Context: an optimization exercise on an open-source flow, tuned for small area and a short achievable clock period. The choices shown serve that exercise and are no tape-out recipe. RTL that was checked went through simulation tests only; none was proved equivalent to the original. Not every run is shown, and edits may drop behaviour that the tests do not exercise. Function not checked in runs 1 and 2: the RTL went through the layout flow alone. No driver is modelled on the clock port, so clocking that relies on it looks cheaper here than on a real chip.

**Run 1: placed cells, one colour a class**

The bar under the picture is 200 µm long.
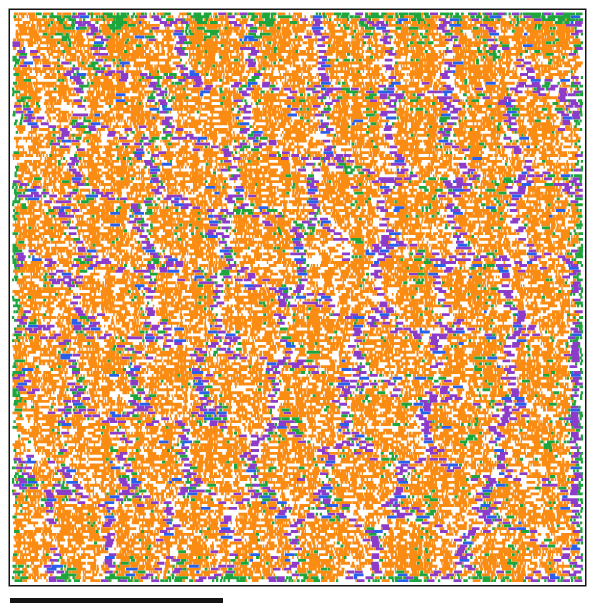
**Run 1: metal 2**

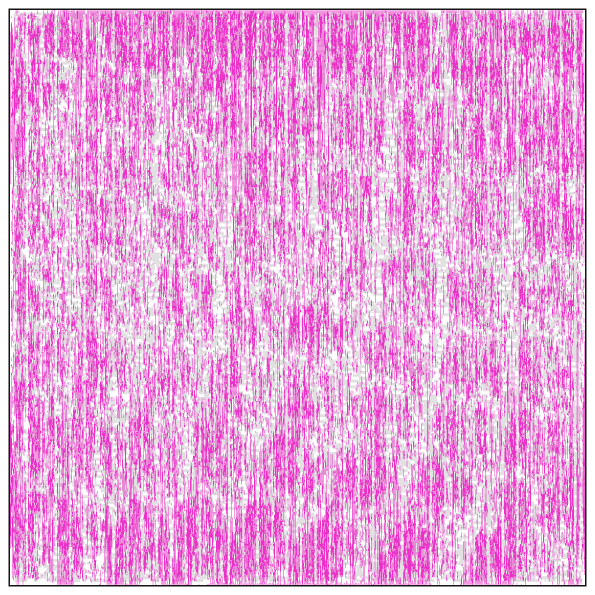
**Run 1: pin map**

The bar under the picture is 200 µm long. Pins as bars across the die edge, other pins in grey.
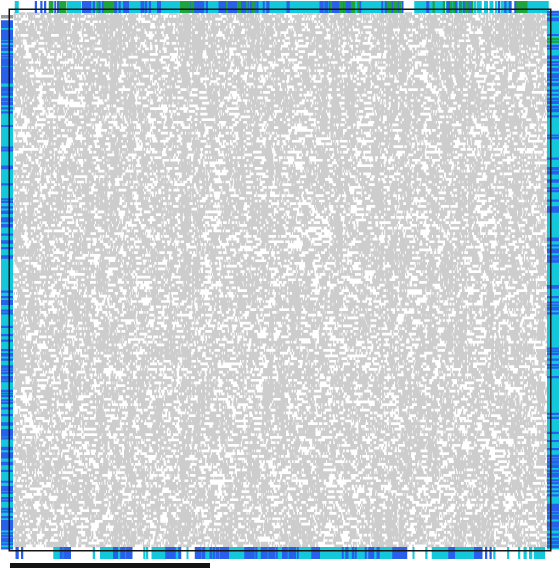
## flow/design.v in outline (module list and top-level ports)
// module basic_pe_array_ws: 40 lines
// module pe_ws_rz: 228 lines
// module pe_ws_rs: 257 lines
// module pe_ws_az: 228 lines
// module pe_ws_as: 257 lines
// module fa_ws: 6 lines
// module ha_ws: 6 lines
// module xnor_ws: 5 lines
// module or_ws: 5 lines
module basic_pe_array_ws (clk, reset, a_vec, b_vec, c_vec);
  // ...
==> flow/flow/run.sh <==
#!/bin/bash
set -euo pipefail
export REMOVE_ABC_BUFFERS=1
export BUFFER_PORTS_ARGS="-buffer_cell sky130_fd_sc_hd__buf_1"
bash standard.sh > flow.log 2>&1
==> flow/standard.sh <==
#!/bin/bash
# synth_recipe.tcl (not shown) runs the flow's synth.tcl, then flattens the netlist and writes it again
# the make line also repeats each setting of config.mk as NAME=value (left out here)
make -C /OpenROAD-flow-scripts/flow DESIGN_CONFIG=/design/flow/config.mk WORK_HOME=/design/flow/orfs CLKGATE_MAP_FILE= SYNTH_SCRIPT=/design/flow/synth_recipe.tcl "${@:-finish}"
==> flow/config.mk <==
export PLATFORM = sky130hd
export DESIGN_NAME = basic_pe_array_ws
export DESIGN_NICKNAME = basic_pe_array_ws
export VERILOG_FILES = /design/flow/design.v
export SDC_FILE = /design/flow/constraint.sdc
export NUM_CORES = 4
export LEC_CHECK = 0
export CAP_MARGIN = 20
export CORE_MARGIN = 2
export CORE_UTILIZATION = 60
export SETUP_SLACK_MARGIN = 4.5
export SLEW_MARGIN = 20
export SYNTH_HIERARCHICAL = 1
export SYNTH_MINIMUM_KEEP_SIZE = 0
==> flow/constraint.sdc <==
create_clock -name core_clock -period 9.0 [get_ports {clk}]
set_input_delay 1.8000 -clock core_clock [delete_from_list [all_inputs] [get_ports {clk}]]
set_output_delay 1.8000 -clock core_clock [all_outputs]
set_load 0.01 [all_outputs]
==> run summary, run 1 <==
* Syn Area/Cell at 9.57 µm²
* Dpl hpwl at 451,000 µm
* Share of cells above drive strength 1 at 22.8%
* CP startpoint kind: input pin
* Layout net count at 24,500
* Arr. time, crit path at 5450 ps
* Minimum clock period at 4730 ps
* Slew headroom at 35.4%
* Initial Util at 60.2%
* Worst EP required at 9720 ps
* Max FFs per register at 945
* Hold path depth at 3
* Final Hold Vio Count at 0
* Wire per inst at 23.5 µm
* R2R Setup Slk at 4570 ps
* Die area at 292,000 µm²
* Final setup fails at 0
* Finished Cell Area at 209,000 µm²
* Vias in the first global route at 131,000
* Period utilisation layout at 52.5%
* Element type at the critical path end: register
* I/O Pins at 1,666
* RSZ-0062 raised after global routing: yes
* TritonCTS Buffers at 191
* Initial antenna violation count at 88
* Slew @ Worst Pin at 969 ps
* Maxcap violations at 0
* Setup WS pre-CTS at 2900 ps
* HP Class: reg2reg
* GRT Util Overall at 37.1%
* Clock Tree Root: clkbuf_16
* H-tree Lvls at 4
* Crit path max fanout at 6
* Max Slew Vio Count at 0
* Fin util at 72.7%
* CTS tree: done
* Worst reg2reg path depth at 13
* Row count at 197
* First-pass GRT wire length at 813,000 µm
* Initial drt markers at 8,767
* Final ANT Viol Nets at 0
* Yosys warns at 27
* Placeable Area at 287,000 µm²
* Clock skew at 40.6 ps
* Cell Area, Placed at 180,000 µm²
* Syn Inst Count at 18,100
* GR Overflow Total at 0
* Mapped cell area at 173,000 µm²
* Run status: timing/DRC/antenna clean
* Placer congestion estimate at 0.977
* CTS Hold Bufs at 0
* DR pass1 iterations at 6
* Longest Clk Path Bufs at 4
* CTS clk-pin slew, worst paths at 60 ps
* Clock sinks at 1,528
* Drt drc at 0
* Critical path class: in2reg
* P&R area growth vs syn at 20.8%
* Largest net degree at the start of global routing at 161
* Drt via density at 5.44
* Fin Setup TNS at 0 ps
* Setup ws final at 4270 ps
* Fmax at 212 MHz
## Picture notes: 'placed cells, one colour a class'
- green: remaining buffers and delay cells (cells 2,247)
- orange: combinational and other logic (cells 15,505)
- purple: sequential cells (cells 1,528)
- blue: clock drivers and dummy loads (cells 346)

## Picture notes: 'metal 2'
- wire length on this layer: 237 mm
- main direction: vertical
- nets with wire on the layer: 21,308
- share of all routed wire: 43%
final wirelength: 552,000 µm
total number of vias: 128,000
M2 GR Usage: 53.9%

## Picture notes: 'pin map'
- green: a_vec (pins 64; direction input; edge 62 top, 2 right)
- blue: b_vec (pins 512; direction input; edge 137 left, 134 top, 132 bottom, 109 right)
- cyan: c_vec (pins 1,088; direction output; edge 293 top, 285 right, 258 bottom, 252 left)
Port Buffers: 1,657
Die W: 541 µm

-- run 1: placed cells by master, fill, tap and decap left out, types with 47 or more instances in the layout --
| master | instances |
|---|---|
| nand2_2 | 399 |
| o21a_1 | 80 |
| o21ai_2 | 60 |
| a21oi_2 | 125 |
| clkbuf_16 | 196 |
| nor2_1 | 765 |
| inv_1 | 1831 |
| xor2_1 | 70 |
| a21oi_4 | 72 |
| buf_1 | 1080 |
| a21o_1 | 150 |
| fa_1 | 2375 |
| buf_4 | 642 |
| buf_8 | 80 |
| nor3_1 | 58 |
| diode_2 | 56 |
| buf_6 | 117 |
| and2b_1 | 49 |
| fa_2 | 1089 |
| buf_12 | 255 |
| o211ai_2 | 106 |
| a221o_1 | 49 |
| dfxtp_1 | 1528 |
| nor2_2 | 76 |
| nand2_4 | 264 |
| o211ai_1 | 71 |
| xnor2_1 | 832 |
| nand2b_1 | 119 |
| a21oi_1 | 212 |
| nor2b_2 | 183 |
| and2_1 | 105 |
| and2_0 | 49 |
| ha_1 | 686 |
| nand2_1 | 3554 |
| nor2b_1 | 696 |
| or2_1 | 488 |
| xnor2_2 | 104 |
| ha_4 | 255 |
| a31oi_1 | 47 |
-- run 1: per-stage QoR --
stage          instances  hold slack [ps]
6_report           23500              525
5_1_grt            23400              568
3_5_place_dp       22500              516
2_1_floorplan      17000              485
3_3_place_gp       22500              505
4_1_cts            23100              532
-- run 1: repair_timing --
item | in CTS | in global routing
pin swaps | 1377 | 1253
gates resized for setup | 3336 | 1723
gates cloned | 0 | 1
endpoints found under the setup margin | 497 | 463
buffers inserted | 297 | 271
-- run 1: layer usage --
metal  GRT usage, %  part of all wire [%]  routed length (µm)  vias up
li1               -                     -                   -    57600
met5          0.115                 0.058                 319        -
met2           53.9                    43              237000     4848
met1           44.9                    37              206000    63900
met4           26.3                   8.2               45100       44
met3           14.9                    12               64200     1217
-- run 1: worst max-delay path, cell delays in order --
cell and delay (ps):
buf_12 100, buf_8 100, nand2_4 40, fa_1 480
fa_2 380, fa_1 540, fa_2 480, ha_4 190
a21o_1 150, a211o_1 250, o32a_1 320, fa_2 410
xnor2_2 150, nor2_1 50
-- run 1: layout make-up --
class                   instances  area, µm²
well taps                    3781       4730
multi-input cells           13600     143000
clock inverters               105       1360
clock buffers                 241       5370
inverters                    1865       7000
repair buffers               2247      16900
fillers                     21400      78500
flip-flops and latches       1528      30600
diodes                         56        140
**Run 1: signal routing as the flow saved it**

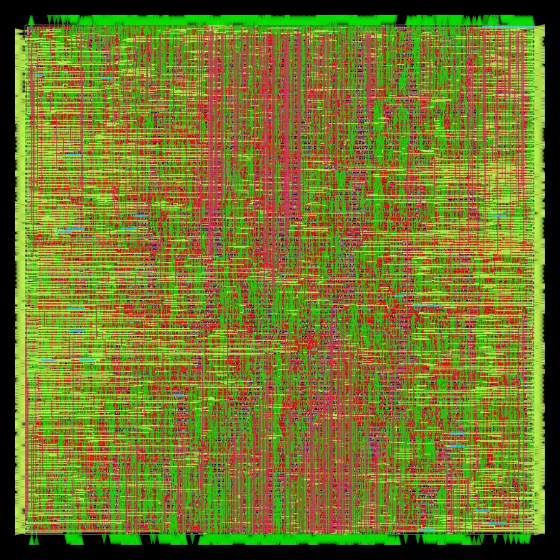

==> run 2, diff against run 1 <==
--- a/flow/design.v
+++ b/flow/design.v
@@ -218,45 +218,57 @@
   wire sumn_P7 = sumn_p[12] & sumn_p[11];
   wire sumn_G8 = sumn_g[14] | (sumn_p[14] & sumn_g[13]);
   wire sumn_P8 = sumn_p[14] & sumn_p[13];
-  wire sumn_G9 = sumn_G2 | (sumn_P2 & sumn_G1);
-  wire sumn_P9 = sumn_P2 & sumn_P1;
-  wire sumn_G10 = sumn_G4 | (sumn_P4 & sumn_G3);
-  wire sumn_P10 = sumn_P4 & sumn_P3;
-  wire sumn_G11 = sumn_G6 | (sumn_P6 & sumn_G5);
-  wire sumn_P11 = sumn_P6 & sumn_P5;
-  wire sumn_G12 = sumn_G8 | (sumn_P8 & sumn_G7);
-  wire sumn_P12 = sumn_P8 & sumn_P7;
-  wire sumn_G13 = sumn_G10 | (sumn_P10 & sumn_G9);
-  wire sumn_P13 = sumn_P10 & sumn_P9;
-  wire sumn_G14 = sumn_G12 | (sumn_P12 & sumn_G11);
-  wire sumn_P14 = sumn_P12 & sumn_P11;
-  wire sumn_G15 = sumn_G14 | (sumn_P14 & sumn_G13);
-  wire sumn_P15 = sumn_P14 & sumn_P13;
-  wire sumn_G16 = sumn_G11 | (sumn_P11 & sumn_G13);
-  wire sumn_P16 = sumn_P11 & sumn_P13;
-  wire sumn_G17 = sumn_G3 | (sumn_P3 & sumn_G9);
-  wire sumn_P17 = sumn_P3 & sumn_P9;
-  wire sumn_G18 = sumn_G5 | (sumn_P5 & sumn_G13);
-  wire sumn_P18 = sumn_P5 & sumn_P13;
-  wire sumn_G19 = sumn_G7 | (sumn_P7 & sumn_G16);
-  wire sumn_P19 = sumn_P7 & sumn_P16;
-  wire sumn_G20 = sumn_g[1] | (sumn_p[1] & sumn_G1);
-  wire sumn_P20 = sumn_p[1] & sumn_P1;
-  wire sumn_G21 = sumn_g[3] | (sumn_p[3] & sumn_G9);
-  wire sumn_P21 = sumn_p[3] & sumn_P9;
-  wire sumn_G22 = sumn_g[5] | (sumn_p[5] & sumn_G17);
-  wire sumn_P22 = sumn_p[5] & sumn_P17;
-  wire sumn_G23 = sumn_g[7] | (sumn_p[7] & sumn_G13);
-  wire sumn_P23 = sumn_p[7] & sumn_P13;
-  wire sumn_G24 = sumn_g[9] | (sumn_p[9] & sumn_G18);
-  wire sumn_P24 = sumn_p[9] & sumn_P18;
-  wire sumn_G25 = sumn_g[11] | (sumn_p[11] & sumn_G16);
-  wire sumn_P25 = sumn_p[11] & sumn_P16;
-  wire sumn_G26 = sumn_g[13] | (sumn_p[13] & sumn_G19);
-  wire sumn_P26 = sumn_p[13] & sumn_P19;
-  wire sumn_G27 = sumn_g[15] | (sumn_p[15] & sumn_G15);
-  wire sumn_P27 = sumn_p[15] & sumn_P15;
-  wire [16:0] sumn = {sumn_p[16] ^ sumn_G27, sumn_p[15] ^ sumn_G15, sumn_p[14] ^ sumn_G26, sumn_p[13] ^ sumn_G19, sumn_p[12] ^ sumn_G25, sumn_p[11] ^ sumn_G16, sumn_p[10] ^ sumn_G24, sumn_p[9] ^ sumn_G18, sumn_p[8] ^ sumn_G23, sumn_p[7] ^ sumn_G13, sumn_p[6] ^ sumn_G22, sumn_p[5] ^ sumn_G17, sumn_p[4] ^ sumn_G21, sumn_p[3] ^ sumn_G9, sumn_p[2] ^ sumn_G20, sumn_p[1] ^ sumn_G1, sumn_p[0] ^ 1'b1};
+  wire sumn_G9 = sumn_g[1] | (sumn_p[1] & sumn_G1);
+  wire sumn_P9 = sumn_p[1] & sumn_P1;
+  wire sumn_G10 = sumn_G2 | (sumn_P2 & sumn_G1);
+  wire sumn_P10 = sumn_P2 & sumn_P1;
+  wire sumn_G11 = sumn_g[5] | (sumn_p[5] & sumn_G3);
+  wire sumn_P11 = sumn_p[5] & sumn_P3;
+  wire sumn_G12 = sumn_G4 | (sumn_P4 & sumn_G3);
+  wire sumn_P12 = sumn_P4 & sumn_P3;
+  wire sumn_G13 = sumn_g[9] | (sumn_p[9] & sumn_G5);
+  wire sumn_P13 = sumn_p[9] & sumn_P5;
+  wire sumn_G14 = sumn_G6 | (sumn_P6 & sumn_G5);
+  wire sumn_P14 = sumn_P6 & sumn_P5;
+  wire sumn_G15 = sumn_g[13] | (sumn_p[13] & sumn_G7);
+  wire sumn_P15 = sumn_p[13] & sumn_P7;
+  wire sumn_G16 = sumn_G8 | (sumn_P8 & sumn_G7);
+  wire sumn_P16 = sumn_P8 & sumn_P7;
+  wire sumn_G17 = sumn_g[3] | (sumn_p[3] & sumn_G10);
+  wire sumn_P17 = sumn_p[3] & sumn_P10;
+  wire sumn_G18 = sumn_G3 | (sumn_P3 & sumn_G10);
+  wire sumn_P18 = sumn_P3 & sumn_P10;
+  wire sumn_G19 = sumn_G11 | (sumn_P11 & sumn_G10);
+  wire sumn_P19 = sumn_P11 & sumn_P10;
+  wire sumn_G20 = sumn_G12 | (sumn_P12 & sumn_G10);
+  wire sumn_P20 = sumn_P12 & sumn_P10;
+  wire sumn_G21 = sumn_g[11] | (sumn_p[11] & sumn_G14);
+  wire sumn_P21 = sumn_p[11] & sumn_P14;
+  wire sumn_G22 = sumn_G7 | (sumn_P7 & sumn_G14);
+  wire sumn_P22 = sumn_P7 & sumn_P14;
+  wire sumn_G23 = sumn_G15 | (sumn_P15 & sumn_G14);
+  wire sumn_P23 = sumn_P15 & sumn_P14;
+  wire sumn_G24 = sumn_G16 | (sumn_P16 & sumn_G14);
+  wire sumn_P24 = sumn_P16 & sumn_P14;
+  wire sumn_G25 = sumn_g[7] | (sumn_p[7] & sumn_G20);
+  wire sumn_P25 = sumn_p[7] & sumn_P20;
+  wire sumn_G26 = sumn_G5 | (sumn_P5 & sumn_G20);
+  wire sumn_P26 = sumn_P5 & sumn_P20;
+  wire sumn_G27 = sumn_G13 | (sumn_P13 & sumn_G20);
+  wire sumn_P27 = sumn_P13 & sumn_P20;
+  wire sumn_G28 = sumn_G14 | (sumn_P14 & sumn_G20);
+  wire sumn_P28 = sumn_P14 & sumn_P20;
+  wire sumn_G29 = sumn_G21 | (sumn_P21 & sumn_G20);
+  wire sumn_P29 = sumn_P21 & sumn_P20;
+  wire sumn_G30 = sumn_G22 | (sumn_P22 & sumn_G20);
+  wire sumn_P30 = sumn_P22 & sumn_P20;
+  wire sumn_G31 = sumn_G23 | (sumn_P23 & sumn_G20);
+  wire sumn_P31 = sumn_P23 & sumn_P20;
+  wire sumn_G32 = sumn_G24 | (sumn_P24 & sumn_G20);
+  wire sumn_P32 = sumn_P24 & sumn_P20;
+  wire sumn_G33 = sumn_g[15] | (sumn_p[15] & sumn_G32);
+  wire sumn_P33 = sumn_p[15] & sumn_P32;
+  wire [16:0] sumn = {sumn_p[16] ^ sumn_G33, sumn_p[15] ^ sumn_G32, sumn_p[14] ^ sumn_G31, sumn_p[13] ^ sumn_G30, sumn_p[12] ^ sumn_G29, sumn_p[11] ^ sumn_G28, sumn_p[10] ^ sumn_G27, sumn_p[9] ^ sumn_G26, sumn_p[8] ^ sumn_G25, sumn_p[7] ^ sumn_G20, sumn_p[6] ^ sumn_G19, sumn_p[5] ^ sumn_G18, sumn_p[4] ^ sumn_G17, sumn_p[3] ^ sumn_G10, sumn_p[2] ^ sumn_G9, sumn_p[1] ^ sumn_G1, sumn_p[0] ^ 1'b1};
   wire [16:0] sum = ~sumn;
   reg [16:0] cr;
   always @(posedge clk) begin
@@ -475,45 +487,57 @@
   wire sumn_P7 = sumn_p[12] & sumn_p[11];
   wire sumn_G8 = sumn_g[14] | (sumn_p[14] & sumn_g[13]);
   wire sumn_P8 = sumn_p[14] & sumn_p[13];
-  wire sumn_G9 = sumn_G2 | (sumn_P2 & sumn_G1);
-  wire sumn_P9 = sumn_P2 & sumn_P1;
-  wire sumn_G10 = sumn_G4 | (sumn_P4 & sumn_G3);
-  wire sumn_P10 = sumn_P4 & sumn_P3;
-  wire sumn_G11 = sumn_G6 | (sumn_P6 & sumn_G5);
-  wire sumn_P11 = sumn_P6 & sumn_P5;
-  wire sumn_G12 = sumn_G8 | (sumn_P8 & sumn_G7);
-  wire sumn_P12 = sumn_P8 & sumn_P7;
-  wire sumn_G13 = sumn_G10 | (sumn_P10 & sumn_G9);
-  wire sumn_P13 = sumn_P10 & sumn_P9;
-  wire sumn_G14 = sumn_G12 | (sumn_P12 & sumn_G11);
-  wire sumn_P14 = sumn_P12 & sumn_P11;
-  wire sumn_G15 = sumn_G14 | (sumn_P14 & sumn_G13);
-  wire sumn_P15 = sumn_P14 & sumn_P13;
-  wire sumn_G16 = sumn_G11 | (sumn_P11 & sumn_G13);
-  wire sumn_P16 = sumn_P11 & sumn_P13;
-  wire sumn_G17 = sumn_G3 | (sumn_P3 & sumn_G9);
-  wire sumn_P17 = sumn_P3 & sumn_P9;
-  wire sumn_G18 = sumn_G5 | (sumn_P5 & sumn_G13);
-  wire sumn_P18 = sumn_P5 & sumn_P13;
-  wire sumn_G19 = sumn_G7 | (sumn_P7 & sumn_G16);
-  wire sumn_P19 = sumn_P7 & sumn_P16;
-  wire sumn_G20 = sumn_g[1] | (sumn_p[1] & sumn_G1);
-  wire sumn_P20 = sumn_p[1] & sumn_P1;
-  wire sumn_G21 = sumn_g[3] | (sumn_p[3] & sumn_G9);
-  wire sumn_P21 = sumn_p[3] & sumn_P9;
-  wire sumn_G22 = sumn_g[5] | (sumn_p[5] & sumn_G17);
-  wire sumn_P22 = sumn_p[5] & sumn_P17;
-  wire sumn_G23 = sumn_g[7] | (sumn_p[7] & sumn_G13);
-  wire sumn_P23 = sumn_p[7] & sumn_P13;
-  wire sumn_G24 = sumn_g[9] | (sumn_p[9] & sumn_G18);
-  wire sumn_P24 = sumn_p[9] & sumn_P18;
-  wire sumn_G25 = sumn_g[11] | (sumn_p[11] & sumn_G16);
-  wire sumn_P25 = sumn_p[11] & sumn_P16;
-  wire sumn_G26 = sumn_g[13] | (sumn_p[13] & sumn_G19);
-  wire sumn_P26 = sumn_p[13] & sumn_P19;
-  wire sumn_G27 = sumn_g[15] | (sumn_p[15] & sumn_G15);
-  wire sumn_P27 = sumn_p[15] & sumn_P15;
-  wire [16:0] sumn = {sumn_p[16] ^ sumn_G27, sumn_p[15] ^ sumn_G15, sumn_p[14] ^ sumn_G26, sumn_p[13] ^ sumn_G19, sumn_p[12] ^ sumn_G25, sumn_p[11] ^ sumn_G16, sumn_p[10] ^ sumn_G24, sumn_p[9] ^ sumn_G18, sumn_p[8] ^ sumn_G23, sumn_p[7] ^ sumn_G13, sumn_p[6] ^ sumn_G22, sumn_p[5] ^ sumn_G17, sumn_p[4] ^ sumn_G21, sumn_p[3] ^ sumn_G9, sumn_p[2] ^ sumn_G20, sumn_p[1] ^ sumn_G1, sumn_p[0] ^ 1'b1};
+  wire sumn_G9 = sumn_g[1] | (sumn_p[1] & sumn_G1);
+  wire sumn_P9 = sumn_p[1] & sumn_P1;
+  wire sumn_G10 = sumn_G2 | (sumn_P2 & sumn_G1);
+  wire sumn_P10 = sumn_P2 & sumn_P1;
+  wire sumn_G11 = sumn_g[5] | (sumn_p[5] & sumn_G3);
+  wire sumn_P11 = sumn_p[5] & sumn_P3;
+  wire sumn_G12 = sumn_G4 | (sumn_P4 & sumn_G3);
+  wire sumn_P12 = sumn_P4 & sumn_P3;
+  wire sumn_G13 = sumn_g[9] | (sumn_p[9] & sumn_G5);
+  wire sumn_P13 = sumn_p[9] & sumn_P5;
+  wire sumn_G14 = sumn_G6 | (sumn_P6 & sumn_G5);
+  wire sumn_P14 = sumn_P6 & sumn_P5;
+  wire sumn_G15 = sumn_g[13] | (sumn_p[13] & sumn_G7);
+  wire sumn_P15 = sumn_p[13] & sumn_P7;
+  wire sumn_G16 = sumn_G8 | (sumn_P8 & sumn_G7);
+  wire sumn_P16 = sumn_P8 & sumn_P7;
+  wire sumn_G17 = sumn_g[3] | (sumn_p[3] & sumn_G10);
+  wire sumn_P17 = sumn_p[3] & sumn_P10;
+  wire sumn_G18 = sumn_G3 | (sumn_P3 & sumn_G10);
+  wire sumn_P18 = sumn_P3 & sumn_P10;
+  wire sumn_G19 = sumn_G11 | (sumn_P11 & sumn_G10);
+  wire sumn_P19 = sumn_P11 & sumn_P10;
+  wire sumn_G20 = sumn_G12 | (sumn_P12 & sumn_G10);
+  wire sumn_P20 = sumn_P12 & sumn_P10;
+  wire sumn_G21 = sumn_g[11] | (sumn_p[11] & sumn_G14);
+  wire sumn_P21 = sumn_p[11] & sumn_P14;
+  wire sumn_G22 = sumn_G7 | (sumn_P7 & sumn_G14);
+  wire sumn_P22 = sumn_P7 & sumn_P14;
+  wire sumn_G23 = sumn_G15 | (sumn_P15 & sumn_G14);
+  wire sumn_P23 = sumn_P15 & sumn_P14;
+  wire sumn_G24 = sumn_G16 | (sumn_P16 & sumn_G14);
+  wire sumn_P24 = sumn_P16 & sumn_P14;
+  wire sumn_G25 = sumn_g[7] | (sumn_p[7] & sumn_G20);
+  wire sumn_P25 = sumn_p[7] & sumn_P20;
+  wire sumn_G26 = sumn_G5 | (sumn_P5 & sumn_G20);
+  wire sumn_P26 = sumn_P5 & sumn_P20;
+  wire sumn_G27 = sumn_G13 | (sumn_P13 & sumn_G20);
+  wire sumn_P27 = sumn_P13 & sumn_P20;
+  wire sumn_G28 = sumn_G14 | (sumn_P14 & sumn_G20);
+  wire sumn_P28 = sumn_P14 & sumn_P20;
+  wire sumn_G29 = sumn_G21 | (sumn_P21 & sumn_G20);
+  wire sumn_P29 = sumn_P21 & sumn_P20;
+  wire sumn_G30 = sumn_G22 | (sumn_P22 & sumn_G20);
+  wire sumn_P30 = sumn_P22 & sumn_P20;
+  wire sumn_G31 = sumn_G23 | (sumn_P23 & sumn_G20);
+  wire sumn_P31 = sumn_P23 & sumn_P20;
+  wire sumn_G32 = sumn_G24 | (sumn_P24 & sumn_G20);
+  wire sumn_P32 = sumn_P24 & sumn_P20;
+  wire sumn_G33 = sumn_g[15] | (sumn_p[15] & sumn_G32);
+  wire sumn_P33 = sumn_p[15] & sumn_P32;
+  wire [16:0] sumn = {sumn_p[16] ^ sumn_G33, sumn_p[15] ^ sumn_G32, sumn_p[14] ^ sumn_G31, sumn_p[13] ^ sumn_G30, sumn_p[12] ^ sumn_G29, sumn_p[11] ^ sumn_G28, sumn_p[10] ^ sumn_G27, sumn_p[9] ^ sumn_G26, sumn_p[8] ^ sumn_G25, sumn_p[7] ^ sumn_G20, sumn_p[6] ^ sumn_G19, sumn_p[5] ^ sumn_G18, sumn_p[4] ^ sumn_G17, sumn_p[3] ^ sumn_G10, sumn_p[2] ^ sumn_G9, sumn_p[1] ^ sumn_G1, sumn_p[0] ^ 1'b1};
   wire [16:0] sum = ~sumn;
   reg [16:0] cr;
   always @(posedge clk) begin
@@ -703,45 +727,57 @@
   wire sumn_P7 = sumn_p[12] & sumn_p[11];
   wire sumn_G8 = sumn_g[14] | (sumn_p[14] & sumn_g[13]);
   wire sumn_P8 = sumn_p[14] & sumn_p[13];
-  wire sumn_G9 = sumn_G2 | (sumn_P2 & sumn_G1);
-  wire sumn_P9 = sumn_P2 & sumn_P1;
-  wire sumn_G10 = sumn_G4 | (sumn_P4 & sumn_G3);
-  wire sumn_P10 = sumn_P4 & sumn_P3;
-  wire sumn_G11 = sumn_G6 | (sumn_P6 & sumn_G5);
-  wire sumn_P11 = sumn_P6 & sumn_P5;
-  wire sumn_G12 = sumn_G8 | (sumn_P8 & sumn_G7);
-  wire sumn_P12 = sumn_P8 & sumn_P7;
-  wire sumn_G13 = sumn_G10 | (sumn_P10 & sumn_G9);
-  wire sumn_P13 = sumn_P10 & sumn_P9;
-  wire sumn_G14 = sumn_G12 | (sumn_P12 & sumn_G11);
-  wire sumn_P14 = sumn_P12 & sumn_P11;
-  wire sumn_G15 = sumn_G14 | (sumn_P14 & sumn_G13);
-  wire sumn_P15 = sumn_P14 & sumn_P13;
-  wire sumn_G16 = sumn_G11 | (sumn_P11 & sumn_G13);
-  wire sumn_P16 = sumn_P11 & sumn_P13;
-  wire sumn_G17 = sumn_G3 | (sumn_P3 & sumn_G9);
-  wire sumn_P17 = sumn_P3 & sumn_P9;
-  wire sumn_G18 = sumn_G5 | (sumn_P5 & sumn_G13);
-  wire sumn_P18 = sumn_P5 & sumn_P13;
-  wire sumn_G19 = sumn_G7 | (sumn_P7 & sumn_G16);
-  wire sumn_P19 = sumn_P7 & sumn_P16;
-  wire sumn_G20 = sumn_g[1] | (sumn_p[1] & sumn_G1);
-  wire sumn_P20 = sumn_p[1] & sumn_P1;
-  wire sumn_G21 = sumn_g[3] | (sumn_p[3] & sumn_G9);
-  wire sumn_P21 = sumn_p[3] & sumn_P9;
-  wire sumn_G22 = sumn_g[5] | (sumn_p[5] & sumn_G17);
-  wire sumn_P22 = sumn_p[5] & sumn_P17;
-  wire sumn_G23 = sumn_g[7] | (sumn_p[7] & sumn_G13);
-  wire sumn_P23 = sumn_p[7] & sumn_P13;
-  wire sumn_G24 = sumn_g[9] | (sumn_p[9] & sumn_G18);
-  wire sumn_P24 = sumn_p[9] & sumn_P18;
-  wire sumn_G25 = sumn_g[11] | (sumn_p[11] & sumn_G16);
-  wire sumn_P25 = sumn_p[11] & sumn_P16;
-  wire sumn_G26 = sumn_g[13] | (sumn_p[13] & sumn_G19);
-  wire sumn_P26 = sumn_p[13] & sumn_P19;
-  wire sumn_G27 = sumn_g[15] | (sumn_p[15] & sumn_G15);
-  wire sumn_P27 = sumn_p[15] & sumn_P15;
-  wire [16:0] sumn = {sumn_p[16] ^ sumn_G27, sumn_p[15] ^ sumn_G15, sumn_p[14] ^ sumn_G26, sumn_p[13] ^ sumn_G19, sumn_p[12] ^ sumn_G25, sumn_p[11] ^ sumn_G16, sumn_p[10] ^ sumn_G24, sumn_p[9] ^ sumn_G18, sumn_p[8] ^ sumn_G23, sumn_p[7] ^ sumn_G13, sumn_p[6] ^ sumn_G22, sumn_p[5] ^ sumn_G17, sumn_p[4] ^ sumn_G21, sumn_p[3] ^ sumn_G9, sumn_p[2] ^ sumn_G20, sumn_p[1] ^ sumn_G1, sumn_p[0] ^ 1'b1};
+  wire sumn_G9 = sumn_g[1] | (sumn_p[1] & sumn_G1);
+  wire sumn_P9 = sumn_p[1] & sumn_P1;
+  wire sumn_G10 = sumn_G2 | (sumn_P2 & sumn_G1);
+  wire sumn_P10 = sumn_P2 & sumn_P1;
+  wire sumn_G11 = sumn_g[5] | (sumn_p[5] & sumn_G3);
+  wire sumn_P11 = sumn_p[5] & sumn_P3;
+  wire sumn_G12 = sumn_G4 | (sumn_P4 & sumn_G3);
+  wire sumn_P12 = sumn_P4 & sumn_P3;
+  wire sumn_G13 = sumn_g[9] | (sumn_p[9] & sumn_G5);
+  wire sumn_P13 = sumn_p[9] & sumn_P5;
+  wire sumn_G14 = sumn_G6 | (sumn_P6 & sumn_G5);
+  wire sumn_P14 = sumn_P6 & sumn_P5;
+  wire sumn_G15 = sumn_g[13] | (sumn_p[13] & sumn_G7);
+  wire sumn_P15 = sumn_p[13] & sumn_P7;
+  wire sumn_G16 = sumn_G8 | (sumn_P8 & sumn_G7);
+  wire sumn_P16 = sumn_P8 & sumn_P7;
+  wire sumn_G17 = sumn_g[3] | (sumn_p[3] & sumn_G10);
+  wire sumn_P17 = sumn_p[3] & sumn_P10;
+  wire sumn_G18 = sumn_G3 | (sumn_P3 & sumn_G10);
+  wire sumn_P18 = sumn_P3 & sumn_P10;
+  wire sumn_G19 = sumn_G11 | (sumn_P11 & sumn_G10);
+  wire sumn_P19 = sumn_P11 & sumn_P10;
+  wire sumn_G20 = sumn_G12 | (sumn_P12 & sumn_G10);
+  wire sumn_P20 = sumn_P12 & sumn_P10;
+  wire sumn_G21 = sumn_g[11] | (sumn_p[11] & sumn_G14);
+  wire sumn_P21 = sumn_p[11] & sumn_P14;
+  wire sumn_G22 = sumn_G7 | (sumn_P7 & sumn_G14);
+  wire sumn_P22 = sumn_P7 & sumn_P14;
+  wire sumn_G23 = sumn_G15 | (sumn_P15 & sumn_G14);
+  wire sumn_P23 = sumn_P15 & sumn_P14;
+  wire sumn_G24 = sumn_G16 | (sumn_P16 & sumn_G14);
+  wire sumn_P24 = sumn_P16 & sumn_P14;
+  wire sumn_G25 = sumn_g[7] | (sumn_p[7] & sumn_G20);
+  wire sumn_P25 = sumn_p[7] & sumn_P20;
+  wire sumn_G26 = sumn_G5 | (sumn_P5 & sumn_G20);
+  wire sumn_P26 = sumn_P5 & sumn_P20;
+  wire sumn_G27 = sumn_G13 | (sumn_P13 & sumn_G20);
+  wire sumn_P27 = sumn_P13 & sumn_P20;
+  wire sumn_G28 = sumn_G14 | (sumn_P14 & sumn_G20);
+  wire sumn_P28 = sumn_P14 & sumn_P20;
+  wire sumn_G29 = sumn_G21 | (sumn_P21 & sumn_G20);
+  wire sumn_P29 = sumn_P21 & sumn_P20;
+  wire sumn_G30 = sumn_G22 | (sumn_P22 & sumn_G20);
+  wire sumn_P30 = sumn_P22 & sumn_P20;
+  wire sumn_G31 = sumn_G23 | (sumn_P23 & sumn_G20);
+  wire sumn_P31 = sumn_P23 & sumn_P20;
+  wire sumn_G32 = sumn_G24 | (sumn_P24 & sumn_G20);
+  wire sumn_P32 = sumn_P24 & sumn_P20;
+  wire sumn_G33 = sumn_g[15] | (sumn_p[15] & sumn_G32);
+  wire sumn_P33 = sumn_p[15] & sumn_P32;
+  wire [16:0] sumn = {sumn_p[16] ^ sumn_G33, sumn_p[15] ^ sumn_G32, sumn_p[14] ^ sumn_G31, sumn_p[13] ^ sumn_G30, sumn_p[12] ^ sumn_G29, sumn_p[11] ^ sumn_G28, sumn_p[10] ^ sumn_G27, sumn_p[9] ^ sumn_G26, sumn_p[8] ^ sumn_G25, sumn_p[7] ^ sumn_G20, sumn_p[6] ^ sumn_G19, sumn_p[5] ^ sumn_G18, sumn_p[4] ^ sumn_G17, sumn_p[3] ^ sumn_G10, sumn_p[2] ^ sumn_G9, sumn_p[1] ^ sumn_G1, sumn_p[0] ^ 1'b1};
   wire [16:0] sum = ~sumn;
   reg [16:0] cr;
   always @(posedge clk) begin
@@ -960,45 +996,57 @@
   wire sumn_P7 = sumn_p[12] & sumn_p[11];
   wire sumn_G8 = sumn_g[14] | (sumn_p[14] & sumn_g[13]);
   wire sumn_P8 = sumn_p[14] & sumn_p[13];
-  wire sumn_G9 = sumn_G2 | (sumn_P2 & sumn_G1);
-  wire sumn_P9 = sumn_P2 & sumn_P1;
-  wire sumn_G10 = sumn_G4 | (sumn_P4 & sumn_G3);
-  wire sumn_P10 = sumn_P4 & sumn_P3;
-  wire sumn_G11 = sumn_G6 | (sumn_P6 & sumn_G5);
-  wire sumn_P11 = sumn_P6 & sumn_P5;
-  wire sumn_G12 = sumn_G8 | (sumn_P8 & sumn_G7);
-  wire sumn_P12 = sumn_P8 & sumn_P7;
-  wire sumn_G13 = sumn_G10 | (sumn_P10 & sumn_G9);
-  wire sumn_P13 = sumn_P10 & sumn_P9;
-  wire sumn_G14 = sumn_G12 | (sumn_P12 & sumn_G11);
-  wire sumn_P14 = sumn_P12 & sumn_P11;
-  wire sumn_G15 = sumn_G14 | (sumn_P14 & sumn_G13);
-  wire sumn_P15 = sumn_P14 & sumn_P13;
-  wire sumn_G16 = sumn_G11 | (sumn_P11 & sumn_G13);
-  wire sumn_P16 = sumn_P11 & sumn_P13;
-  wire sumn_G17 = sumn_G3 | (sumn_P3 & sumn_G9);
-  wire sumn_P17 = sumn_P3 & sumn_P9;
-  wire sumn_G18 = sumn_G5 | (sumn_P5 & sumn_G13);
-  wire sumn_P18 = sumn_P5 & sumn_P13;
-  wire sumn_G19 = sumn_G7 | (sumn_P7 & sumn_G16);
-  wire sumn_P19 = sumn_P7 & sumn_P16;
-  wire sumn_G20 = sumn_g[1] | (sumn_p[1] & sumn_G1);
-  wire sumn_P20 = sumn_p[1] & sumn_P1;
-  wire sumn_G21 = sumn_g[3] | (sumn_p[3] & sumn_G9);
-  wire sumn_P21 = sumn_p[3] & sumn_P9;
-  wire sumn_G22 = sumn_g[5] | (sumn_p[5] & sumn_G17);
-  wire sumn_P22 = sumn_p[5] & sumn_P17;
-  wire sumn_G23 = sumn_g[7] | (sumn_p[7] & sumn_G13);
-  wire sumn_P23 = sumn_p[7] & sumn_P13;
-  wire sumn_G24 = sumn_g[9] | (sumn_p[9] & sumn_G18);
-  wire sumn_P24 = sumn_p[9] & sumn_P18;
-  wire sumn_G25 = sumn_g[11] | (sumn_p[11] & sumn_G16);
-  wire sumn_P25 = sumn_p[11] & sumn_P16;
-  wire sumn_G26 = sumn_g[13] | (sumn_p[13] & sumn_G19);
-  wire sumn_P26 = sumn_p[13] & sumn_P19;
-  wire sumn_G27 = sumn_g[15] | (sumn_p[15] & sumn_G15);
-  wire sumn_P27 = sumn_p[15] & sumn_P15;
-  wire [16:0] sumn = {sumn_p[16] ^ sumn_G27, sumn_p[15] ^ sumn_G15, sumn_p[14] ^ sumn_G26, sumn_p[13] ^ sumn_G19, sumn_p[12] ^ sumn_G25, sumn_p[11] ^ sumn_G16, sumn_p[10] ^ sumn_G24, sumn_p[9] ^ sumn_G18, sumn_p[8] ^ sumn_G23, sumn_p[7] ^ sumn_G13, sumn_p[6] ^ sumn_G22, sumn_p[5] ^ sumn_G17, sumn_p[4] ^ sumn_G21, sumn_p[3] ^ sumn_G9, sumn_p[2] ^ sumn_G20, sumn_p[1] ^ sumn_G1, sumn_p[0] ^ 1'b1};
+  wire sumn_G9 = sumn_g[1] | (sumn_p[1] & sumn_G1);
+  wire sumn_P9 = sumn_p[1] & sumn_P1;
+  wire sumn_G10 = sumn_G2 | (sumn_P2 & sumn_G1);
+  wire sumn_P10 = sumn_P2 & sumn_P1;
+  wire sumn_G11 = sumn_g[5] | (sumn_p[5] & sumn_G3);
+  wire sumn_P11 = sumn_p[5] & sumn_P3;
+  wire sumn_G12 = sumn_G4 | (sumn_P4 & sumn_G3);
+  wire sumn_P12 = sumn_P4 & sumn_P3;
+  wire sumn_G13 = sumn_g[9] | (sumn_p[9] & sumn_G5);
+  wire sumn_P13 = sumn_p[9] & sumn_P5;
+  wire sumn_G14 = sumn_G6 | (sumn_P6 & sumn_G5);
+  wire sumn_P14 = sumn_P6 & sumn_P5;
+  wire sumn_G15 = sumn_g[13] | (sumn_p[13] & sumn_G7);
+  wire sumn_P15 = sumn_p[13] & sumn_P7;
+  wire sumn_G16 = sumn_G8 | (sumn_P8 & sumn_G7);
+  wire sumn_P16 = sumn_P8 & sumn_P7;
+  wire sumn_G17 = sumn_g[3] | (sumn_p[3] & sumn_G10);
+  wire sumn_P17 = sumn_p[3] & sumn_P10;
+  wire sumn_G18 = sumn_G3 | (sumn_P3 & sumn_G10);
+  wire sumn_P18 = sumn_P3 & sumn_P10;
+  wire sumn_G19 = sumn_G11 | (sumn_P11 & sumn_G10);
+  wire sumn_P19 = sumn_P11 & sumn_P10;
+  wire sumn_G20 = sumn_G12 | (sumn_P12 & sumn_G10);
+  wire sumn_P20 = sumn_P12 & sumn_P10;
+  wire sumn_G21 = sumn_g[11] | (sumn_p[11] & sumn_G14);
+  wire sumn_P21 = sumn_p[11] & sumn_P14;
+  wire sumn_G22 = sumn_G7 | (sumn_P7 & sumn_G14);
+  wire sumn_P22 = sumn_P7 & sumn_P14;
+  wire sumn_G23 = sumn_G15 | (sumn_P15 & sumn_G14);
+  wire sumn_P23 = sumn_P15 & sumn_P14;
+  wire sumn_G24 = sumn_G16 | (sumn_P16 & sumn_G14);
+  wire sumn_P24 = sumn_P16 & sumn_P14;
+  wire sumn_G25 = sumn_g[7] | (sumn_p[7] & sumn_G20);
+  wire sumn_P25 = sumn_p[7] & sumn_P20;
+  wire sumn_G26 = sumn_G5 | (sumn_P5 & sumn_G20);
+  wire sumn_P26 = sumn_P5 & sumn_P20;
+  wire sumn_G27 = sumn_G13 | (sumn_P13 & sumn_G20);
+  wire sumn_P27 = sumn_P13 & sumn_P20;
+  wire sumn_G28 = sumn_G14 | (sumn_P14 & sumn_G20);
+  wire sumn_P28 = sumn_P14 & sumn_P20;
+  wire sumn_G29 = sumn_G21 | (sumn_P21 & sumn_G20);
+  wire sumn_P29 = sumn_P21 & sumn_P20;
+  wire sumn_G30 = sumn_G22 | (sumn_P22 & sumn_G20);
+  wire sumn_P30 = sumn_P22 & sumn_P20;
+  wire sumn_G31 = sumn_G23 | (sumn_P23 & sumn_G20);
+  wire sumn_P31 = sumn_P23 & sumn_P20;
+  wire sumn_G32 = sumn_G24 | (sumn_P24 & sumn_G20);
+  wire sumn_P32 = sumn_P24 & sumn_P20;
+  wire sumn_G33 = sumn_g[15] | (sumn_p[15] & sumn_G32);
+  wire sumn_P33 = sumn_p[15] & sumn_P32;
+  wire [16:0] sumn = {sumn_p[16] ^ sumn_G33, sumn_p[15] ^ sumn_G32, sumn_p[14] ^ sumn_G31, sumn_p[13] ^ sumn_G30, sumn_p[12] ^ sumn_G29, sumn_p[11] ^ sumn_G28, sumn_p[10] ^ sumn_G27, sumn_p[9] ^ sumn_G26, sumn_p[8] ^ sumn_G25, sumn_p[7] ^ sumn_G20, sumn_p[6] ^ sumn_G19, sumn_p[5] ^ sumn_G18, sumn_p[4] ^ sumn_G17, sumn_p[3] ^ sumn_G10, sumn_p[2] ^ sumn_G9, sumn_p[1] ^ sumn_G1, sumn_p[0] ^ 1'b1};
   wire [16:0] sum = ~sumn;
   reg [16:0] cr;
   always @(posedge clk) begin
**Run 2: signal routing as the flow saved it**

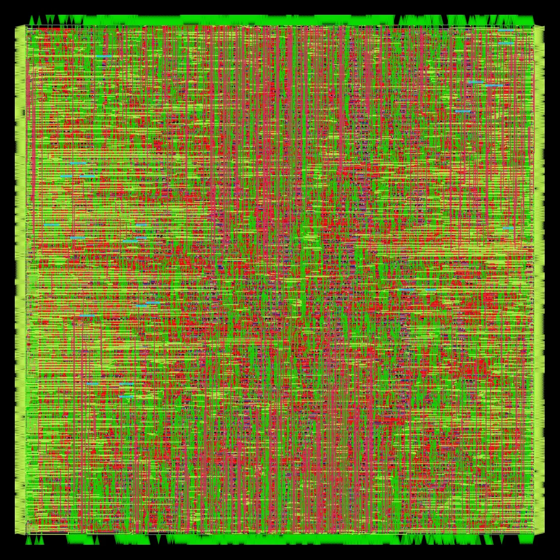
final wirelength: 546,000 µm
wire length on met3: 63,100 µm
wire per inst: 23.7 µm
total number of vias: 127,000

**Run 2: metal 2**

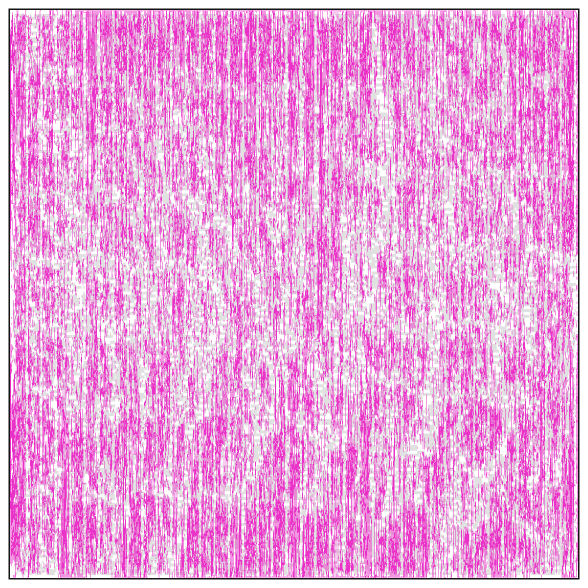
- longest straight run: 218 µm
- wire length on this layer: 232 mm
M2 GR Usage: 54.6%

==> run summary, run 2 <==
* Layout net count at 23,900 (was 24,500)
* Vias in the first global route at 130,000 (was 131,000)
* CTS tree: done (unchanged)
* Crit path top cell by count: fa_1 (was fa_2)
* Period utilisation layout at 56.8% (was 52.5%)
* CP startpoint kind: input pin (unchanged)
* Critical path class: in2reg (unchanged)
* Slew headroom at 20.1% (was 35.4%)
* Crit-path max cell delay at 520 ps (was 540 ps)
* Syn Area/Cell at 9.52 µm² (was 9.57 µm²)
* Mapped cell area at 169,000 µm² (was 173,000 µm²)
* TritonCTS Buffers at 194 (was 191)
* Die area at 285,000 µm² (was 292,000 µm²)
* Clock sinks at 1,528 (unchanged)
* Placeable Area at 280,000 µm² (was 287,000 µm²)
* Vert. Die Dim at 534 µm (was 541 µm)
* Initial drt markers at 8,191 (was 8,767)
* CP cell instances: buf_8 -> nand2_1 -> fa_1 -> fa_2 -> fa_1 -> fa_1 -> ha_4 -> nand4_1 -> a211oi_2 -> o211ai_2 -> a21boi_2 -> a31o_1 -> a21o_1 -> fa_1 -> nor2_1 (was buf_12 -> buf_8 -> nand2_4 -> fa_1 -> fa_2 -> fa_1 -> fa_2 -> ha_4 -> a21o_1 -> a211o_1 -> o32a_1 -> fa_2 -> xnor2_2 -> nor2_1)
* Fin Setup TNS at 0 ps (unchanged)
* First-pass GRT wire length at 805,000 µm (was 813,000 µm)
* Minimum clock period at 5110 ps (was 4730 ps)
* Hold path depth at 3 (unchanged)
* Yosys warns at 27 (unchanged)
* Row count at 194 (was 197)
* CTS clk-pin slew, worst paths at 60 ps (about the same)
* Longest Clk Path Bufs at 4 (unchanged)
* Worst EP required at 9800 ps (was 9720 ps)
* Final Hold Vio Count at 0 (unchanged)
* Share of cells above drive strength 1 at 17.3% (was 22.8%)
* Max FFs per register at 945 (unchanged)
* Clock Tree Root: clkbuf_16 (unchanged)
* GRT Util Overall at 37.6% (was 37.1%)
* CTS Hold Bufs at 0 (unchanged)
* Placer congestion estimate at 1.00 (was 0.977)
* Finished Cell Area at 200,000 µm² (was 209,000 µm²)
* Cell Area, Placed at 175,000 µm² (was 180,000 µm²)
* DR pass1 iterations at 6 (unchanged)
* Max Slew Vio Count at 0 (unchanged)
* Clock skew at 46.1 ps (was 40.6 ps)
* Arr. time, crit path at 5910 ps (was 5450 ps)
* Worst-Skew Late Latency at 900 ps (was 890 ps)
* Crit path max fanout at 8 (was 6)
* Commonest non-fill, non-tap cell in the layout: nand2_1 (unchanged)
* Initial antenna violation count at 97 (was 88)
* RSZ-0062 raised after global routing: yes (unchanged)
* Commonest cells after routing, fill and taps aside: 3,787 x nand2_1, 2,883 x fa_1, 1,528 x dfxtp_1 (was 3,554 x nand2_1, 2,375 x fa_1, 1,831 x inv_1)
* Initial Util at 60.3% (was 60.2%)
* I/O Pins at 1,666 (unchanged)
* Slew @ Worst Pin at 1200 ps (was 969 ps)
* Run status: timing/DRC/antenna clean (unchanged)
* Final setup fails at 0 (unchanged)
* P&R area growth vs syn at 18.3% (was 20.8%)
* Crit path max-delay cell type: fa_1 (unchanged)
* H-tree Lvls at 4 (unchanged)
* Drt drc at 0 (unchanged)
* Fmax at 196 MHz (was 212 MHz)
* Syn Inst Count at 17,700 (was 18,100)
* Dpl hpwl at 445,000 µm (was 451,000 µm)
* Element type at the critical path end: register (unchanged)
* Drt via density at 5.50 (was 5.44)
* GR Overflow Total at 0 (unchanged)
* R2R Setup Slk at 4110 ps (was 4570 ps)
* Maxcap violations at 0 (unchanged)
* HP Class: reg2reg (unchanged)
* Largest net degree at the start of global routing at 193 (was 161)
* Worst reg2reg path depth at 14 (was 13)
* Final ANT Viol Nets at 0 (unchanged)
* Port Buffers at 1,657 (unchanged)
* Die W at 534 µm (was 541 µm)
**Run 2: placed cells, one colour a class**

The bar under the picture is 200 µm long.
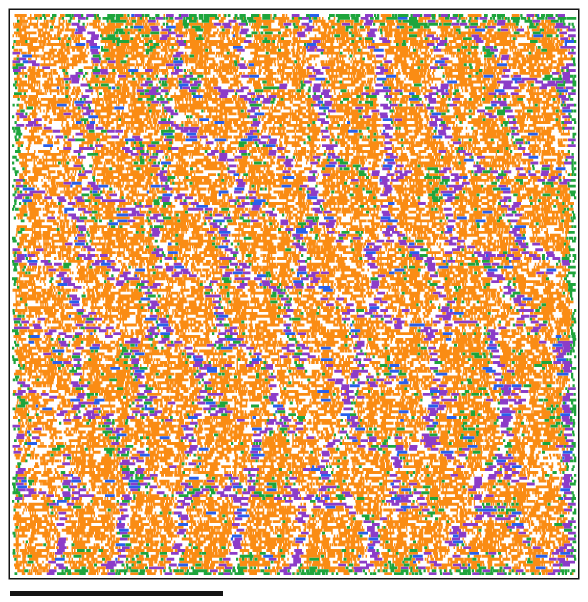
- green: remaining buffers and delay cells (cells 2,319)
- orange: combinational and other logic (cells 15,096)
- purple: sequential cells (cells 1,528)
- blue: clock drivers and dummy loads (cells 351)

**Run 2: sequential cells coloured by netlist name**

Other sequential cells in the stronger grey, the rest of the logic in the fainter grey.
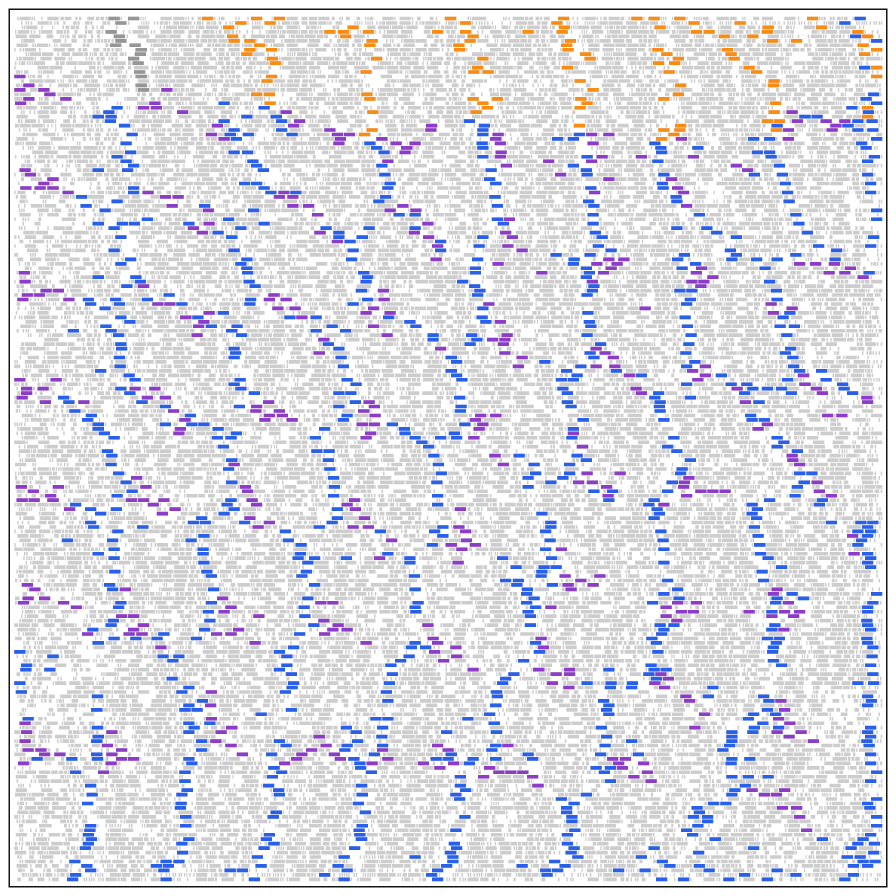
- blue: gr.gc.genblk2.genblk1.pe.u.cr (placed flops 945; where all over the die)
- purple: gr.ah (placed flops 448; where all over the die)
- orange: gr.gc.genblk2.pe.u.cr (placed flops 119)
sequential cell area: 30,600 µm²
fin util: 71.3%
register fraction of the total cell area: 15.3%

run 2: metrics by stage:
stage | cells | hold WS, ps | worst slack, ps | utilization, %
6_report | 23100 | 544 | 3890 | 71.3
2_1_floorplan | 16600 | 527 | 3290 | -
3_5_place_dp | 22000 | 506 | 2520 | 62.7
5_1_grt | 23100 | 571 | 3790 | 71.3
3_3_place_gp | 22000 | 504 | 2560 | 62.7
4_1_cts | 22700 | 528 | 4000 | 68.5
run 2: layout make-up:
cell class                      count  area [µm²]
Multi-Input combinational cell  13700      135000
Clock inverter                     90        1170
Tap cell                         3724        4660
Fill cell                       21700       80100
Timing Repair Buffer             2319       17100
Clock buffer                      261        5490
Inverter                         1400        5260
Sequential cell                  1528       30600
Antenna cell                       61         153
run 2: timing repair:
action                      CTS  global route
pin swaps                  1034           900
resized for setup          2096          1470
setup endpoints to repair   488           388
buffers inserted            352           283
run 2: worst max-delay path, delay by kind of cell:
family | cells | cell delay, ps
AO/OA/AOI/OAI | 5 | 1090
adder cells (fa/ha/maj) | 6 | 2570
buffers and inverters | 1 | 110
AND/OR/NAND/NOR | 3 | 330
run 2: metal layers:
layer | vias up | global-route usage, % | part of all wire (%)
met5 | - | 0 | 0.053
met4 | 46 | 25.5 | 8.2
met3 | 1163 | 15.0 | 12
met2 | 5036 | 54.6 | 42
met1 | 63200 | 45.9 | 38
li1 | 57500 | - | -
**Run 2: pin map**

The bar under the picture is 200 µm long. Pins as bars across the die edge, other pins in grey.
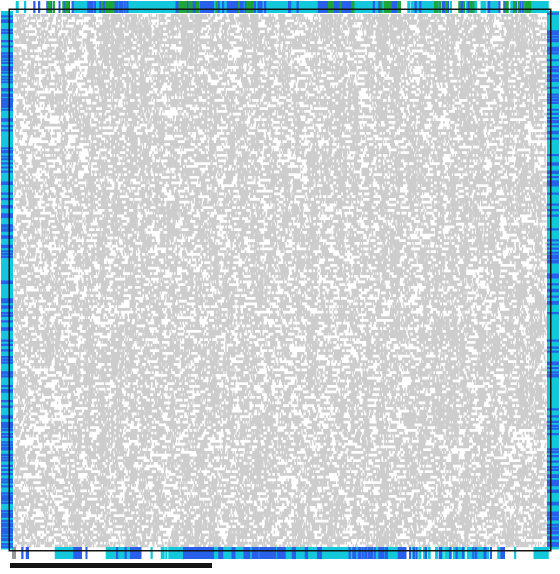

==> run 3: too many edits to list; what changed since run 2 <==
flow/design.v: 1080 -> 1000 lines; modules unchanged: 5
  pe_ws_rz: edited, 240 -> 219 lines
  pe_ws_rs: edited, 269 -> 250 lines
  pe_ws_az: edited, 240 -> 219 lines
  pe_ws_as: edited, 269 -> 250 lines
==> module pe_ws_rs as of run 3 <==
module pe_ws_rs (clk, reset, a, b, s, sn, c, cn);
input wire clk, reset;
input wire [7:0] a, b;
input wire [16:0] s, sn;    
output wire [16:0] c, cn;
  wire pp0_0 = ~(a[0] & b[0]);
  wire pp0_1 = ~(a[0] & b[1]);
  wire pp0_2 = ~(a[0] & b[2]);
  wire pp0_3 = ~(a[0] & b[3]);
  wire pp0_4 = ~(a[0] & b[4]);
  wire pp0_5 = ~(a[0] & b[5]);
  wire pp0_6 = ~(a[0] & b[6]);
  wire pp0_7 = ~(a[0] & b[7]);
  wire pp1_0 = ~(a[1] & b[0]);
  wire pp1_1 = ~(a[1] & b[1]);
  wire pp1_2 = ~(a[1] & b[2]);
  wire pp1_3 = ~(a[1] & b[3]);
  wire pp1_4 = ~(a[1] & b[4]);
  wire pp1_5 = ~(a[1] & b[5]);
  wire pp1_6 = ~(a[1] & b[6]);
  wire pp1_7 = ~(a[1] & b[7]);
  wire pp2_0 = ~(a[2] & b[0]);
  wire pp2_1 = ~(a[2] & b[1]);
  wire pp2_2 = ~(a[2] & b[2]);
  wire pp2_3 = ~(a[2] & b[3]);
  wire pp2_4 = ~(a[2] & b[4]);
  wire pp2_5 = ~(a[2] & b[5]);
  wire pp2_6 = ~(a[2] & b[6]);
  wire pp2_7 = ~(a[2] & b[7]);
  wire pp3_0 = ~(a[3] & b[0]);
  wire pp3_1 = ~(a[3] & b[1]);
  wire pp3_2 = ~(a[3] & b[2]);
  wire pp3_3 = ~(a[3] & b[3]);
  wire pp3_4 = ~(a[3] & b[4]);
  wire pp3_5 = ~(a[3] & b[5]);
  wire pp3_6 = ~(a[3] & b[6]);
  wire pp3_7 = ~(a[3] & b[7]);
  wire pp4_0 = ~(a[4] & b[0]);
  wire pp4_1 = ~(a[4] & b[1]);
  wire pp4_2 = ~(a[4] & b[2]);
  wire pp4_3 = ~(a[4] & b[3]);
  wire pp4_4 = ~(a[4] & b[4]);
  wire pp4_5 = ~(a[4] & b[5]);
  wire pp4_6 = ~(a[4] & b[6]);
  wire pp4_7 = ~(a[4] & b[7]);
  wire pp5_0 = ~(a[5] & b[0]);
  wire pp5_1 = ~(a[5] & b[1]);
  wire pp5_2 = ~(a[5] & b[2]);
  wire pp5_3 = ~(a[5] & b[3]);
  wire pp5_4 = ~(a[5] & b[4]);
  wire pp5_5 = ~(a[5] & b[5]);
  wire pp5_6 = ~(a[5] & b[6]);
  wire pp5_7 = ~(a[5] & b[7]);
  wire pp6_0 = ~(a[6] & b[0]);
  wire pp6_1 = ~(a[6] & b[1]);
  wire pp6_2 = ~(a[6] & b[2]);
  wire pp6_3 = ~(a[6] & b[3]);
  wire pp6_4 = ~(a[6] & b[4]);
  wire pp6_5 = ~(a[6] & b[5]);
  wire pp6_6 = ~(a[6] & b[6]);
  wire pp6_7 = ~(a[6] & b[7]);
  wire pp7_0 = ~(a[7] & b[0]);
  wire pp7_1 = ~(a[7] & b[1]);
  wire pp7_2 = ~(a[7] & b[2]);
  wire pp7_3 = ~(a[7] & b[3]);
  wire pp7_4 = ~(a[7] & b[4]);
  wire pp7_5 = ~(a[7] & b[5]);
  wire pp7_6 = ~(a[7] & b[6]);
  wire pp7_7 = ~(a[7] & b[7]);
  wire w1, w2;
  xnor_ws h3 (.a(sn[5]), .b(pp0_5), .y(w1));
  or_ws o3 (.a(sn[5]), .b(pp0_5), .y(w2));
  wire w4, w5;
  fa_ws f6 (.a(sn[6]), .b(pp0_6), .ci(pp1_5), .s(w4), .co(w5));
  wire w7, w8;
  xnor_ws h9 (.a(pp2_4), .b(pp3_3), .y(w7));
  or_ws o9 (.a(pp2_4), .b(pp3_3), .y(w8));
  wire w10, w11;
  fa_ws f12 (.a(sn[7]), .b(pp0_7), .ci(pp1_6), .s(w10), .co(w11));
  wire w13, w14;
  fa_ws f15 (.a(pp2_5), .b(pp3_4), .ci(pp4_3), .s(w13), .co(w14));
  wire w16, w17;
  xnor_ws h18 (.a(pp5_2), .b(pp6_1), .y(w16));
  or_ws o18 (.a(pp5_2), .b(pp6_1), .y(w17));
  wire w19, w20;
  fa_ws f21 (.a(sn[8]), .b(pp1_7), .ci(pp2_6), .s(w19), .co(w20));
  wire w22, w23;
  fa_ws f24 (.a(pp3_5), .b(pp4_4), .ci(pp5_3), .s(w22), .co(w23));
  wire w25, w26;
  xnor_ws h27 (.a(pp6_2), .b(pp7_1), .y(w25));
  or_ws o27 (.a(pp6_2), .b(pp7_1), .y(w26));
  wire w28, w29;
  fa_ws f30 (.a(sn[9]), .b(pp2_7), .ci(pp3_6), .s(w28), .co(w29));
  wire w31, w32;
  fa_ws f33 (.a(pp4_5), .b(pp5_4), .ci(pp6_3), .s(w31), .co(w32));
  wire w34, w35;
  fa_ws f36 (.a(sn[10]), .b(pp3_7), .ci(pp4_6), .s(w34), .co(w35));
  wire w37, w38;
  xnor_ws h39 (.a(sn[3]), .b(pp0_3), .y(w37));
  or_ws o39 (.a(sn[3]), .b(pp0_3), .y(w38));
  wire w40, w41;
  fa_ws f42 (.a(sn[4]), .b(pp0_4), .ci(pp1_3), .s(w40), .co(w41));
  wire w43, w44;
  xnor_ws h45 (.a(pp2_2), .b(pp3_1), .y(w43));
  or_ws o45 (.a(pp2_2), .b(pp3_1), .y(w44));
  wire w46, w47;
  fa_ws f48 (.a(pp1_4), .b(pp2_3), .ci(pp3_2), .s(w46), .co(w47));
  wire w49, w50;
  fa_ws f51 (.a(pp4_1), .b(pp5_0), .ci(w1), .s(w49), .co(w50));
  wire w52, w53;
  fa_ws f54 (.a(pp4_2), .b(pp5_1), .ci(pp6_0), .s(w52), .co(w53));
  wire w55, w56;
  fa_ws f57 (.a(w2), .b(w7), .ci(w4), .s(w55), .co(w56));
  wire w58, w59;
  fa_ws f60 (.a(pp7_0), .b(w8), .ci(w16), .s(w58), .co(w59));
  wire w61, w62;
  fa_ws f63 (.a(w5), .b(w10), .ci(w13), .s(w61), .co(w62));
  wire w64, w65;
  fa_ws f66 (.a(w17), .b(w25), .ci(w11), .s(w64), .co(w65));
  wire w67, w68;
  fa_ws f69 (.a(w14), .b(w19), .ci(w22), .s(w67), .co(w68));
  wire w70, w71;
  fa_ws f72 (.a(pp7_2), .b(w26), .ci(w20), .s(w70), .co(w71));
  wire w73, w74;
  fa_ws f75 (.a(w23), .b(w28), .ci(w31), .s(w73), .co(w74));
  wire w76, w77;
  fa_ws f78 (.a(pp5_5), .b(pp6_4), .ci(pp7_3), .s(w76), .co(w77));
  wire w79, w80;
  fa_ws f81 (.a(w29), .b(w32), .ci(w34), .s(w79), .co(w80));
  wire w82, w83;
  fa_ws f84 (.a(sn[11]), .b(pp4_7), .ci(pp5_6), .s(w82), .co(w83));
  wire w85, w86;
  fa_ws f87 (.a(pp6_5), .b(pp7_4), .ci(w35), .s(w85), .co(w86));
  wire w88, w89;
  fa_ws f90 (.a(sn[12]), .b(pp5_7), .ci(pp6_6), .s(w88), .co(w89));
  wire w91, w92;
  xnor_ws h93 (.a(sn[2]), .b(pp0_2), .y(w91));
  or_ws o93 (.a(sn[2]), .b(pp0_2), .y(w92));
  wire w94, w95;
  fa_ws f96 (.a(pp1_2), .b(pp2_1), .ci(pp3_0), .s(w94), .co(w95));
  wire w97, w98;
  fa_ws f99 (.a(pp4_0), .b(w38), .ci(w43), .s(w97), .co(w98));
  wire w100, w101;
  fa_ws f102 (.a(w44), .b(w41), .ci(w46), .s(w100), .co(w101));
  wire w103, w104;
  fa_ws f105 (.a(w47), .b(w52), .ci(w50), .s(w103), .co(w104));
  wire w106, w107;
  fa_ws f108 (.a(w53), .b(w58), .ci(w56), .s(w106), .co(w107));
  wire w109, w110;
  fa_ws f111 (.a(w59), .b(w62), .ci(w64), .s(w109), .co(w110));
  wire w112, w113;
  fa_ws f114 (.a(w65), .b(w68), .ci(w70), .s(w112), .co(w113));
  wire w115, w116;
  fa_ws f117 (.a(w76), .b(w71), .ci(w74), .s(w115), .co(w116));
  wire w118, w119;
  fa_ws f120 (.a(w77), .b(w82), .ci(w80), .s(w118), .co(w119));
  wire w121, w122;
  fa_ws f123 (.a(pp7_5), .b(w83), .ci(w88), .s(w121), .co(w122));
  wire w124, w125;
  fa_ws f126 (.a(sn[13]), .b(pp6_7), .ci(pp7_6), .s(w124), .co(w125));
  wire w127, w128;
  xnor_ws h129 (.a(sn[1]), .b(pp0_1), .y(w127));
  or_ws o129 (.a(sn[1]), .b(pp0_1), .y(w128));
  wire w130, w131;
  fa_ws f132 (.a(pp1_1), .b(pp2_0), .ci(w91), .s(w130), .co(w131));
  wire w133, w134;
  fa_ws f135 (.a(w92), .b(w37), .ci(w94), .s(w133), .co(w134));
  wire w136, w137;
  fa_ws f138 (.a(w95), .b(w40), .ci(w97), .s(w136), .co(w137));
  wire w139, w140;
  fa_ws f141 (.a(w98), .b(w49), .ci(w100), .s(w139), .co(w140));
  wire w142, w143;
  fa_ws f144 (.a(w101), .b(w55), .ci(w103), .s(w142), .co(w143));
  wire w145, w146;
  fa_ws f147 (.a(w61), .b(w104), .ci(w106), .s(w145), .co(w146));
  wire w148, w149;
  fa_ws f150 (.a(w67), .b(w107), .ci(w109), .s(w148), .co(w149));
  wire w151, w152;
  fa_ws f153 (.a(w73), .b(w110), .ci(w112), .s(w151), .co(w152));
  wire w154, w155;
  fa_ws f156 (.a(w79), .b(w113), .ci(w115), .s(w154), .co(w155));
  wire w157, w158;
  fa_ws f159 (.a(w85), .b(w116), .ci(w118), .s(w157), .co(w158));
  wire w160, w161;
  fa_ws f162 (.a(w86), .b(w121), .ci(w119), .s(w160), .co(w161));
  wire w163, w164;
  fa_ws f165 (.a(w89), .b(w124), .ci(w122), .s(w163), .co(w164));
  wire w166, w167;
  fa_ws f168 (.a(sn[14]), .b(pp7_7), .ci(w125), .s(w166), .co(w167));
  wire w169, w170;
  xnor_ws h171 (.a(sn[0]), .b(pp0_0), .y(w169));
  or_ws o171 (.a(sn[0]), .b(pp0_0), .y(w170));
  wire w172, w173;
  fa_ws f174 (.a(pp1_0), .b(w170), .ci(w127), .s(w172), .co(w173));
  wire w175, w176;
  fa_ws f177 (.a(w128), .b(w173), .ci(w130), .s(w175), .co(w176));
  wire w178, w179;
  fa_ws f180 (.a(w131), .b(w133), .ci(w176), .s(w178), .co(w179));
  wire [12:0] n0 = {sn[16], sn[15], w166, w163, w158, w155, w152, w149, w146, w143, w140, w137, w134};
  wire [12:0] n1 = {1'b1, w167, w164, w161, w160, w157, w154, w151, w148, w145, w142, w139, w136};
  wire [12:0] sumn_g = n0 & n1;
  wire [12:0] sumn_p = n0 ^ n1;
  wire sumn_G1 = sumn_g[0] | (sumn_p[0] & w179);
  wire sumn_P1 = sumn_p[0] & 1'b0;
  wire sumn_G2 = sumn_g[2] | (sumn_p[2] & sumn_g[1]);
  wire sumn_P2 = sumn_p[2] & sumn_p[1];
  wire sumn_G3 = sumn_g[4] | (sumn_p[4] & sumn_g[3]);
  wire sumn_P3 = sumn_p[4] & sumn_p[3];
  wire sumn_G4 = sumn_g[6] | (sumn_p[6] & sumn_g[5]);
  wire sumn_P4 = sumn_p[6] & sumn_p[5];
  wire sumn_G5 = sumn_g[8] | (sumn_p[8] & sumn_g[7]);
  wire sumn_P5 = sumn_p[8] & sumn_p[7];
  wire sumn_G6 = sumn_g[10] | (sumn_p[10] & sumn_g[9]);
  wire sumn_P6 = sumn_p[10] & sumn_p[9];
  wire sumn_G7 = sumn_G2 | (sumn_P2 & sumn_G1);
  wire sumn_P7 = sumn_P2 & sumn_P1;
  wire sumn_G8 = sumn_G4 | (sumn_P4 & sumn_G3);
  wire sumn_P8 = sumn_P4 & sumn_P3;
  wire sumn_G9 = sumn_G6 | (sumn_P6 & sumn_G5);
  wire sumn_P9 = sumn_P6 & sumn_P5;
  wire sumn_G10 = sumn_G8 | (sumn_P8 & sumn_G7);
  wire sumn_P10 = sumn_P8 & sumn_P7;
  wire sumn_G11 = sumn_G9 | (sumn_P9 & sumn_G10);
  wire sumn_P11 = sumn_P9 & sumn_P10;
  wire sumn_G12 = sumn_G3 | (sumn_P3 & sumn_G7);
  wire sumn_P12 = sumn_P3 & sumn_P7;
  wire sumn_G13 = sumn_G5 | (sumn_P5 & sumn_G10);
  wire sumn_P13 = sumn_P5 & sumn_P10;
  wire sumn_G14 = sumn_g[1] | (sumn_p[1] & sumn_G1);
  wire sumn_P14 = sumn_p[1] & sumn_P1;
  wire sumn_G15 = sumn_g[3] | (sumn_p[3] & sumn_G7);
  wire sumn_P15 = sumn_p[3] & sumn_P7;
  wire sumn_G16 = sumn_g[5] | (sumn_p[5] & sumn_G12);
  wire sumn_P16 = sumn_p[5] & sumn_P12;
  wire sumn_G17 = sumn_g[7] | (sumn_p[7] & sumn_G10);
  wire sumn_P17 = sumn_p[7] & sumn_P10;
  wire sumn_G18 = sumn_g[9] | (sumn_p[9] & sumn_G13);
  wire sumn_P18 = sumn_p[9] & sumn_P13;
  wire sumn_G19 = sumn_g[11] | (sumn_p[11] & sumn_G11);
  wire sumn_P19 = sumn_p[11] & sumn_P11;
  wire [12:0] sumn = {sumn_p[12] ^ sumn_G19, sumn_p[11] ^ sumn_G11, sumn_p[10] ^ sumn_G18, sumn_p[9] ^ sumn_G13, sumn_p[8] ^ sumn_G17, sumn_p[7] ^ sumn_G10, sumn_p[6] ^ sumn_G16, sumn_p[5] ^ sumn_G12, sumn_p[4] ^ sumn_G15, sumn_p[3] ^ sumn_G7, sumn_p[2] ^ sumn_G14, sumn_p[1] ^ sumn_G1, sumn_p[0] ^ w179};
  wire [16:0] sum = {~sumn, ~w178, ~w175, ~w172, ~w169};
  reg [16:0] cr;
  always @(posedge clk) begin
    if (reset) cr <= 0;
    else cr <= sum;
  end
  assign c = cr;
  assign cn = ~cr;
endmodule
**Run 3: pin map**

The bar under the picture is 200 µm long. Pins as bars across the die edge, other pins in grey.
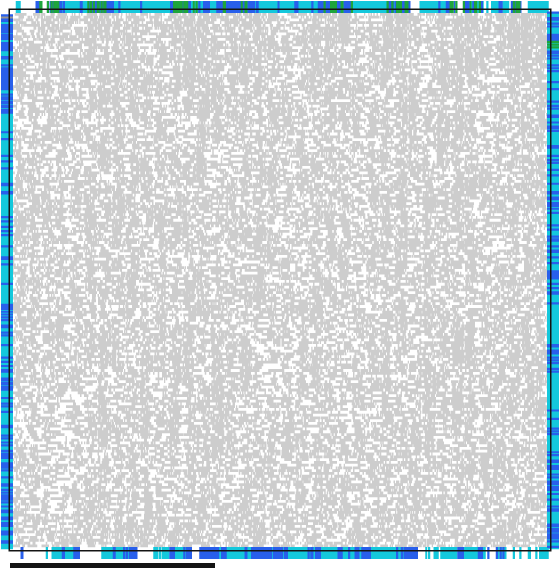
- cyan: c_vec (pins 1,088; direction output; edge 300 top, 271 right, 270 bottom, 247 left)
- blue: b_vec (pins 512; direction input; edge 135 left, 133 bottom, 132 top, 112 right)
- green: a_vec (pins 64; direction input; edge 61 top, 3 right)
- all pins by edge: 493 top, 403 bottom, 386 right, 384 left
Die W: 528 µm
Vert. Die Dim: 528 µm

**Run 3: signal routing as the flow saved it**

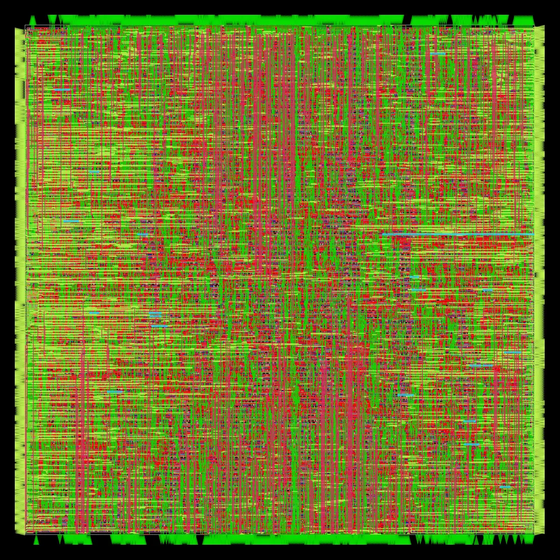
Top Metal Used: met5
met2 WL: 227,000 µm
wire length on met3: 59,700 µm
total number of vias: 119,000
wire per inst: 24.1 µm

**Run 3: metal 2**

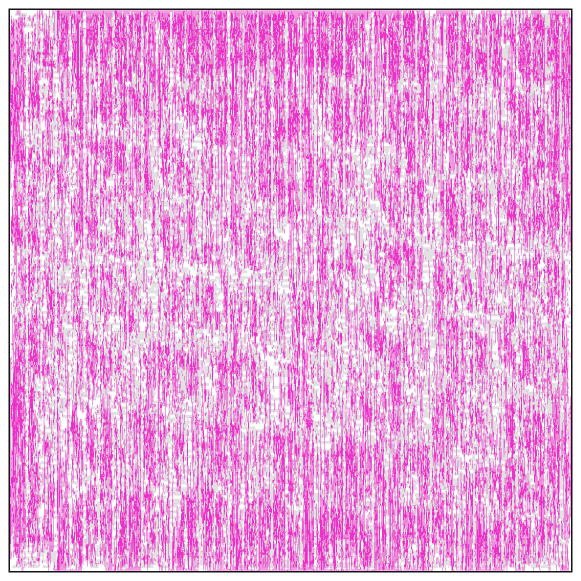
- nets with wire on the layer: 20,057
- share of all routed wire: 43%
- wire length on this layer: 227 mm
- longest straight run: 183 µm
- main direction: vertical

**Run 3: sequential cells coloured by netlist name**

Other sequential cells in the stronger grey, the rest of the logic in the fainter grey.
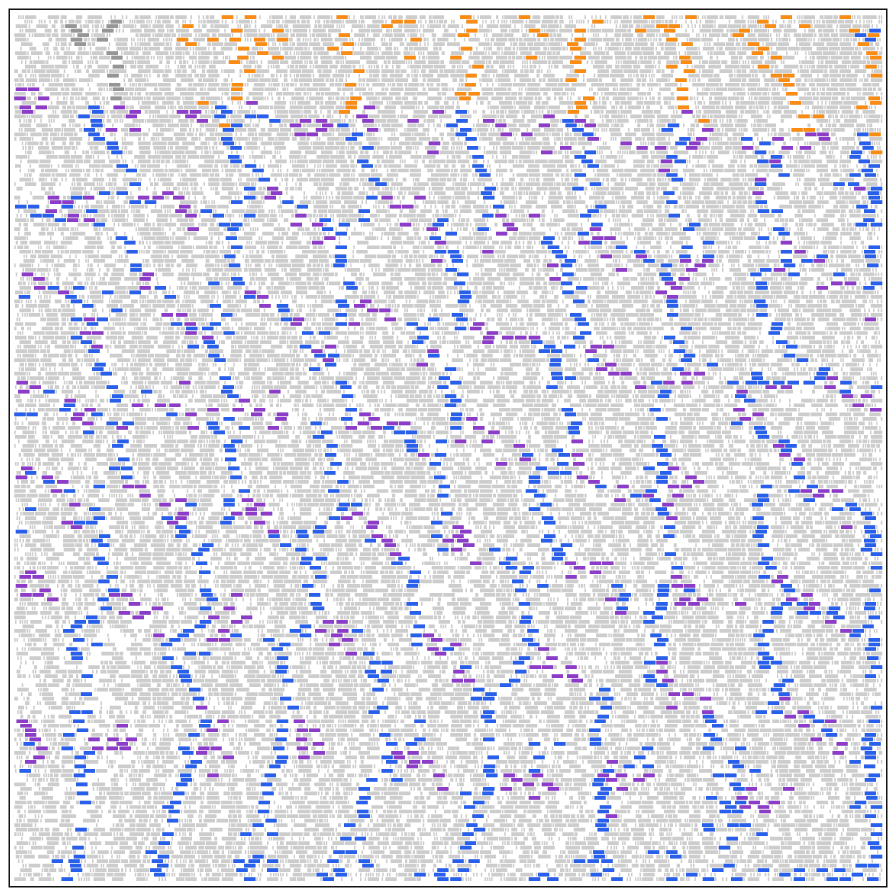
- blue: gr.gc.genblk2.genblk1.pe.u.cr (placed flops 945; where all over the die)
- orange: gr.gc.genblk2.pe.u.cr (placed flops 119; where a band across the top)
- purple: gr.ah (placed flops 448; where all over the die)
- not coloured: 16
fin util: 72.9%
register fraction of the total cell area: 15.4%

==> run summary, run 3 <==
* Setup ws final at 4200 ps (was 3890 ps)
* Clock skew at 41.9 ps (was 46.1 ps)
* Syn Inst Count at 16,900 (was 17,700)
* Port Buffers at 1,657 (unchanged)
* Drt drc at 0 (unchanged)
* Share of cells above drive strength 1 at 22.5% (was 17.3%)
* Critical path class: in2reg (unchanged)
* CTS clk-pin slew, worst paths at 60 ps (about the same)
* CTS tree: done (unchanged)
* Crit path top cell by count: fa_1 (unchanged)
* Run status: timing/DRC/antenna clean (unchanged)
* Fmax at 209 MHz (was 196 MHz)
* Final setup fails at 0 (unchanged)
* First-pass GRT wire length at 780,000 µm (was 805,000 µm)
* Minimum clock period at 4800 ps (was 5110 ps)
* Die area at 279,000 µm² (was 285,000 µm²)
* R2R Setup Slk at 4510 ps (was 4110 ps)
* Element type at the critical path end: register (unchanged)
* Cell family with most CP delay: adder cells (unchanged)
* Crit path max-delay cell type: fa_1 (unchanged)
* Worst reg2reg path depth at 12 (was 14)
* Period utilisation layout at 53.3% (was 56.8%)
* CP cell instances: buf_12 -> nand2_1 -> fa_1 -> fa_2 -> fa_1 -> fa_1 -> ha_4 -> nand3_4 -> nor3_4 -> o211ai_4 -> a311oi_2 -> fa_2 -> nor2_1 (was buf_8 -> nand2_1 -> fa_1 -> fa_2 -> fa_1 -> fa_1 -> ha_4 -> nand4_1 -> a211oi_2 -> o211ai_2 -> a21boi_2 -> a31o_1 -> a21o_1 -> fa_1 -> nor2_1)
* I/O Pins at 1,666 (unchanged)
* Dpl hpwl at 430,000 µm (was 445,000 µm)
* GR Overflow Total at 0 (unchanged)
* Max FFs per register at 945 (unchanged)
* Worst path bufs/invs at 1 (unchanged)
* HP Class: reg2reg (unchanged)
* Hold path depth at 3 (unchanged)
* DR pass1 iterations at 6 (unchanged)
* Largest net degree at the start of global routing at 177 (was 193)
* Initial drt markers at 8,023 (was 8,191)
* Vias in the first global route at 124,000 (was 130,000)
* GRT Util Overall at 37.6% (about the same)
* Placed Instances at 21,000 (was 22,000)
* Arr. time, crit path at 5610 ps (was 5910 ps)
* Clock sinks at 1,528 (unchanged)
* Worst-Skew Late Latency at 900 ps (about the same)
* Setup WS pre-CTS at 2960 ps (was 2520 ps)
* RSZ-0062 raised after global routing: yes (unchanged)
* Crit-path max cell delay at 580 ps (was 520 ps)
* Final ANT Viol Nets at 0 (unchanged)
* Longest Clk Path Bufs at 4 (unchanged)
* Maxcap violations at 0 (unchanged)
* Final wirelength at 529,000 µm (was 546,000 µm)
* Crit path max fanout at 8 (unchanged)
* Placeable Area at 273,000 µm² (was 280,000 µm²)
* Worst EP required at 9820 ps (was 9800 ps)
* Commonest non-fill, non-tap cell in the layout: nand2_1 (unchanged)
* Syn Area/Cell at 9.76 µm² (was 9.52 µm²)
[run 3: stage by stage]
step | area [µm²] | hold slack (ps)
floorplan | 160000 | 485
finish | 199000 | 546
global placement | 171000 | 505
CTS | 191000 | 537
global route | 199000 | 580
detailed placement | 171000 | 514
[run 3: timing repair]
item,CTS,global route
cloned,0,3
hold buffers,0,0
setup buffers,306,197
setup endpoints to repair,465,420
resized for setup,3150,1659
pin swaps,1151,1344
[run 3: cell type report]
type / count / area [µm²]
Timing Repair Buffer: 2185 / 16600
Clock inverter: 104 / 1410
Clock buffer: 244 / 5420
Sequential cell: 1528 / 30600
Antenna cell: 59 / 148
Inverter: 1616 / 6070
Tap cell: 3589 / 4490
Fill cell: 20100 / 74100
Multi-Input combinational cell: 12600 / 135000
[run 3: worst reg2reg max path: stages (launching register included)]
cell	delay [ps]
dfxtp_1	580
inv_1	160
fa_2	440
fa_2	590
fa_1	450
fa_1	610
ha_4	240
a21oi_4	130
o21ai_2	80
o211ai_2	270
and2_4	190
fa_2	440
nor2b_1	140
[run 3: routing by layer]
layer	share of wire, %	track usage, %	vias to the layer above	wire length [µm]
li1	-	-	52600	-
met2	43	54.2	4824	227000
met1	37	46.1	60500	195000
met5	0.072	0.381	-	383
met4	8.8	28.2	42	46300
met3	11	14.1	1244	59700
**Run 3: placed cells, one colour a class**

The bar under the picture is 200 µm long.
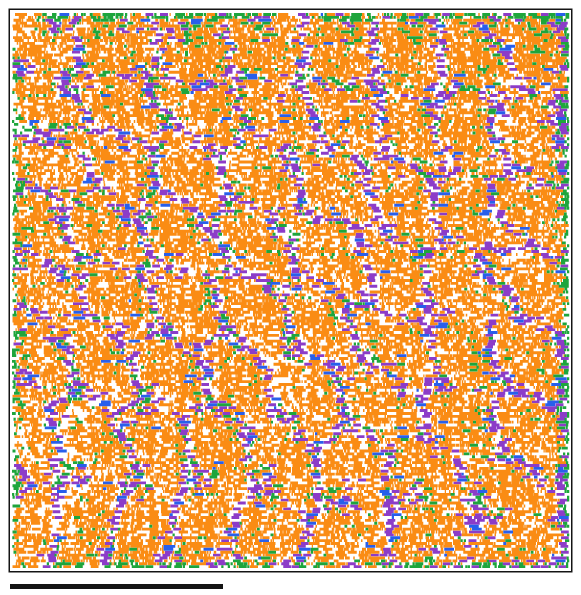

==> run 4, diff against run 3 <==
--- a/flow/design.v
+++ b/flow/design.v
@@ -210,7 +210,19 @@
   wire [11:0] n0 = {1'b1, 1'b1, pp7_7, w124, w121, w116, w113, w110, w107, w104, w101, w98};
   wire [11:0] n1 = {1'b1, 1'b1, w125, w122, w119, w118, w115, w112, w109, w106, w103, w100};
   wire [11:0] sumn_g = n0 & n1;
-  wire [11:0] sumn_p = n0 ^ n1;
+  wire [11:0] sumn_p;
+  xor_ws sumn_px0 (.a(n0[0]), .b(n1[0]), .y(sumn_p[0]));
+  xor_ws sumn_px1 (.a(n0[1]), .b(n1[1]), .y(sumn_p[1]));
+  xor_ws sumn_px2 (.a(n0[2]), .b(n1[2]), .y(sumn_p[2]));
+  xor_ws sumn_px3 (.a(n0[3]), .b(n1[3]), .y(sumn_p[3]));
+  xor_ws sumn_px4 (.a(n0[4]), .b(n1[4]), .y(sumn_p[4]));
+  xor_ws sumn_px5 (.a(n0[5]), .b(n1[5]), .y(sumn_p[5]));
+  xor_ws sumn_px6 (.a(n0[6]), .b(n1[6]), .y(sumn_p[6]));
+  xor_ws sumn_px7 (.a(n0[7]), .b(n1[7]), .y(sumn_p[7]));
+  xor_ws sumn_px8 (.a(n0[8]), .b(n1[8]), .y(sumn_p[8]));
+  xor_ws sumn_px9 (.a(n0[9]), .b(n1[9]), .y(sumn_p[9]));
+  xor_ws sumn_px10 (.a(n0[10]), .b(n1[10]), .y(sumn_p[10]));
+  xor_ws sumn_px11 (.a(n0[11]), .b(n1[11]), .y(sumn_p[11]));
   wire sumn_G1 = sumn_g[0] | (sumn_p[0] & w137);
   wire sumn_P1 = sumn_p[0] & 1'b0;
   wire sumn_G2 = sumn_g[2] | (sumn_p[2] & sumn_g[1]);
@@ -247,7 +259,19 @@
   wire sumn_P17 = sumn_p[7] & sumn_P10;
   wire sumn_G18 = sumn_g[9] | (sumn_p[9] & sumn_G13);
   wire sumn_P18 = sumn_p[9] & sumn_P13;
-  wire [11:0] sumn = {sumn_p[11] ^ sumn_G11, sumn_p[10] ^ sumn_G18, sumn_p[9] ^ sumn_G13, sumn_p[8] ^ sumn_G17, sumn_p[7] ^ sumn_G10, sumn_p[6] ^ sumn_G16, sumn_p[5] ^ sumn_G12, sumn_p[4] ^ sumn_G15, sumn_p[3] ^ sumn_G7, sumn_p[2] ^ sumn_G14, sumn_p[1] ^ sumn_G1, sumn_p[0] ^ w137};
+  wire [11:0] sumn;
+  xor_ws sumn_sx0 (.a(sumn_p[0]), .b(w137), .y(sumn[0]));
+  xor_ws sumn_sx1 (.a(sumn_p[1]), .b(sumn_G1), .y(sumn[1]));
+  xor_ws sumn_sx2 (.a(sumn_p[2]), .b(sumn_G14), .y(sumn[2]));
+  xor_ws sumn_sx3 (.a(sumn_p[3]), .b(sumn_G7), .y(sumn[3]));
+  xor_ws sumn_sx4 (.a(sumn_p[4]), .b(sumn_G15), .y(sumn[4]));
+  xor_ws sumn_sx5 (.a(sumn_p[5]), .b(sumn_G12), .y(sumn[5]));
+  xor_ws sumn_sx6 (.a(sumn_p[6]), .b(sumn_G16), .y(sumn[6]));
+  xor_ws sumn_sx7 (.a(sumn_p[7]), .b(sumn_G10), .y(sumn[7]));
+  xor_ws sumn_sx8 (.a(sumn_p[8]), .b(sumn_G17), .y(sumn[8]));
+  xor_ws sumn_sx9 (.a(sumn_p[9]), .b(sumn_G13), .y(sumn[9]));
+  xor_ws sumn_sx10 (.a(sumn_p[10]), .b(sumn_G18), .y(sumn[10]));
+  xor_ws sumn_sx11 (.a(sumn_p[11]), .b(sumn_G11), .y(sumn[11]));
   wire [16:0] sum = {~sumn, ~w136, ~w133, ~w130, ~w127, ~pp0_0};
   reg [16:0] cr;
   always @(posedge clk) begin
@@ -458,7 +482,20 @@
   wire [12:0] n0 = {sn[16], sn[15], w166, w163, w158, w155, w152, w149, w146, w143, w140, w137, w134};
   wire [12:0] n1 = {1'b1, w167, w164, w161, w160, w157, w154, w151, w148, w145, w142, w139, w136};
   wire [12:0] sumn_g = n0 & n1;
-  wire [12:0] sumn_p = n0 ^ n1;
+  wire [12:0] sumn_p;
+  xor_ws sumn_px0 (.a(n0[0]), .b(n1[0]), .y(sumn_p[0]));
+  xor_ws sumn_px1 (.a(n0[1]), .b(n1[1]), .y(sumn_p[1]));
+  xor_ws sumn_px2 (.a(n0[2]), .b(n1[2]), .y(sumn_p[2]));
+  xor_ws sumn_px3 (.a(n0[3]), .b(n1[3]), .y(sumn_p[3]));
+  xor_ws sumn_px4 (.a(n0[4]), .b(n1[4]), .y(sumn_p[4]));
+  xor_ws sumn_px5 (.a(n0[5]), .b(n1[5]), .y(sumn_p[5]));
+  xor_ws sumn_px6 (.a(n0[6]), .b(n1[6]), .y(sumn_p[6]));
+  xor_ws sumn_px7 (.a(n0[7]), .b(n1[7]), .y(sumn_p[7]));
+  xor_ws sumn_px8 (.a(n0[8]), .b(n1[8]), .y(sumn_p[8]));
+  xor_ws sumn_px9 (.a(n0[9]), .b(n1[9]), .y(sumn_p[9]));
+  xor_ws sumn_px10 (.a(n0[10]), .b(n1[10]), .y(sumn_p[10]));
+  xor_ws sumn_px11 (.a(n0[11]), .b(n1[11]), .y(sumn_p[11]));
+  xor_ws sumn_px12 (.a(n0[12]), .b(n1[12]), .y(sumn_p[12]));
   wire sumn_G1 = sumn_g[0] | (sumn_p[0] & w179);
   wire sumn_P1 = sumn_p[0] & 1'b0;
   wire sumn_G2 = sumn_g[2] | (sumn_p[2] & sumn_g[1]);
@@ -497,7 +534,20 @@
   wire sumn_P18 = sumn_p[9] & sumn_P13;
   wire sumn_G19 = sumn_g[11] | (sumn_p[11] & sumn_G11);
   wire sumn_P19 = sumn_p[11] & sumn_P11;
-  wire [12:0] sumn = {sumn_p[12] ^ sumn_G19, sumn_p[11] ^ sumn_G11, sumn_p[10] ^ sumn_G18, sumn_p[9] ^ sumn_G13, sumn_p[8] ^ sumn_G17, sumn_p[7] ^ sumn_G10, sumn_p[6] ^ sumn_G16, sumn_p[5] ^ sumn_G12, sumn_p[4] ^ sumn_G15, sumn_p[3] ^ sumn_G7, sumn_p[2] ^ sumn_G14, sumn_p[1] ^ sumn_G1, sumn_p[0] ^ w179};
+  wire [12:0] sumn;
+  xor_ws sumn_sx0 (.a(sumn_p[0]), .b(w179), .y(sumn[0]));
+  xor_ws sumn_sx1 (.a(sumn_p[1]), .b(sumn_G1), .y(sumn[1]));
+  xor_ws sumn_sx2 (.a(sumn_p[2]), .b(sumn_G14), .y(sumn[2]));
+  xor_ws sumn_sx3 (.a(sumn_p[3]), .b(sumn_G7), .y(sumn[3]));
+  xor_ws sumn_sx4 (.a(sumn_p[4]), .b(sumn_G15), .y(sumn[4]));
+  xor_ws sumn_sx5 (.a(sumn_p[5]), .b(sumn_G12), .y(sumn[5]));
+  xor_ws sumn_sx6 (.a(sumn_p[6]), .b(sumn_G16), .y(sumn[6]));
+  xor_ws sumn_sx7 (.a(sumn_p[7]), .b(sumn_G10), .y(sumn[7]));
+  xor_ws sumn_sx8 (.a(sumn_p[8]), .b(sumn_G17), .y(sumn[8]));
+  xor_ws sumn_sx9 (.a(sumn_p[9]), .b(sumn_G13), .y(sumn[9]));
+  xor_ws sumn_sx10 (.a(sumn_p[10]), .b(sumn_G18), .y(sumn[10]));
+  xor_ws sumn_sx11 (.a(sumn_p[11]), .b(sumn_G11), .y(sumn[11]));
+  xor_ws sumn_sx12 (.a(sumn_p[12]), .b(sumn_G19), .y(sumn[12]));
   wire [16:0] sum = {~sumn, ~w178, ~w175, ~w172, ~w169};
   reg [16:0] cr;
   always @(posedge clk) begin
@@ -679,7 +729,19 @@
   wire [11:0] n0 = {1'b1, 1'b1, pp7_7, w124, w121, w116, w113, w110, w107, w104, w101, w98};
   wire [11:0] n1 = {1'b1, 1'b1, w125, w122, w119, w118, w115, w112, w109, w106, w103, w100};
   wire [11:0] sumn_g = n0 & n1;
-  wire [11:0] sumn_p = n0 ^ n1;
+  wire [11:0] sumn_p;
+  xor_ws sumn_px0 (.a(n0[0]), .b(n1[0]), .y(sumn_p[0]));
+  xor_ws sumn_px1 (.a(n0[1]), .b(n1[1]), .y(sumn_p[1]));
+  xor_ws sumn_px2 (.a(n0[2]), .b(n1[2]), .y(sumn_p[2]));
+  xor_ws sumn_px3 (.a(n0[3]), .b(n1[3]), .y(sumn_p[3]));
+  xor_ws sumn_px4 (.a(n0[4]), .b(n1[4]), .y(sumn_p[4]));
+  xor_ws sumn_px5 (.a(n0[5]), .b(n1[5]), .y(sumn_p[5]));
+  xor_ws sumn_px6 (.a(n0[6]), .b(n1[6]), .y(sumn_p[6]));
+  xor_ws sumn_px7 (.a(n0[7]), .b(n1[7]), .y(sumn_p[7]));
+  xor_ws sumn_px8 (.a(n0[8]), .b(n1[8]), .y(sumn_p[8]));
+  xor_ws sumn_px9 (.a(n0[9]), .b(n1[9]), .y(sumn_p[9]));
+  xor_ws sumn_px10 (.a(n0[10]), .b(n1[10]), .y(sumn_p[10]));
+  xor_ws sumn_px11 (.a(n0[11]), .b(n1[11]), .y(sumn_p[11]));
   wire sumn_G1 = sumn_g[0] | (sumn_p[0] & w137);
   wire sumn_P1 = sumn_p[0] & 1'b0;
   wire sumn_G2 = sumn_g[2] | (sumn_p[2] & sumn_g[1]);
@@ -716,7 +778,19 @@
   wire sumn_P17 = sumn_p[7] & sumn_P10;
   wire sumn_G18 = sumn_g[9] | (sumn_p[9] & sumn_G13);
   wire sumn_P18 = sumn_p[9] & sumn_P13;
-  wire [11:0] sumn = {sumn_p[11] ^ sumn_G11, sumn_p[10] ^ sumn_G18, sumn_p[9] ^ sumn_G13, sumn_p[8] ^ sumn_G17, sumn_p[7] ^ sumn_G10, sumn_p[6] ^ sumn_G16, sumn_p[5] ^ sumn_G12, sumn_p[4] ^ sumn_G15, sumn_p[3] ^ sumn_G7, sumn_p[2] ^ sumn_G14, sumn_p[1] ^ sumn_G1, sumn_p[0] ^ w137};
+  wire [11:0] sumn;
+  xor_ws sumn_sx0 (.a(sumn_p[0]), .b(w137), .y(sumn[0]));
+  xor_ws sumn_sx1 (.a(sumn_p[1]), .b(sumn_G1), .y(sumn[1]));
+  xor_ws sumn_sx2 (.a(sumn_p[2]), .b(sumn_G14), .y(sumn[2]));
+  xor_ws sumn_sx3 (.a(sumn_p[3]), .b(sumn_G7), .y(sumn[3]));
+  xor_ws sumn_sx4 (.a(sumn_p[4]), .b(sumn_G15), .y(sumn[4]));
+  xor_ws sumn_sx5 (.a(sumn_p[5]), .b(sumn_G12), .y(sumn[5]));
+  xor_ws sumn_sx6 (.a(sumn_p[6]), .b(sumn_G16), .y(sumn[6]));
+  xor_ws sumn_sx7 (.a(sumn_p[7]), .b(sumn_G10), .y(sumn[7]));
+  xor_ws sumn_sx8 (.a(sumn_p[8]), .b(sumn_G17), .y(sumn[8]));
+  xor_ws sumn_sx9 (.a(sumn_p[9]), .b(sumn_G13), .y(sumn[9]));
+  xor_ws sumn_sx10 (.a(sumn_p[10]), .b(sumn_G18), .y(sumn[10]));
+  xor_ws sumn_sx11 (.a(sumn_p[11]), .b(sumn_G11), .y(sumn[11]));
   wire [16:0] sum = {~sumn, ~w136, ~w133, ~w130, ~w127, ~pp0_0};
   reg [16:0] cr;
   always @(posedge clk) begin
@@ -927,7 +1001,20 @@
   wire [12:0] n0 = {sn[16], sn[15], w166, w163, w158, w155, w152, w149, w146, w143, w140, w137, w134};
   wire [12:0] n1 = {1'b1, w167, w164, w161, w160, w157, w154, w151, w148, w145, w142, w139, w136};
   wire [12:0] sumn_g = n0 & n1;
-  wire [12:0] sumn_p = n0 ^ n1;
+  wire [12:0] sumn_p;
+  xor_ws sumn_px0 (.a(n0[0]), .b(n1[0]), .y(sumn_p[0]));
+  xor_ws sumn_px1 (.a(n0[1]), .b(n1[1]), .y(sumn_p[1]));
+  xor_ws sumn_px2 (.a(n0[2]), .b(n1[2]), .y(sumn_p[2]));
+  xor_ws sumn_px3 (.a(n0[3]), .b(n1[3]), .y(sumn_p[3]));
+  xor_ws sumn_px4 (.a(n0[4]), .b(n1[4]), .y(sumn_p[4]));
+  xor_ws sumn_px5 (.a(n0[5]), .b(n1[5]), .y(sumn_p[5]));
+  xor_ws sumn_px6 (.a(n0[6]), .b(n1[6]), .y(sumn_p[6]));
+  xor_ws sumn_px7 (.a(n0[7]), .b(n1[7]), .y(sumn_p[7]));
+  xor_ws sumn_px8 (.a(n0[8]), .b(n1[8]), .y(sumn_p[8]));
+  xor_ws sumn_px9 (.a(n0[9]), .b(n1[9]), .y(sumn_p[9]));
+  xor_ws sumn_px10 (.a(n0[10]), .b(n1[10]), .y(sumn_p[10]));
+  xor_ws sumn_px11 (.a(n0[11]), .b(n1[11]), .y(sumn_p[11]));
+  xor_ws sumn_px12 (.a(n0[12]), .b(n1[12]), .y(sumn_p[12]));
   wire sumn_G1 = sumn_g[0] | (sumn_p[0] & w179);
   wire sumn_P1 = sumn_p[0] & 1'b0;
   wire sumn_G2 = sumn_g[2] | (sumn_p[2] & sumn_g[1]);
@@ -966,7 +1053,20 @@
   wire sumn_P18 = sumn_p[9] & sumn_P13;
   wire sumn_G19 = sumn_g[11] | (sumn_p[11] & sumn_G11);
   wire sumn_P19 = sumn_p[11] & sumn_P11;
-  wire [12:0] sumn = {sumn_p[12] ^ sumn_G19, sumn_p[11] ^ sumn_G11, sumn_p[10] ^ sumn_G18, sumn_p[9] ^ sumn_G13, sumn_p[8] ^ sumn_G17, sumn_p[7] ^ sumn_G10, sumn_p[6] ^ sumn_G16, sumn_p[5] ^ sumn_G12, sumn_p[4] ^ sumn_G15, sumn_p[3] ^ sumn_G7, sumn_p[2] ^ sumn_G14, sumn_p[1] ^ sumn_G1, sumn_p[0] ^ w179};
+  wire [12:0] sumn;
+  xor_ws sumn_sx0 (.a(sumn_p[0]), .b(w179), .y(sumn[0]));
+  xor_ws sumn_sx1 (.a(sumn_p[1]), .b(sumn_G1), .y(sumn[1]));
+  xor_ws sumn_sx2 (.a(sumn_p[2]), .b(sumn_G14), .y(sumn[2]));
+  xor_ws sumn_sx3 (.a(sumn_p[3]), .b(sumn_G7), .y(sumn[3]));
+  xor_ws sumn_sx4 (.a(sumn_p[4]), .b(sumn_G15), .y(sumn[4]));
+  xor_ws sumn_sx5 (.a(sumn_p[5]), .b(sumn_G12), .y(sumn[5]));
+  xor_ws sumn_sx6 (.a(sumn_p[6]), .b(sumn_G16), .y(sumn[6]));
+  xor_ws sumn_sx7 (.a(sumn_p[7]), .b(sumn_G10), .y(sumn[7]));
+  xor_ws sumn_sx8 (.a(sumn_p[8]), .b(sumn_G17), .y(sumn[8]));
+  xor_ws sumn_sx9 (.a(sumn_p[9]), .b(sumn_G13), .y(sumn[9]));
+  xor_ws sumn_sx10 (.a(sumn_p[10]), .b(sumn_G18), .y(sumn[10]));
+  xor_ws sumn_sx11 (.a(sumn_p[11]), .b(sumn_G11), .y(sumn[11]));
+  xor_ws sumn_sx12 (.a(sumn_p[12]), .b(sumn_G19), .y(sumn[12]));
   wire [16:0] sum = {~sumn, ~w178, ~w175, ~w172, ~w169};
   reg [16:0] cr;
   always @(posedge clk) begin
@@ -993,6 +1093,11 @@
 output wire y;
 assign y = ~(a ^ b);
 endmodule
+module xor_ws (a, b, y);
+input wire a, b;
+output wire y;
+assign y = a ^ b;
+endmodule
 module or_ws (a, b, y);
 input wire a, b;
 output wire y;
==> flow/flow/run.sh (replaced) <==
#!/bin/bash
set -euo pipefail
export REMOVE_ABC_BUFFERS=1
export BUFFER_PORTS_ARGS="-buffer_cell sky130_fd_sc_hd__buf_1"
SETUP_SLACK_MARGIN=4.5 bash standard.sh cts > flow_cts.log 2>&1
SETUP_SLACK_MARGIN=-2 bash standard.sh > flow_rest.log 2>&1
--- a/flow/config.mk
+++ b/flow/config.mk
@@ -8,7 +8,6 @@
 export CAP_MARGIN = 20
 export CORE_MARGIN = 2
 export CORE_UTILIZATION = 60
-export SETUP_SLACK_MARGIN = 4.5
 export SLEW_MARGIN = 20
 export SYNTH_HIERARCHICAL = 1
 export SYNTH_MINIMUM_KEEP_SIZE = 0
**Run 4: placed cells, one colour a class**

The bar under the picture is 200 µm long.
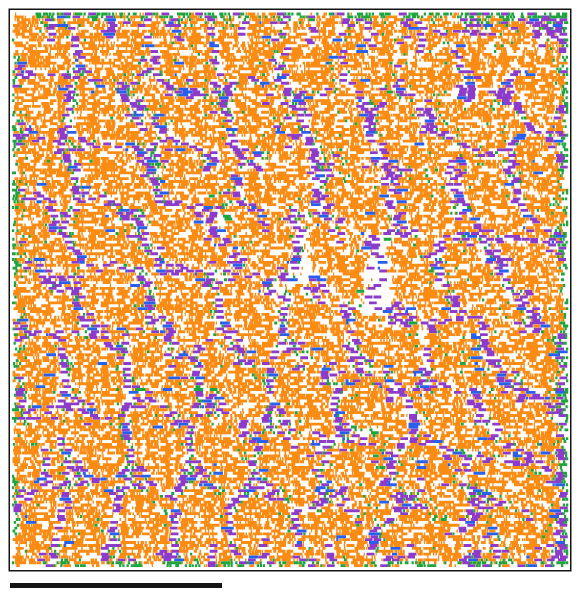
- orange: combinational and other logic (cells 14,600)
- blue: clock drivers and dummy loads (cells 346)
- green: remaining buffers and delay cells (cells 1,792)
- purple: sequential cells (cells 1,536)
register fraction of the total cell area: 17.0%
Placeable Area: 273,000 µm²
Finished Cell Area: 181,000 µm²
row count: 192
fin util: 66.2%

**Run 4: pin map**

The bar under the picture is 200 µm long. Pins as bars across the die edge, other pins in grey.
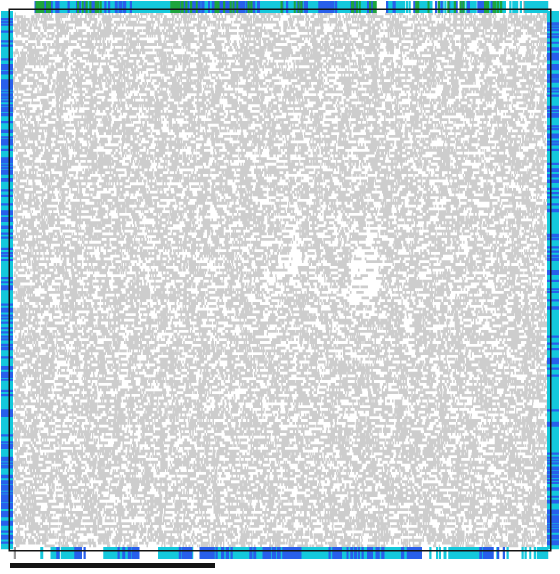
- cyan: c_vec (pins 1,088; direction output; edge 300 top, 277 bottom, 268 right, 243 left)
- green: a_vec (pins 64; direction input; edge top)
- blue: b_vec (pins 512; direction input; edge 143 left, 130 bottom, 121 top, 118 right)
- all pins by edge: 486 top, 408 bottom, 386 right, 386 left

==> run summary, run 4 <==
* Max Slew Vio Count at 0 (unchanged)
* GRT Util Overall at 37.0% (was 37.6%)
* Final Hold Vio Count at 0 (unchanged)
* Fmax at 211 MHz (was 209 MHz)
* Dpl hpwl at 428,000 µm (was 430,000 µm)
* Worst-Skew Late Latency at 910 ps (was 900 ps)
* Run status: timing/DRC/antenna clean (unchanged)
* Initial drt markers at 9,384 (was 8,023)
* Share of cells above drive strength 1 at 10.1% (was 22.5%)
* Drt via density at 5.53 (was 5.44)
* R2R Setup Slk at 4730 ps (was 4510 ps)
* Longest Clk Path Bufs at 4 (unchanged)
* Die W at 527 µm (was 528 µm)
* Arr. time, crit path at 5480 ps (was 5610 ps)
* Crit path max fanout at 8 (unchanged)
* Largest net degree at the start of global routing at 195 (was 177)
* Period utilisation layout at 52.7% (was 53.3%)
* Hold path depth at 3 (unchanged)
* Clock skew at 46.5 ps (was 41.9 ps)
* Drt drc at 0 (unchanged)
* Slew @ Worst Pin at 1140 ps (was 983 ps)
* Setup ws final at 4260 ps (was 4200 ps)
* CTS tree: done (unchanged)
* HP Class: reg2reg (unchanged)
* Final wirelength at 515,000 µm (was 529,000 µm)
* Port Buffers at 1,665 (was 1,657)
* Commonest non-fill, non-tap cell in the layout: nand2_1 (unchanged)
* Critical path class: in2reg (unchanged)
* Worst reg2reg path depth at 12 (unchanged)
* Setup WS pre-CTS at 3000 ps (was 2960 ps)
* DR pass1 iterations at 6 (unchanged)
* P&R area growth vs syn at 10.0% (was 21.0%)
* Vias in the first global route at 122,000 (was 124,000)
* CP startpoint kind: input pin (unchanged)
* TritonCTS Buffers at 192 (unchanged)
* Final ANT Viol Nets at 0 (unchanged)
* Initial antenna violation count at 220 (was 94)
* Minimum clock period at 4740 ps (was 4800 ps)
* Clock Tree Root: clkbuf_16 (unchanged)
* Clock sinks at 1,536 (was 1,528)
* Fin Setup TNS at 0 ps (unchanged)
* Worst EP required at 9740 ps (was 9820 ps)
* GR Overflow Total at 0 (unchanged)
* Initial Util at 60.2% (about the same)
* Final setup fails at 0 (unchanged)
* I/O Pins at 1,666 (unchanged)
* Vert. Die Dim at 527 µm (was 528 µm)
* RSZ-0062 raised after global routing: no (was yes)
* Mapped cell area at 164,000 µm² (was 165,000 µm²)
* H-tree Lvls at 4 (unchanged)
* Syn Area/Cell at 9.50 µm² (was 9.76 µm²)
* Layout net count at 21,900 (was 22,900)
* Commonest cells after routing, fill and taps aside: 4,389 x nand2_1, 3,097 x fa_1, 1,536 x dfxtp_1 (was 3,569 x nand2_1, 2,758 x fa_1, 1,616 x inv_1)
* Yosys warns at 27 (unchanged)
* Wire per inst at 23.4 µm (was 24.1 µm)
**Run 4: metal 2**

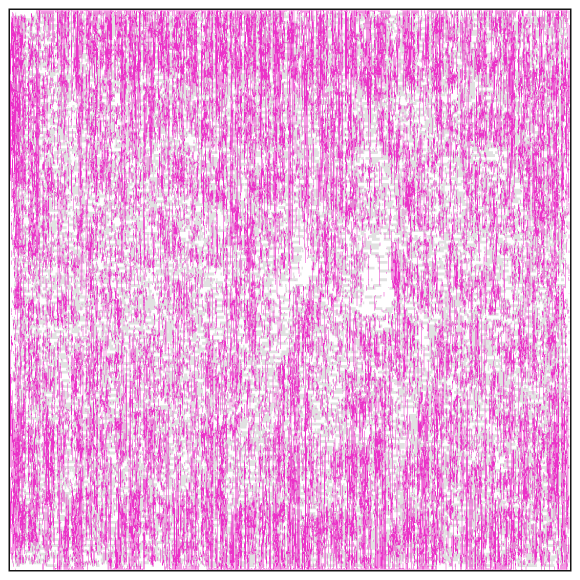
- share of all routed wire: 42%
- wire length on this layer: 214 mm

**Run 4: sequential cells coloured by netlist name**

Other sequential cells in the stronger grey, the rest of the logic in the fainter grey.
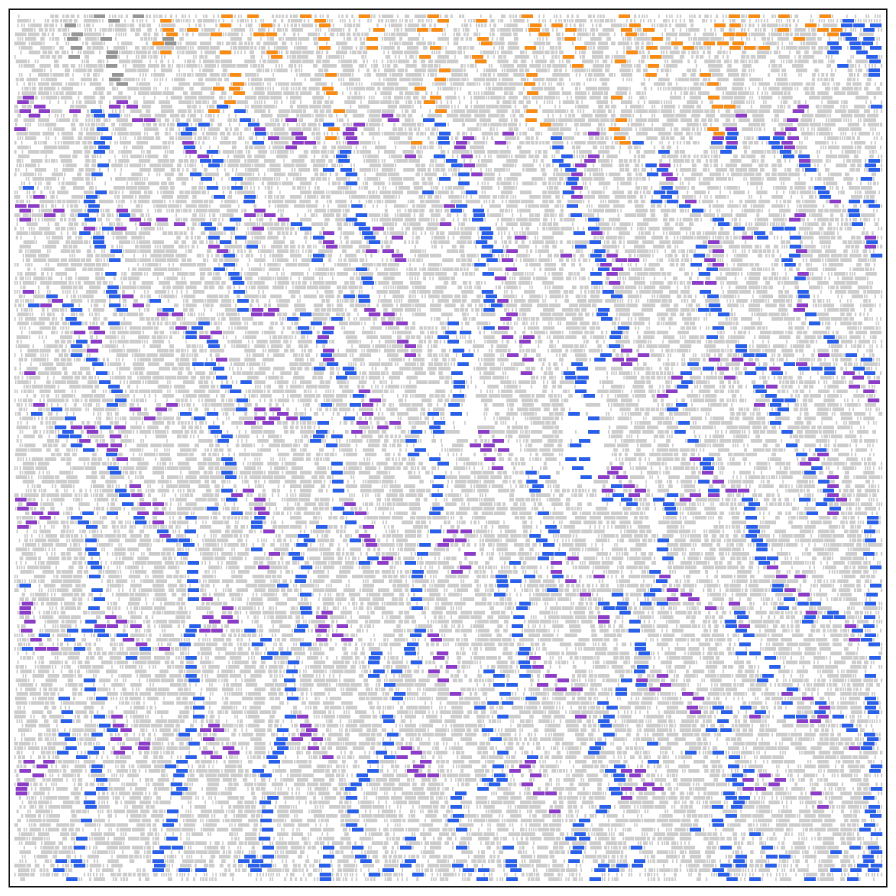
- purple: gr.ah (placed flops 448; where all over the die)
- orange: gr.gc.genblk2.pe.u.cr (placed flops 119)
- blue: gr.gc.genblk2.genblk1.pe.u.cr (placed flops 952; where all over the die)
- not coloured: 17
sequential cell area: 30,700 µm²

run 4: changes by cell type in the layout (fill, tap and decap cells not counted), sizes merged, moves of 344 or more:
cell,previous run,this run
buf,2135,1791
fa,3600,3160
ha,624,0
inv,1622,1090
xnor2,928,568
xor2,8,1648
run 4: cell type report:
type / count / area [µm²]
Antenna cell: 134 / 335
Clock buffer: 248 / 5330
Clock inverter: 98 / 1180
Fill cell: 22900 / 92300
Inverter: 1080 / 4050
Multi-Input combinational cell: 13500 / 126000
Sequential cell: 1536 / 30700
Tap cell: 3589 / 4490
Timing Repair Buffer: 1792 / 8340
run 4: routing by layer:
layer | share of wire, % | vias to the layer above | track usage, % | routed length [µm]
met3 | 12 | 1138 | 13.9 | 59700
met2 | 42 | 4963 | 52.1 | 214000
met5 | 0.13 | - | 0 | 669
li1 | - | 54700 | - | -
met1 | 38 | 60700 | 46.4 | 198000
met4 | 8.4 | 102 | 27.1 | 43200
run 4: worst max-delay path, stage by stage:
cell	delay (ps)
buf_1	340
nand2_1	140
fa_1	490
fa_1	550
fa_1	450
xor2_1	230
a32o_1	300
a31o_4	240
a31oi_4	190
inv_2	60
xor2_1	580
nor2_1	100
run 4: metrics by stage:
stage	hold WS (ps)	instance area (µm²)	utilization, %	cells
2_1_floorplan	491	160000	-	16100
3_3_place_gp	535	171000	62.4	21400
3_5_place_dp	545	171000	62.4	21400
4_1_cts	562	180000	66.1	21900
5_1_grt	606	181000	66.2	22000
6_report	567	181000	66.2	22000
run 4: what timing repair did:
action / in CTS / in global routing
setup buffers: 112 / 0
hold endpoints to repair: 0 / 0
endpoints found under the setup margin: 456 / 0
hold buffers: 0 / 0
resized for setup: 973 / 0
**Run 4: signal routing as the flow saved it**

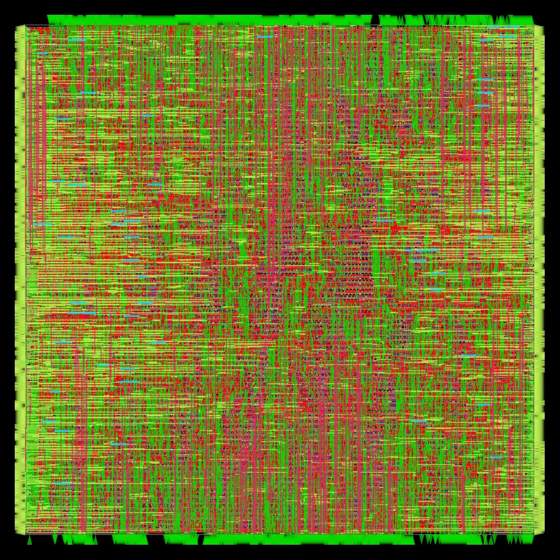

==> run 5, diff against run 4 <==
--- a/flow/config.mk
+++ b/flow/config.mk
@@ -7,7 +7,7 @@
 export LEC_CHECK = 0
 export CAP_MARGIN = 20
 export CORE_MARGIN = 2
-export CORE_UTILIZATION = 60
+export CORE_UTILIZATION = 70
 export SLEW_MARGIN = 20
 export SYNTH_HIERARCHICAL = 1
 export SYNTH_MINIMUM_KEEP_SIZE = 0
**Run 5: signal routing as the flow saved it**

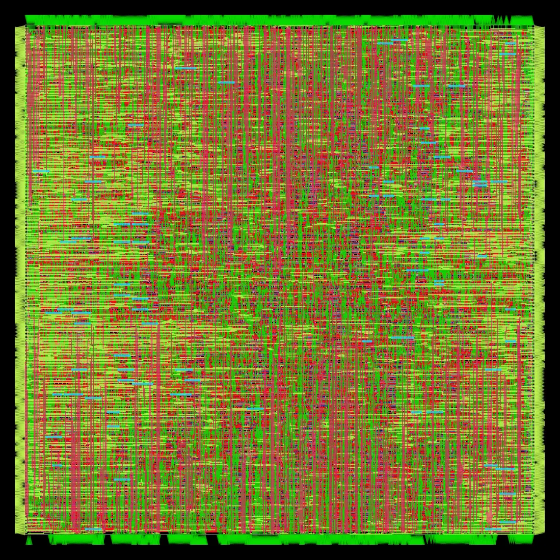
final wirelength: 523,000 µm
wire per inst: 24.3 µm
met1 wire length: 180,000 µm

**Run 5: pin map**

The bar under the picture is 100 µm long. Pins as bars across the die edge, other pins in grey.
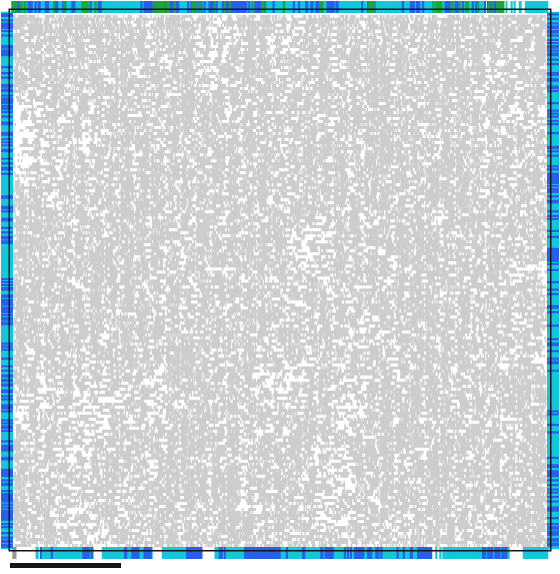
- cyan: c_vec (pins 1,088; direction output; edge 323 top, 307 bottom, 244 right, 214 left)
- blue: b_vec (pins 512; direction input; edge 143 left, 134 bottom, 122 top, 113 right)
- green: a_vec (pins 64; direction input; edge top)
- all pins by edge: 509 top, 443 bottom, 357 right, 357 left

==> run summary, run 5 <==
* Run status: timing/DRC/antenna clean (unchanged)
* Final setup fails at 0 (unchanged)
* Initial drt markers at 10,800 (was 9,384)
* Post-route non-filler standard cell count at 21,600 (was 22,000)
* Mapped cell area at 164,000 µm² (unchanged)
* Worst path bufs/invs at 2 (unchanged)
* TritonCTS Buffers at 180 (was 192)
* Clock skew at 33.5 ps (was 46.5 ps)
* Layout net count at 21,900 (about the same)
* Worst EP required at 9720 ps (was 9740 ps)
* H-tree Lvls at 4 (unchanged)
* Sequential cell area at 30,700 µm² (unchanged)
* Vias in the first global route at 127,000 (was 122,000)
* Final Hold Vio Count at 0 (unchanged)
* Placeable Area at 233,000 µm² (was 273,000 µm²)
* Multi-input gate area at 127,000 µm² (was 126,000 µm²)
* Clock Tree Root: clkbuf_16 (unchanged)
* Max Slew Vio Count at 0 (unchanged)
* HP Class: reg2reg (unchanged)
* R2R Setup Slk at 4770 ps (was 4730 ps)
* Final ANT Viol Nets at 0 (unchanged)
* Crit-path max cell delay at 600 ps (was 580 ps)
* CTS tree: done (unchanged)
* Share of cells above drive strength 1 at 10.9% (was 10.1%)
* Drt drc at 0 (unchanged)
* GRT Util Overall at 44.0% (was 37.0%)
* Cell family with most CP delay: adder cells (unchanged)
* Element type at the critical path end: register (unchanged)
* Die W at 489 µm (was 527 µm)
* Commonest non-fill, non-tap cell in the layout: nand2_1 (unchanged)
* Slew @ Worst Pin at 1220 ps (was 1140 ps)
* P&R area growth vs syn at 10.2% (was 10.0%)
* Slew headroom at 18.5% (was 23.7%)
* First-pass GRT wire length at 782,000 µm (was 771,000 µm)
* Drt via density at 5.81 (was 5.53)
* Yosys warns at 27 (unchanged)
* Longest Clk Path Bufs at 3 (was 4)
* Worst-Skew Late Latency at 880 ps (was 910 ps)
* Hold path depth at 3 (unchanged)
* Placer congestion estimate at 1.07 (was 1.09)
* Placed Instances at 20,900 (was 21,400)
* CTS Hold Bufs at 0 (unchanged)
* Port Buffers at 1,665 (unchanged)
* Fmax at 213 MHz (was 211 MHz)
* CP startpoint kind: input pin (unchanged)
* Fin Setup TNS at 0 ps (unchanged)
* Critical path depth at 14 (was 12)
* CP cell instances: buf_1 -> nand2_1 -> or2_1 -> fa_1 -> fa_1 -> fa_1 -> xor2_2 -> and3_1 -> o2bb2ai_1 -> a41oi_2 -> buf_4 -> a31oi_1 -> xor2_1 -> nor2_1 (was buf_1 -> nand2_1 -> fa_1 -> fa_1 -> fa_1 -> xor2_1 -> a32o_1 -> a31o_4 -> a31oi_4 -> inv_2 -> xor2_1 -> nor2_1)
* Worst reg2reg path depth at 13 (was 12)
* Crit path max-delay cell type: fa_1 (was xor2_1)
* Period utilisation layout at 52.1% (was 52.7%)
* CTS clk-pin slew, worst paths at 70 ps (was 60 ps)
* Crit path max fanout at 8 (unchanged)
* RSZ-0062 raised after global routing: no (unchanged)
* Initial antenna violation count at 237 (was 220)
* I/O Pins at 1,666 (unchanged)
* Total number of vias at 125,000 (was 122,000)
* Clock sinks at 1,536 (unchanged)
* DR pass1 iterations at 8 (was 6)
* Largest net degree at the start of global routing at 200 (was 195)
* Commonest cells after routing, fill and taps aside: 4,380 x nand2_1, 3,045 x fa_1, 1,536 x dfxtp_1 (was 4,389 x nand2_1, 3,097 x fa_1, 1,536 x dfxtp_1)
* Vert. Die Dim at 489 µm (was 527 µm)
* Arr. time, crit path at 5400 ps (was 5480 ps)
* Minimum clock period at 4680 ps (was 4740 ps)
* Syn Area/Cell at 9.50 µm² (unchanged)
* Syn Inst Count at 17,300 (unchanged)
* Crit path top cell by count: fa_1 (unchanged)
* Row count at 177 (was 192)
* Critical path class: in2reg (unchanged)
* Max FFs per register at 952 (unchanged)
* Maxcap violations at 0 (unchanged)
* Fin util at 77.7% (was 66.2%)
* GR Overflow Total at 0 (unchanged)
* Initial Util at 70.5% (was 60.2%)
* # fillers at 16,100 (was 22,900)
* Die area at 239,000 µm² (was 278,000 µm²)
* Dpl hpwl at 427,000 µm (was 428,000 µm)
**Run 5: metal 2**

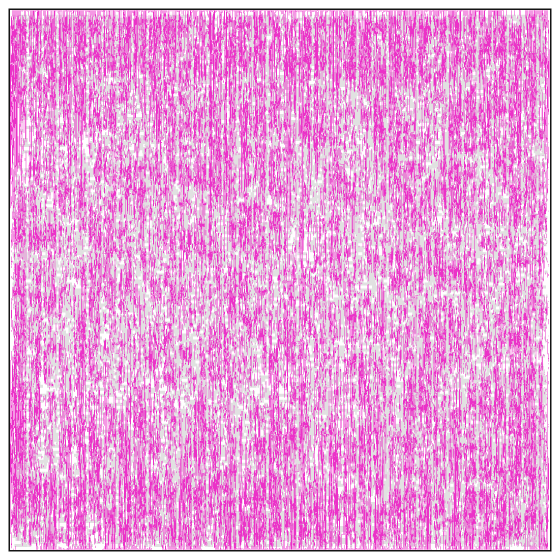
- nets with wire on the layer: 19,193
- main direction: vertical
- share of all routed wire: 41%
- longest straight run: 233 µm

**Run 5: sequential cells coloured by netlist name**

Other sequential cells in the stronger grey, the rest of the logic in the fainter grey.
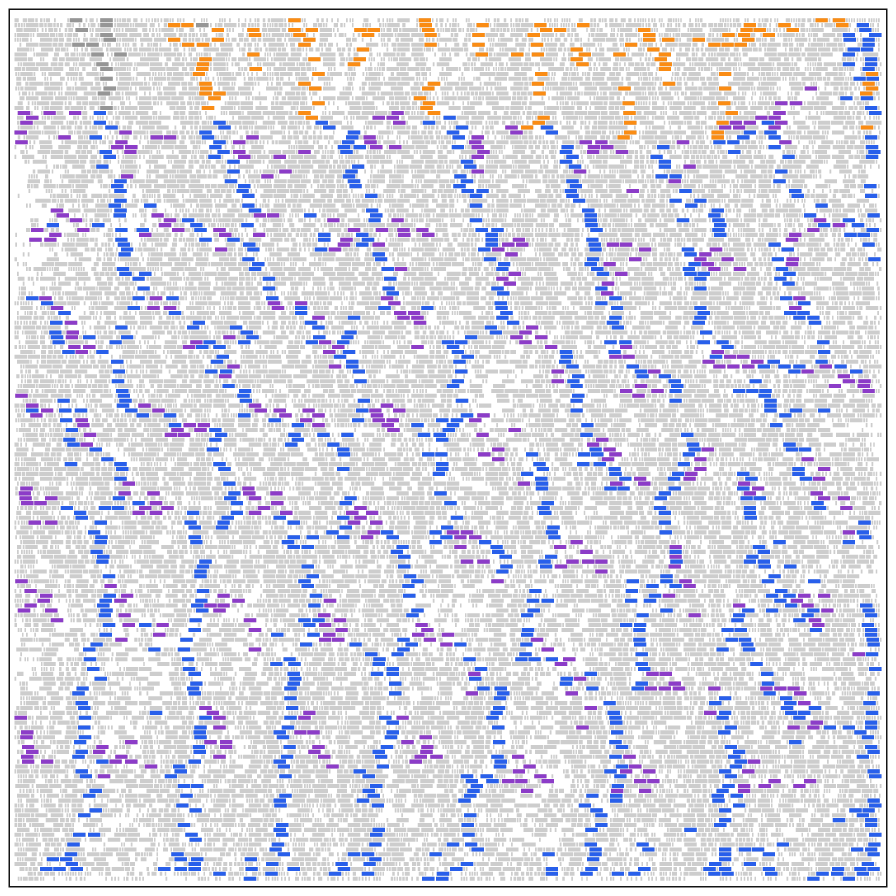
- orange: gr.gc.genblk2.pe.u.cr (placed flops 119; where a band across the top)
- blue: gr.gc.genblk2.genblk1.pe.u.cr (placed flops 952; where all over the die)
- purple: gr.ah (placed flops 448; where all over the die)
- not coloured: 17

[run 5: layer usage]
metal  track usage [%]  vias up  wire length, µm
met1              51.8    62200           180000
met3              19.3     1595            71600
met4              38.8      160            55500
li1                  -    54700                -
met2              60.8     6707           215000
met5            0.0612        -              998
[run 5: worst min-delay path, cell delays in order, from the launching register on]
cell and delay [ps]:
dfxtp_1 320, inv_1 70, xnor2_1 70, nor2_1 90
[run 5: layout make-up]
type,instances,share of cell area [%]
multi-input combinational,13500,70.1
sequential,1536,17.0
clock inverter,91,0.623
antenna,138,0.191
tap,3132,2.16
inverter,1080,2.24
clock buffer,239,2.83
timing repair buffer,1822,4.87
[run 5: timing repair]
action                                  in CTS  in global routing
gates resized for setup                   1200                  0
buffers inserted                           142                  0
hold endpoints to repair                     0                  0
endpoints found under the setup margin     485                  0
[run 5: per-stage QoR]
step	hold WS (ps)	cell area, µm²	setup slack (ps)
after floorplan	491	160000	3820
after global placement	536	170000	3110
after detailed placement	554	170000	3040
after CTS	577	181000	4470
after global routing	632	181000	4110
final	580	181000	4320

[re-timing with driven ports]
In the flow no input, the clock included, has a driving cell. The finished layouts below were timed again as built, in two steps.
Step 1: set_driving_cell puts a clkbuf_16 on clk and a buf_2 on each other input, an assumption about the parent block.
Step 2 moves the port delays by t, midway between the first and last clock arrival at a register: inputs arrive t later, outputs are due t later. That takes back most of the time a late clock gives input paths.
Three values: ideal ports, drivers, drivers and shift; two values: the first two.
| run | t, ns | setup WS [ns] | hold WS [ns] | clock arrival spread, ns | slew at the worst register clock pin (ns) |
|---|---|---|---|---|---|
| run 1 | 0.995 | 4.274 / 4.147 / 3.151 | 0.525 / 0.525 / 0.525 | 0.055 / 0.055 | 0.07 / 0.07 |
| run 2 | 0.998 | 3.889 / 3.800 / 2.802 | 0.544 / 0.544 / 0.544 | 0.048 / 0.048 | 0.07 / 0.07 |
| run 3 | 0.996 | 4.204 / 4.130 / 3.135 | 0.546 / 0.546 / 0.546 | 0.045 / 0.045 | 0.07 / 0.07 |
| run 4 | 0.992 | 4.257 / 4.230 / 3.238 | 0.567 / 0.567 / 0.567 | 0.053 / 0.053 | 0.07 / 0.07 |
| run 5 | 0.967 | 4.315 / 4.241 / 3.274 | 0.580 / 0.580 / 0.580 | 0.051 / 0.050 | 0.07 / 0.07 |
After both steps every run listed still meets setup and hold. For run 1, which loses most, drivers alone change the setup slack by -0.127 ns; drivers and shift together by -1.123 ns.
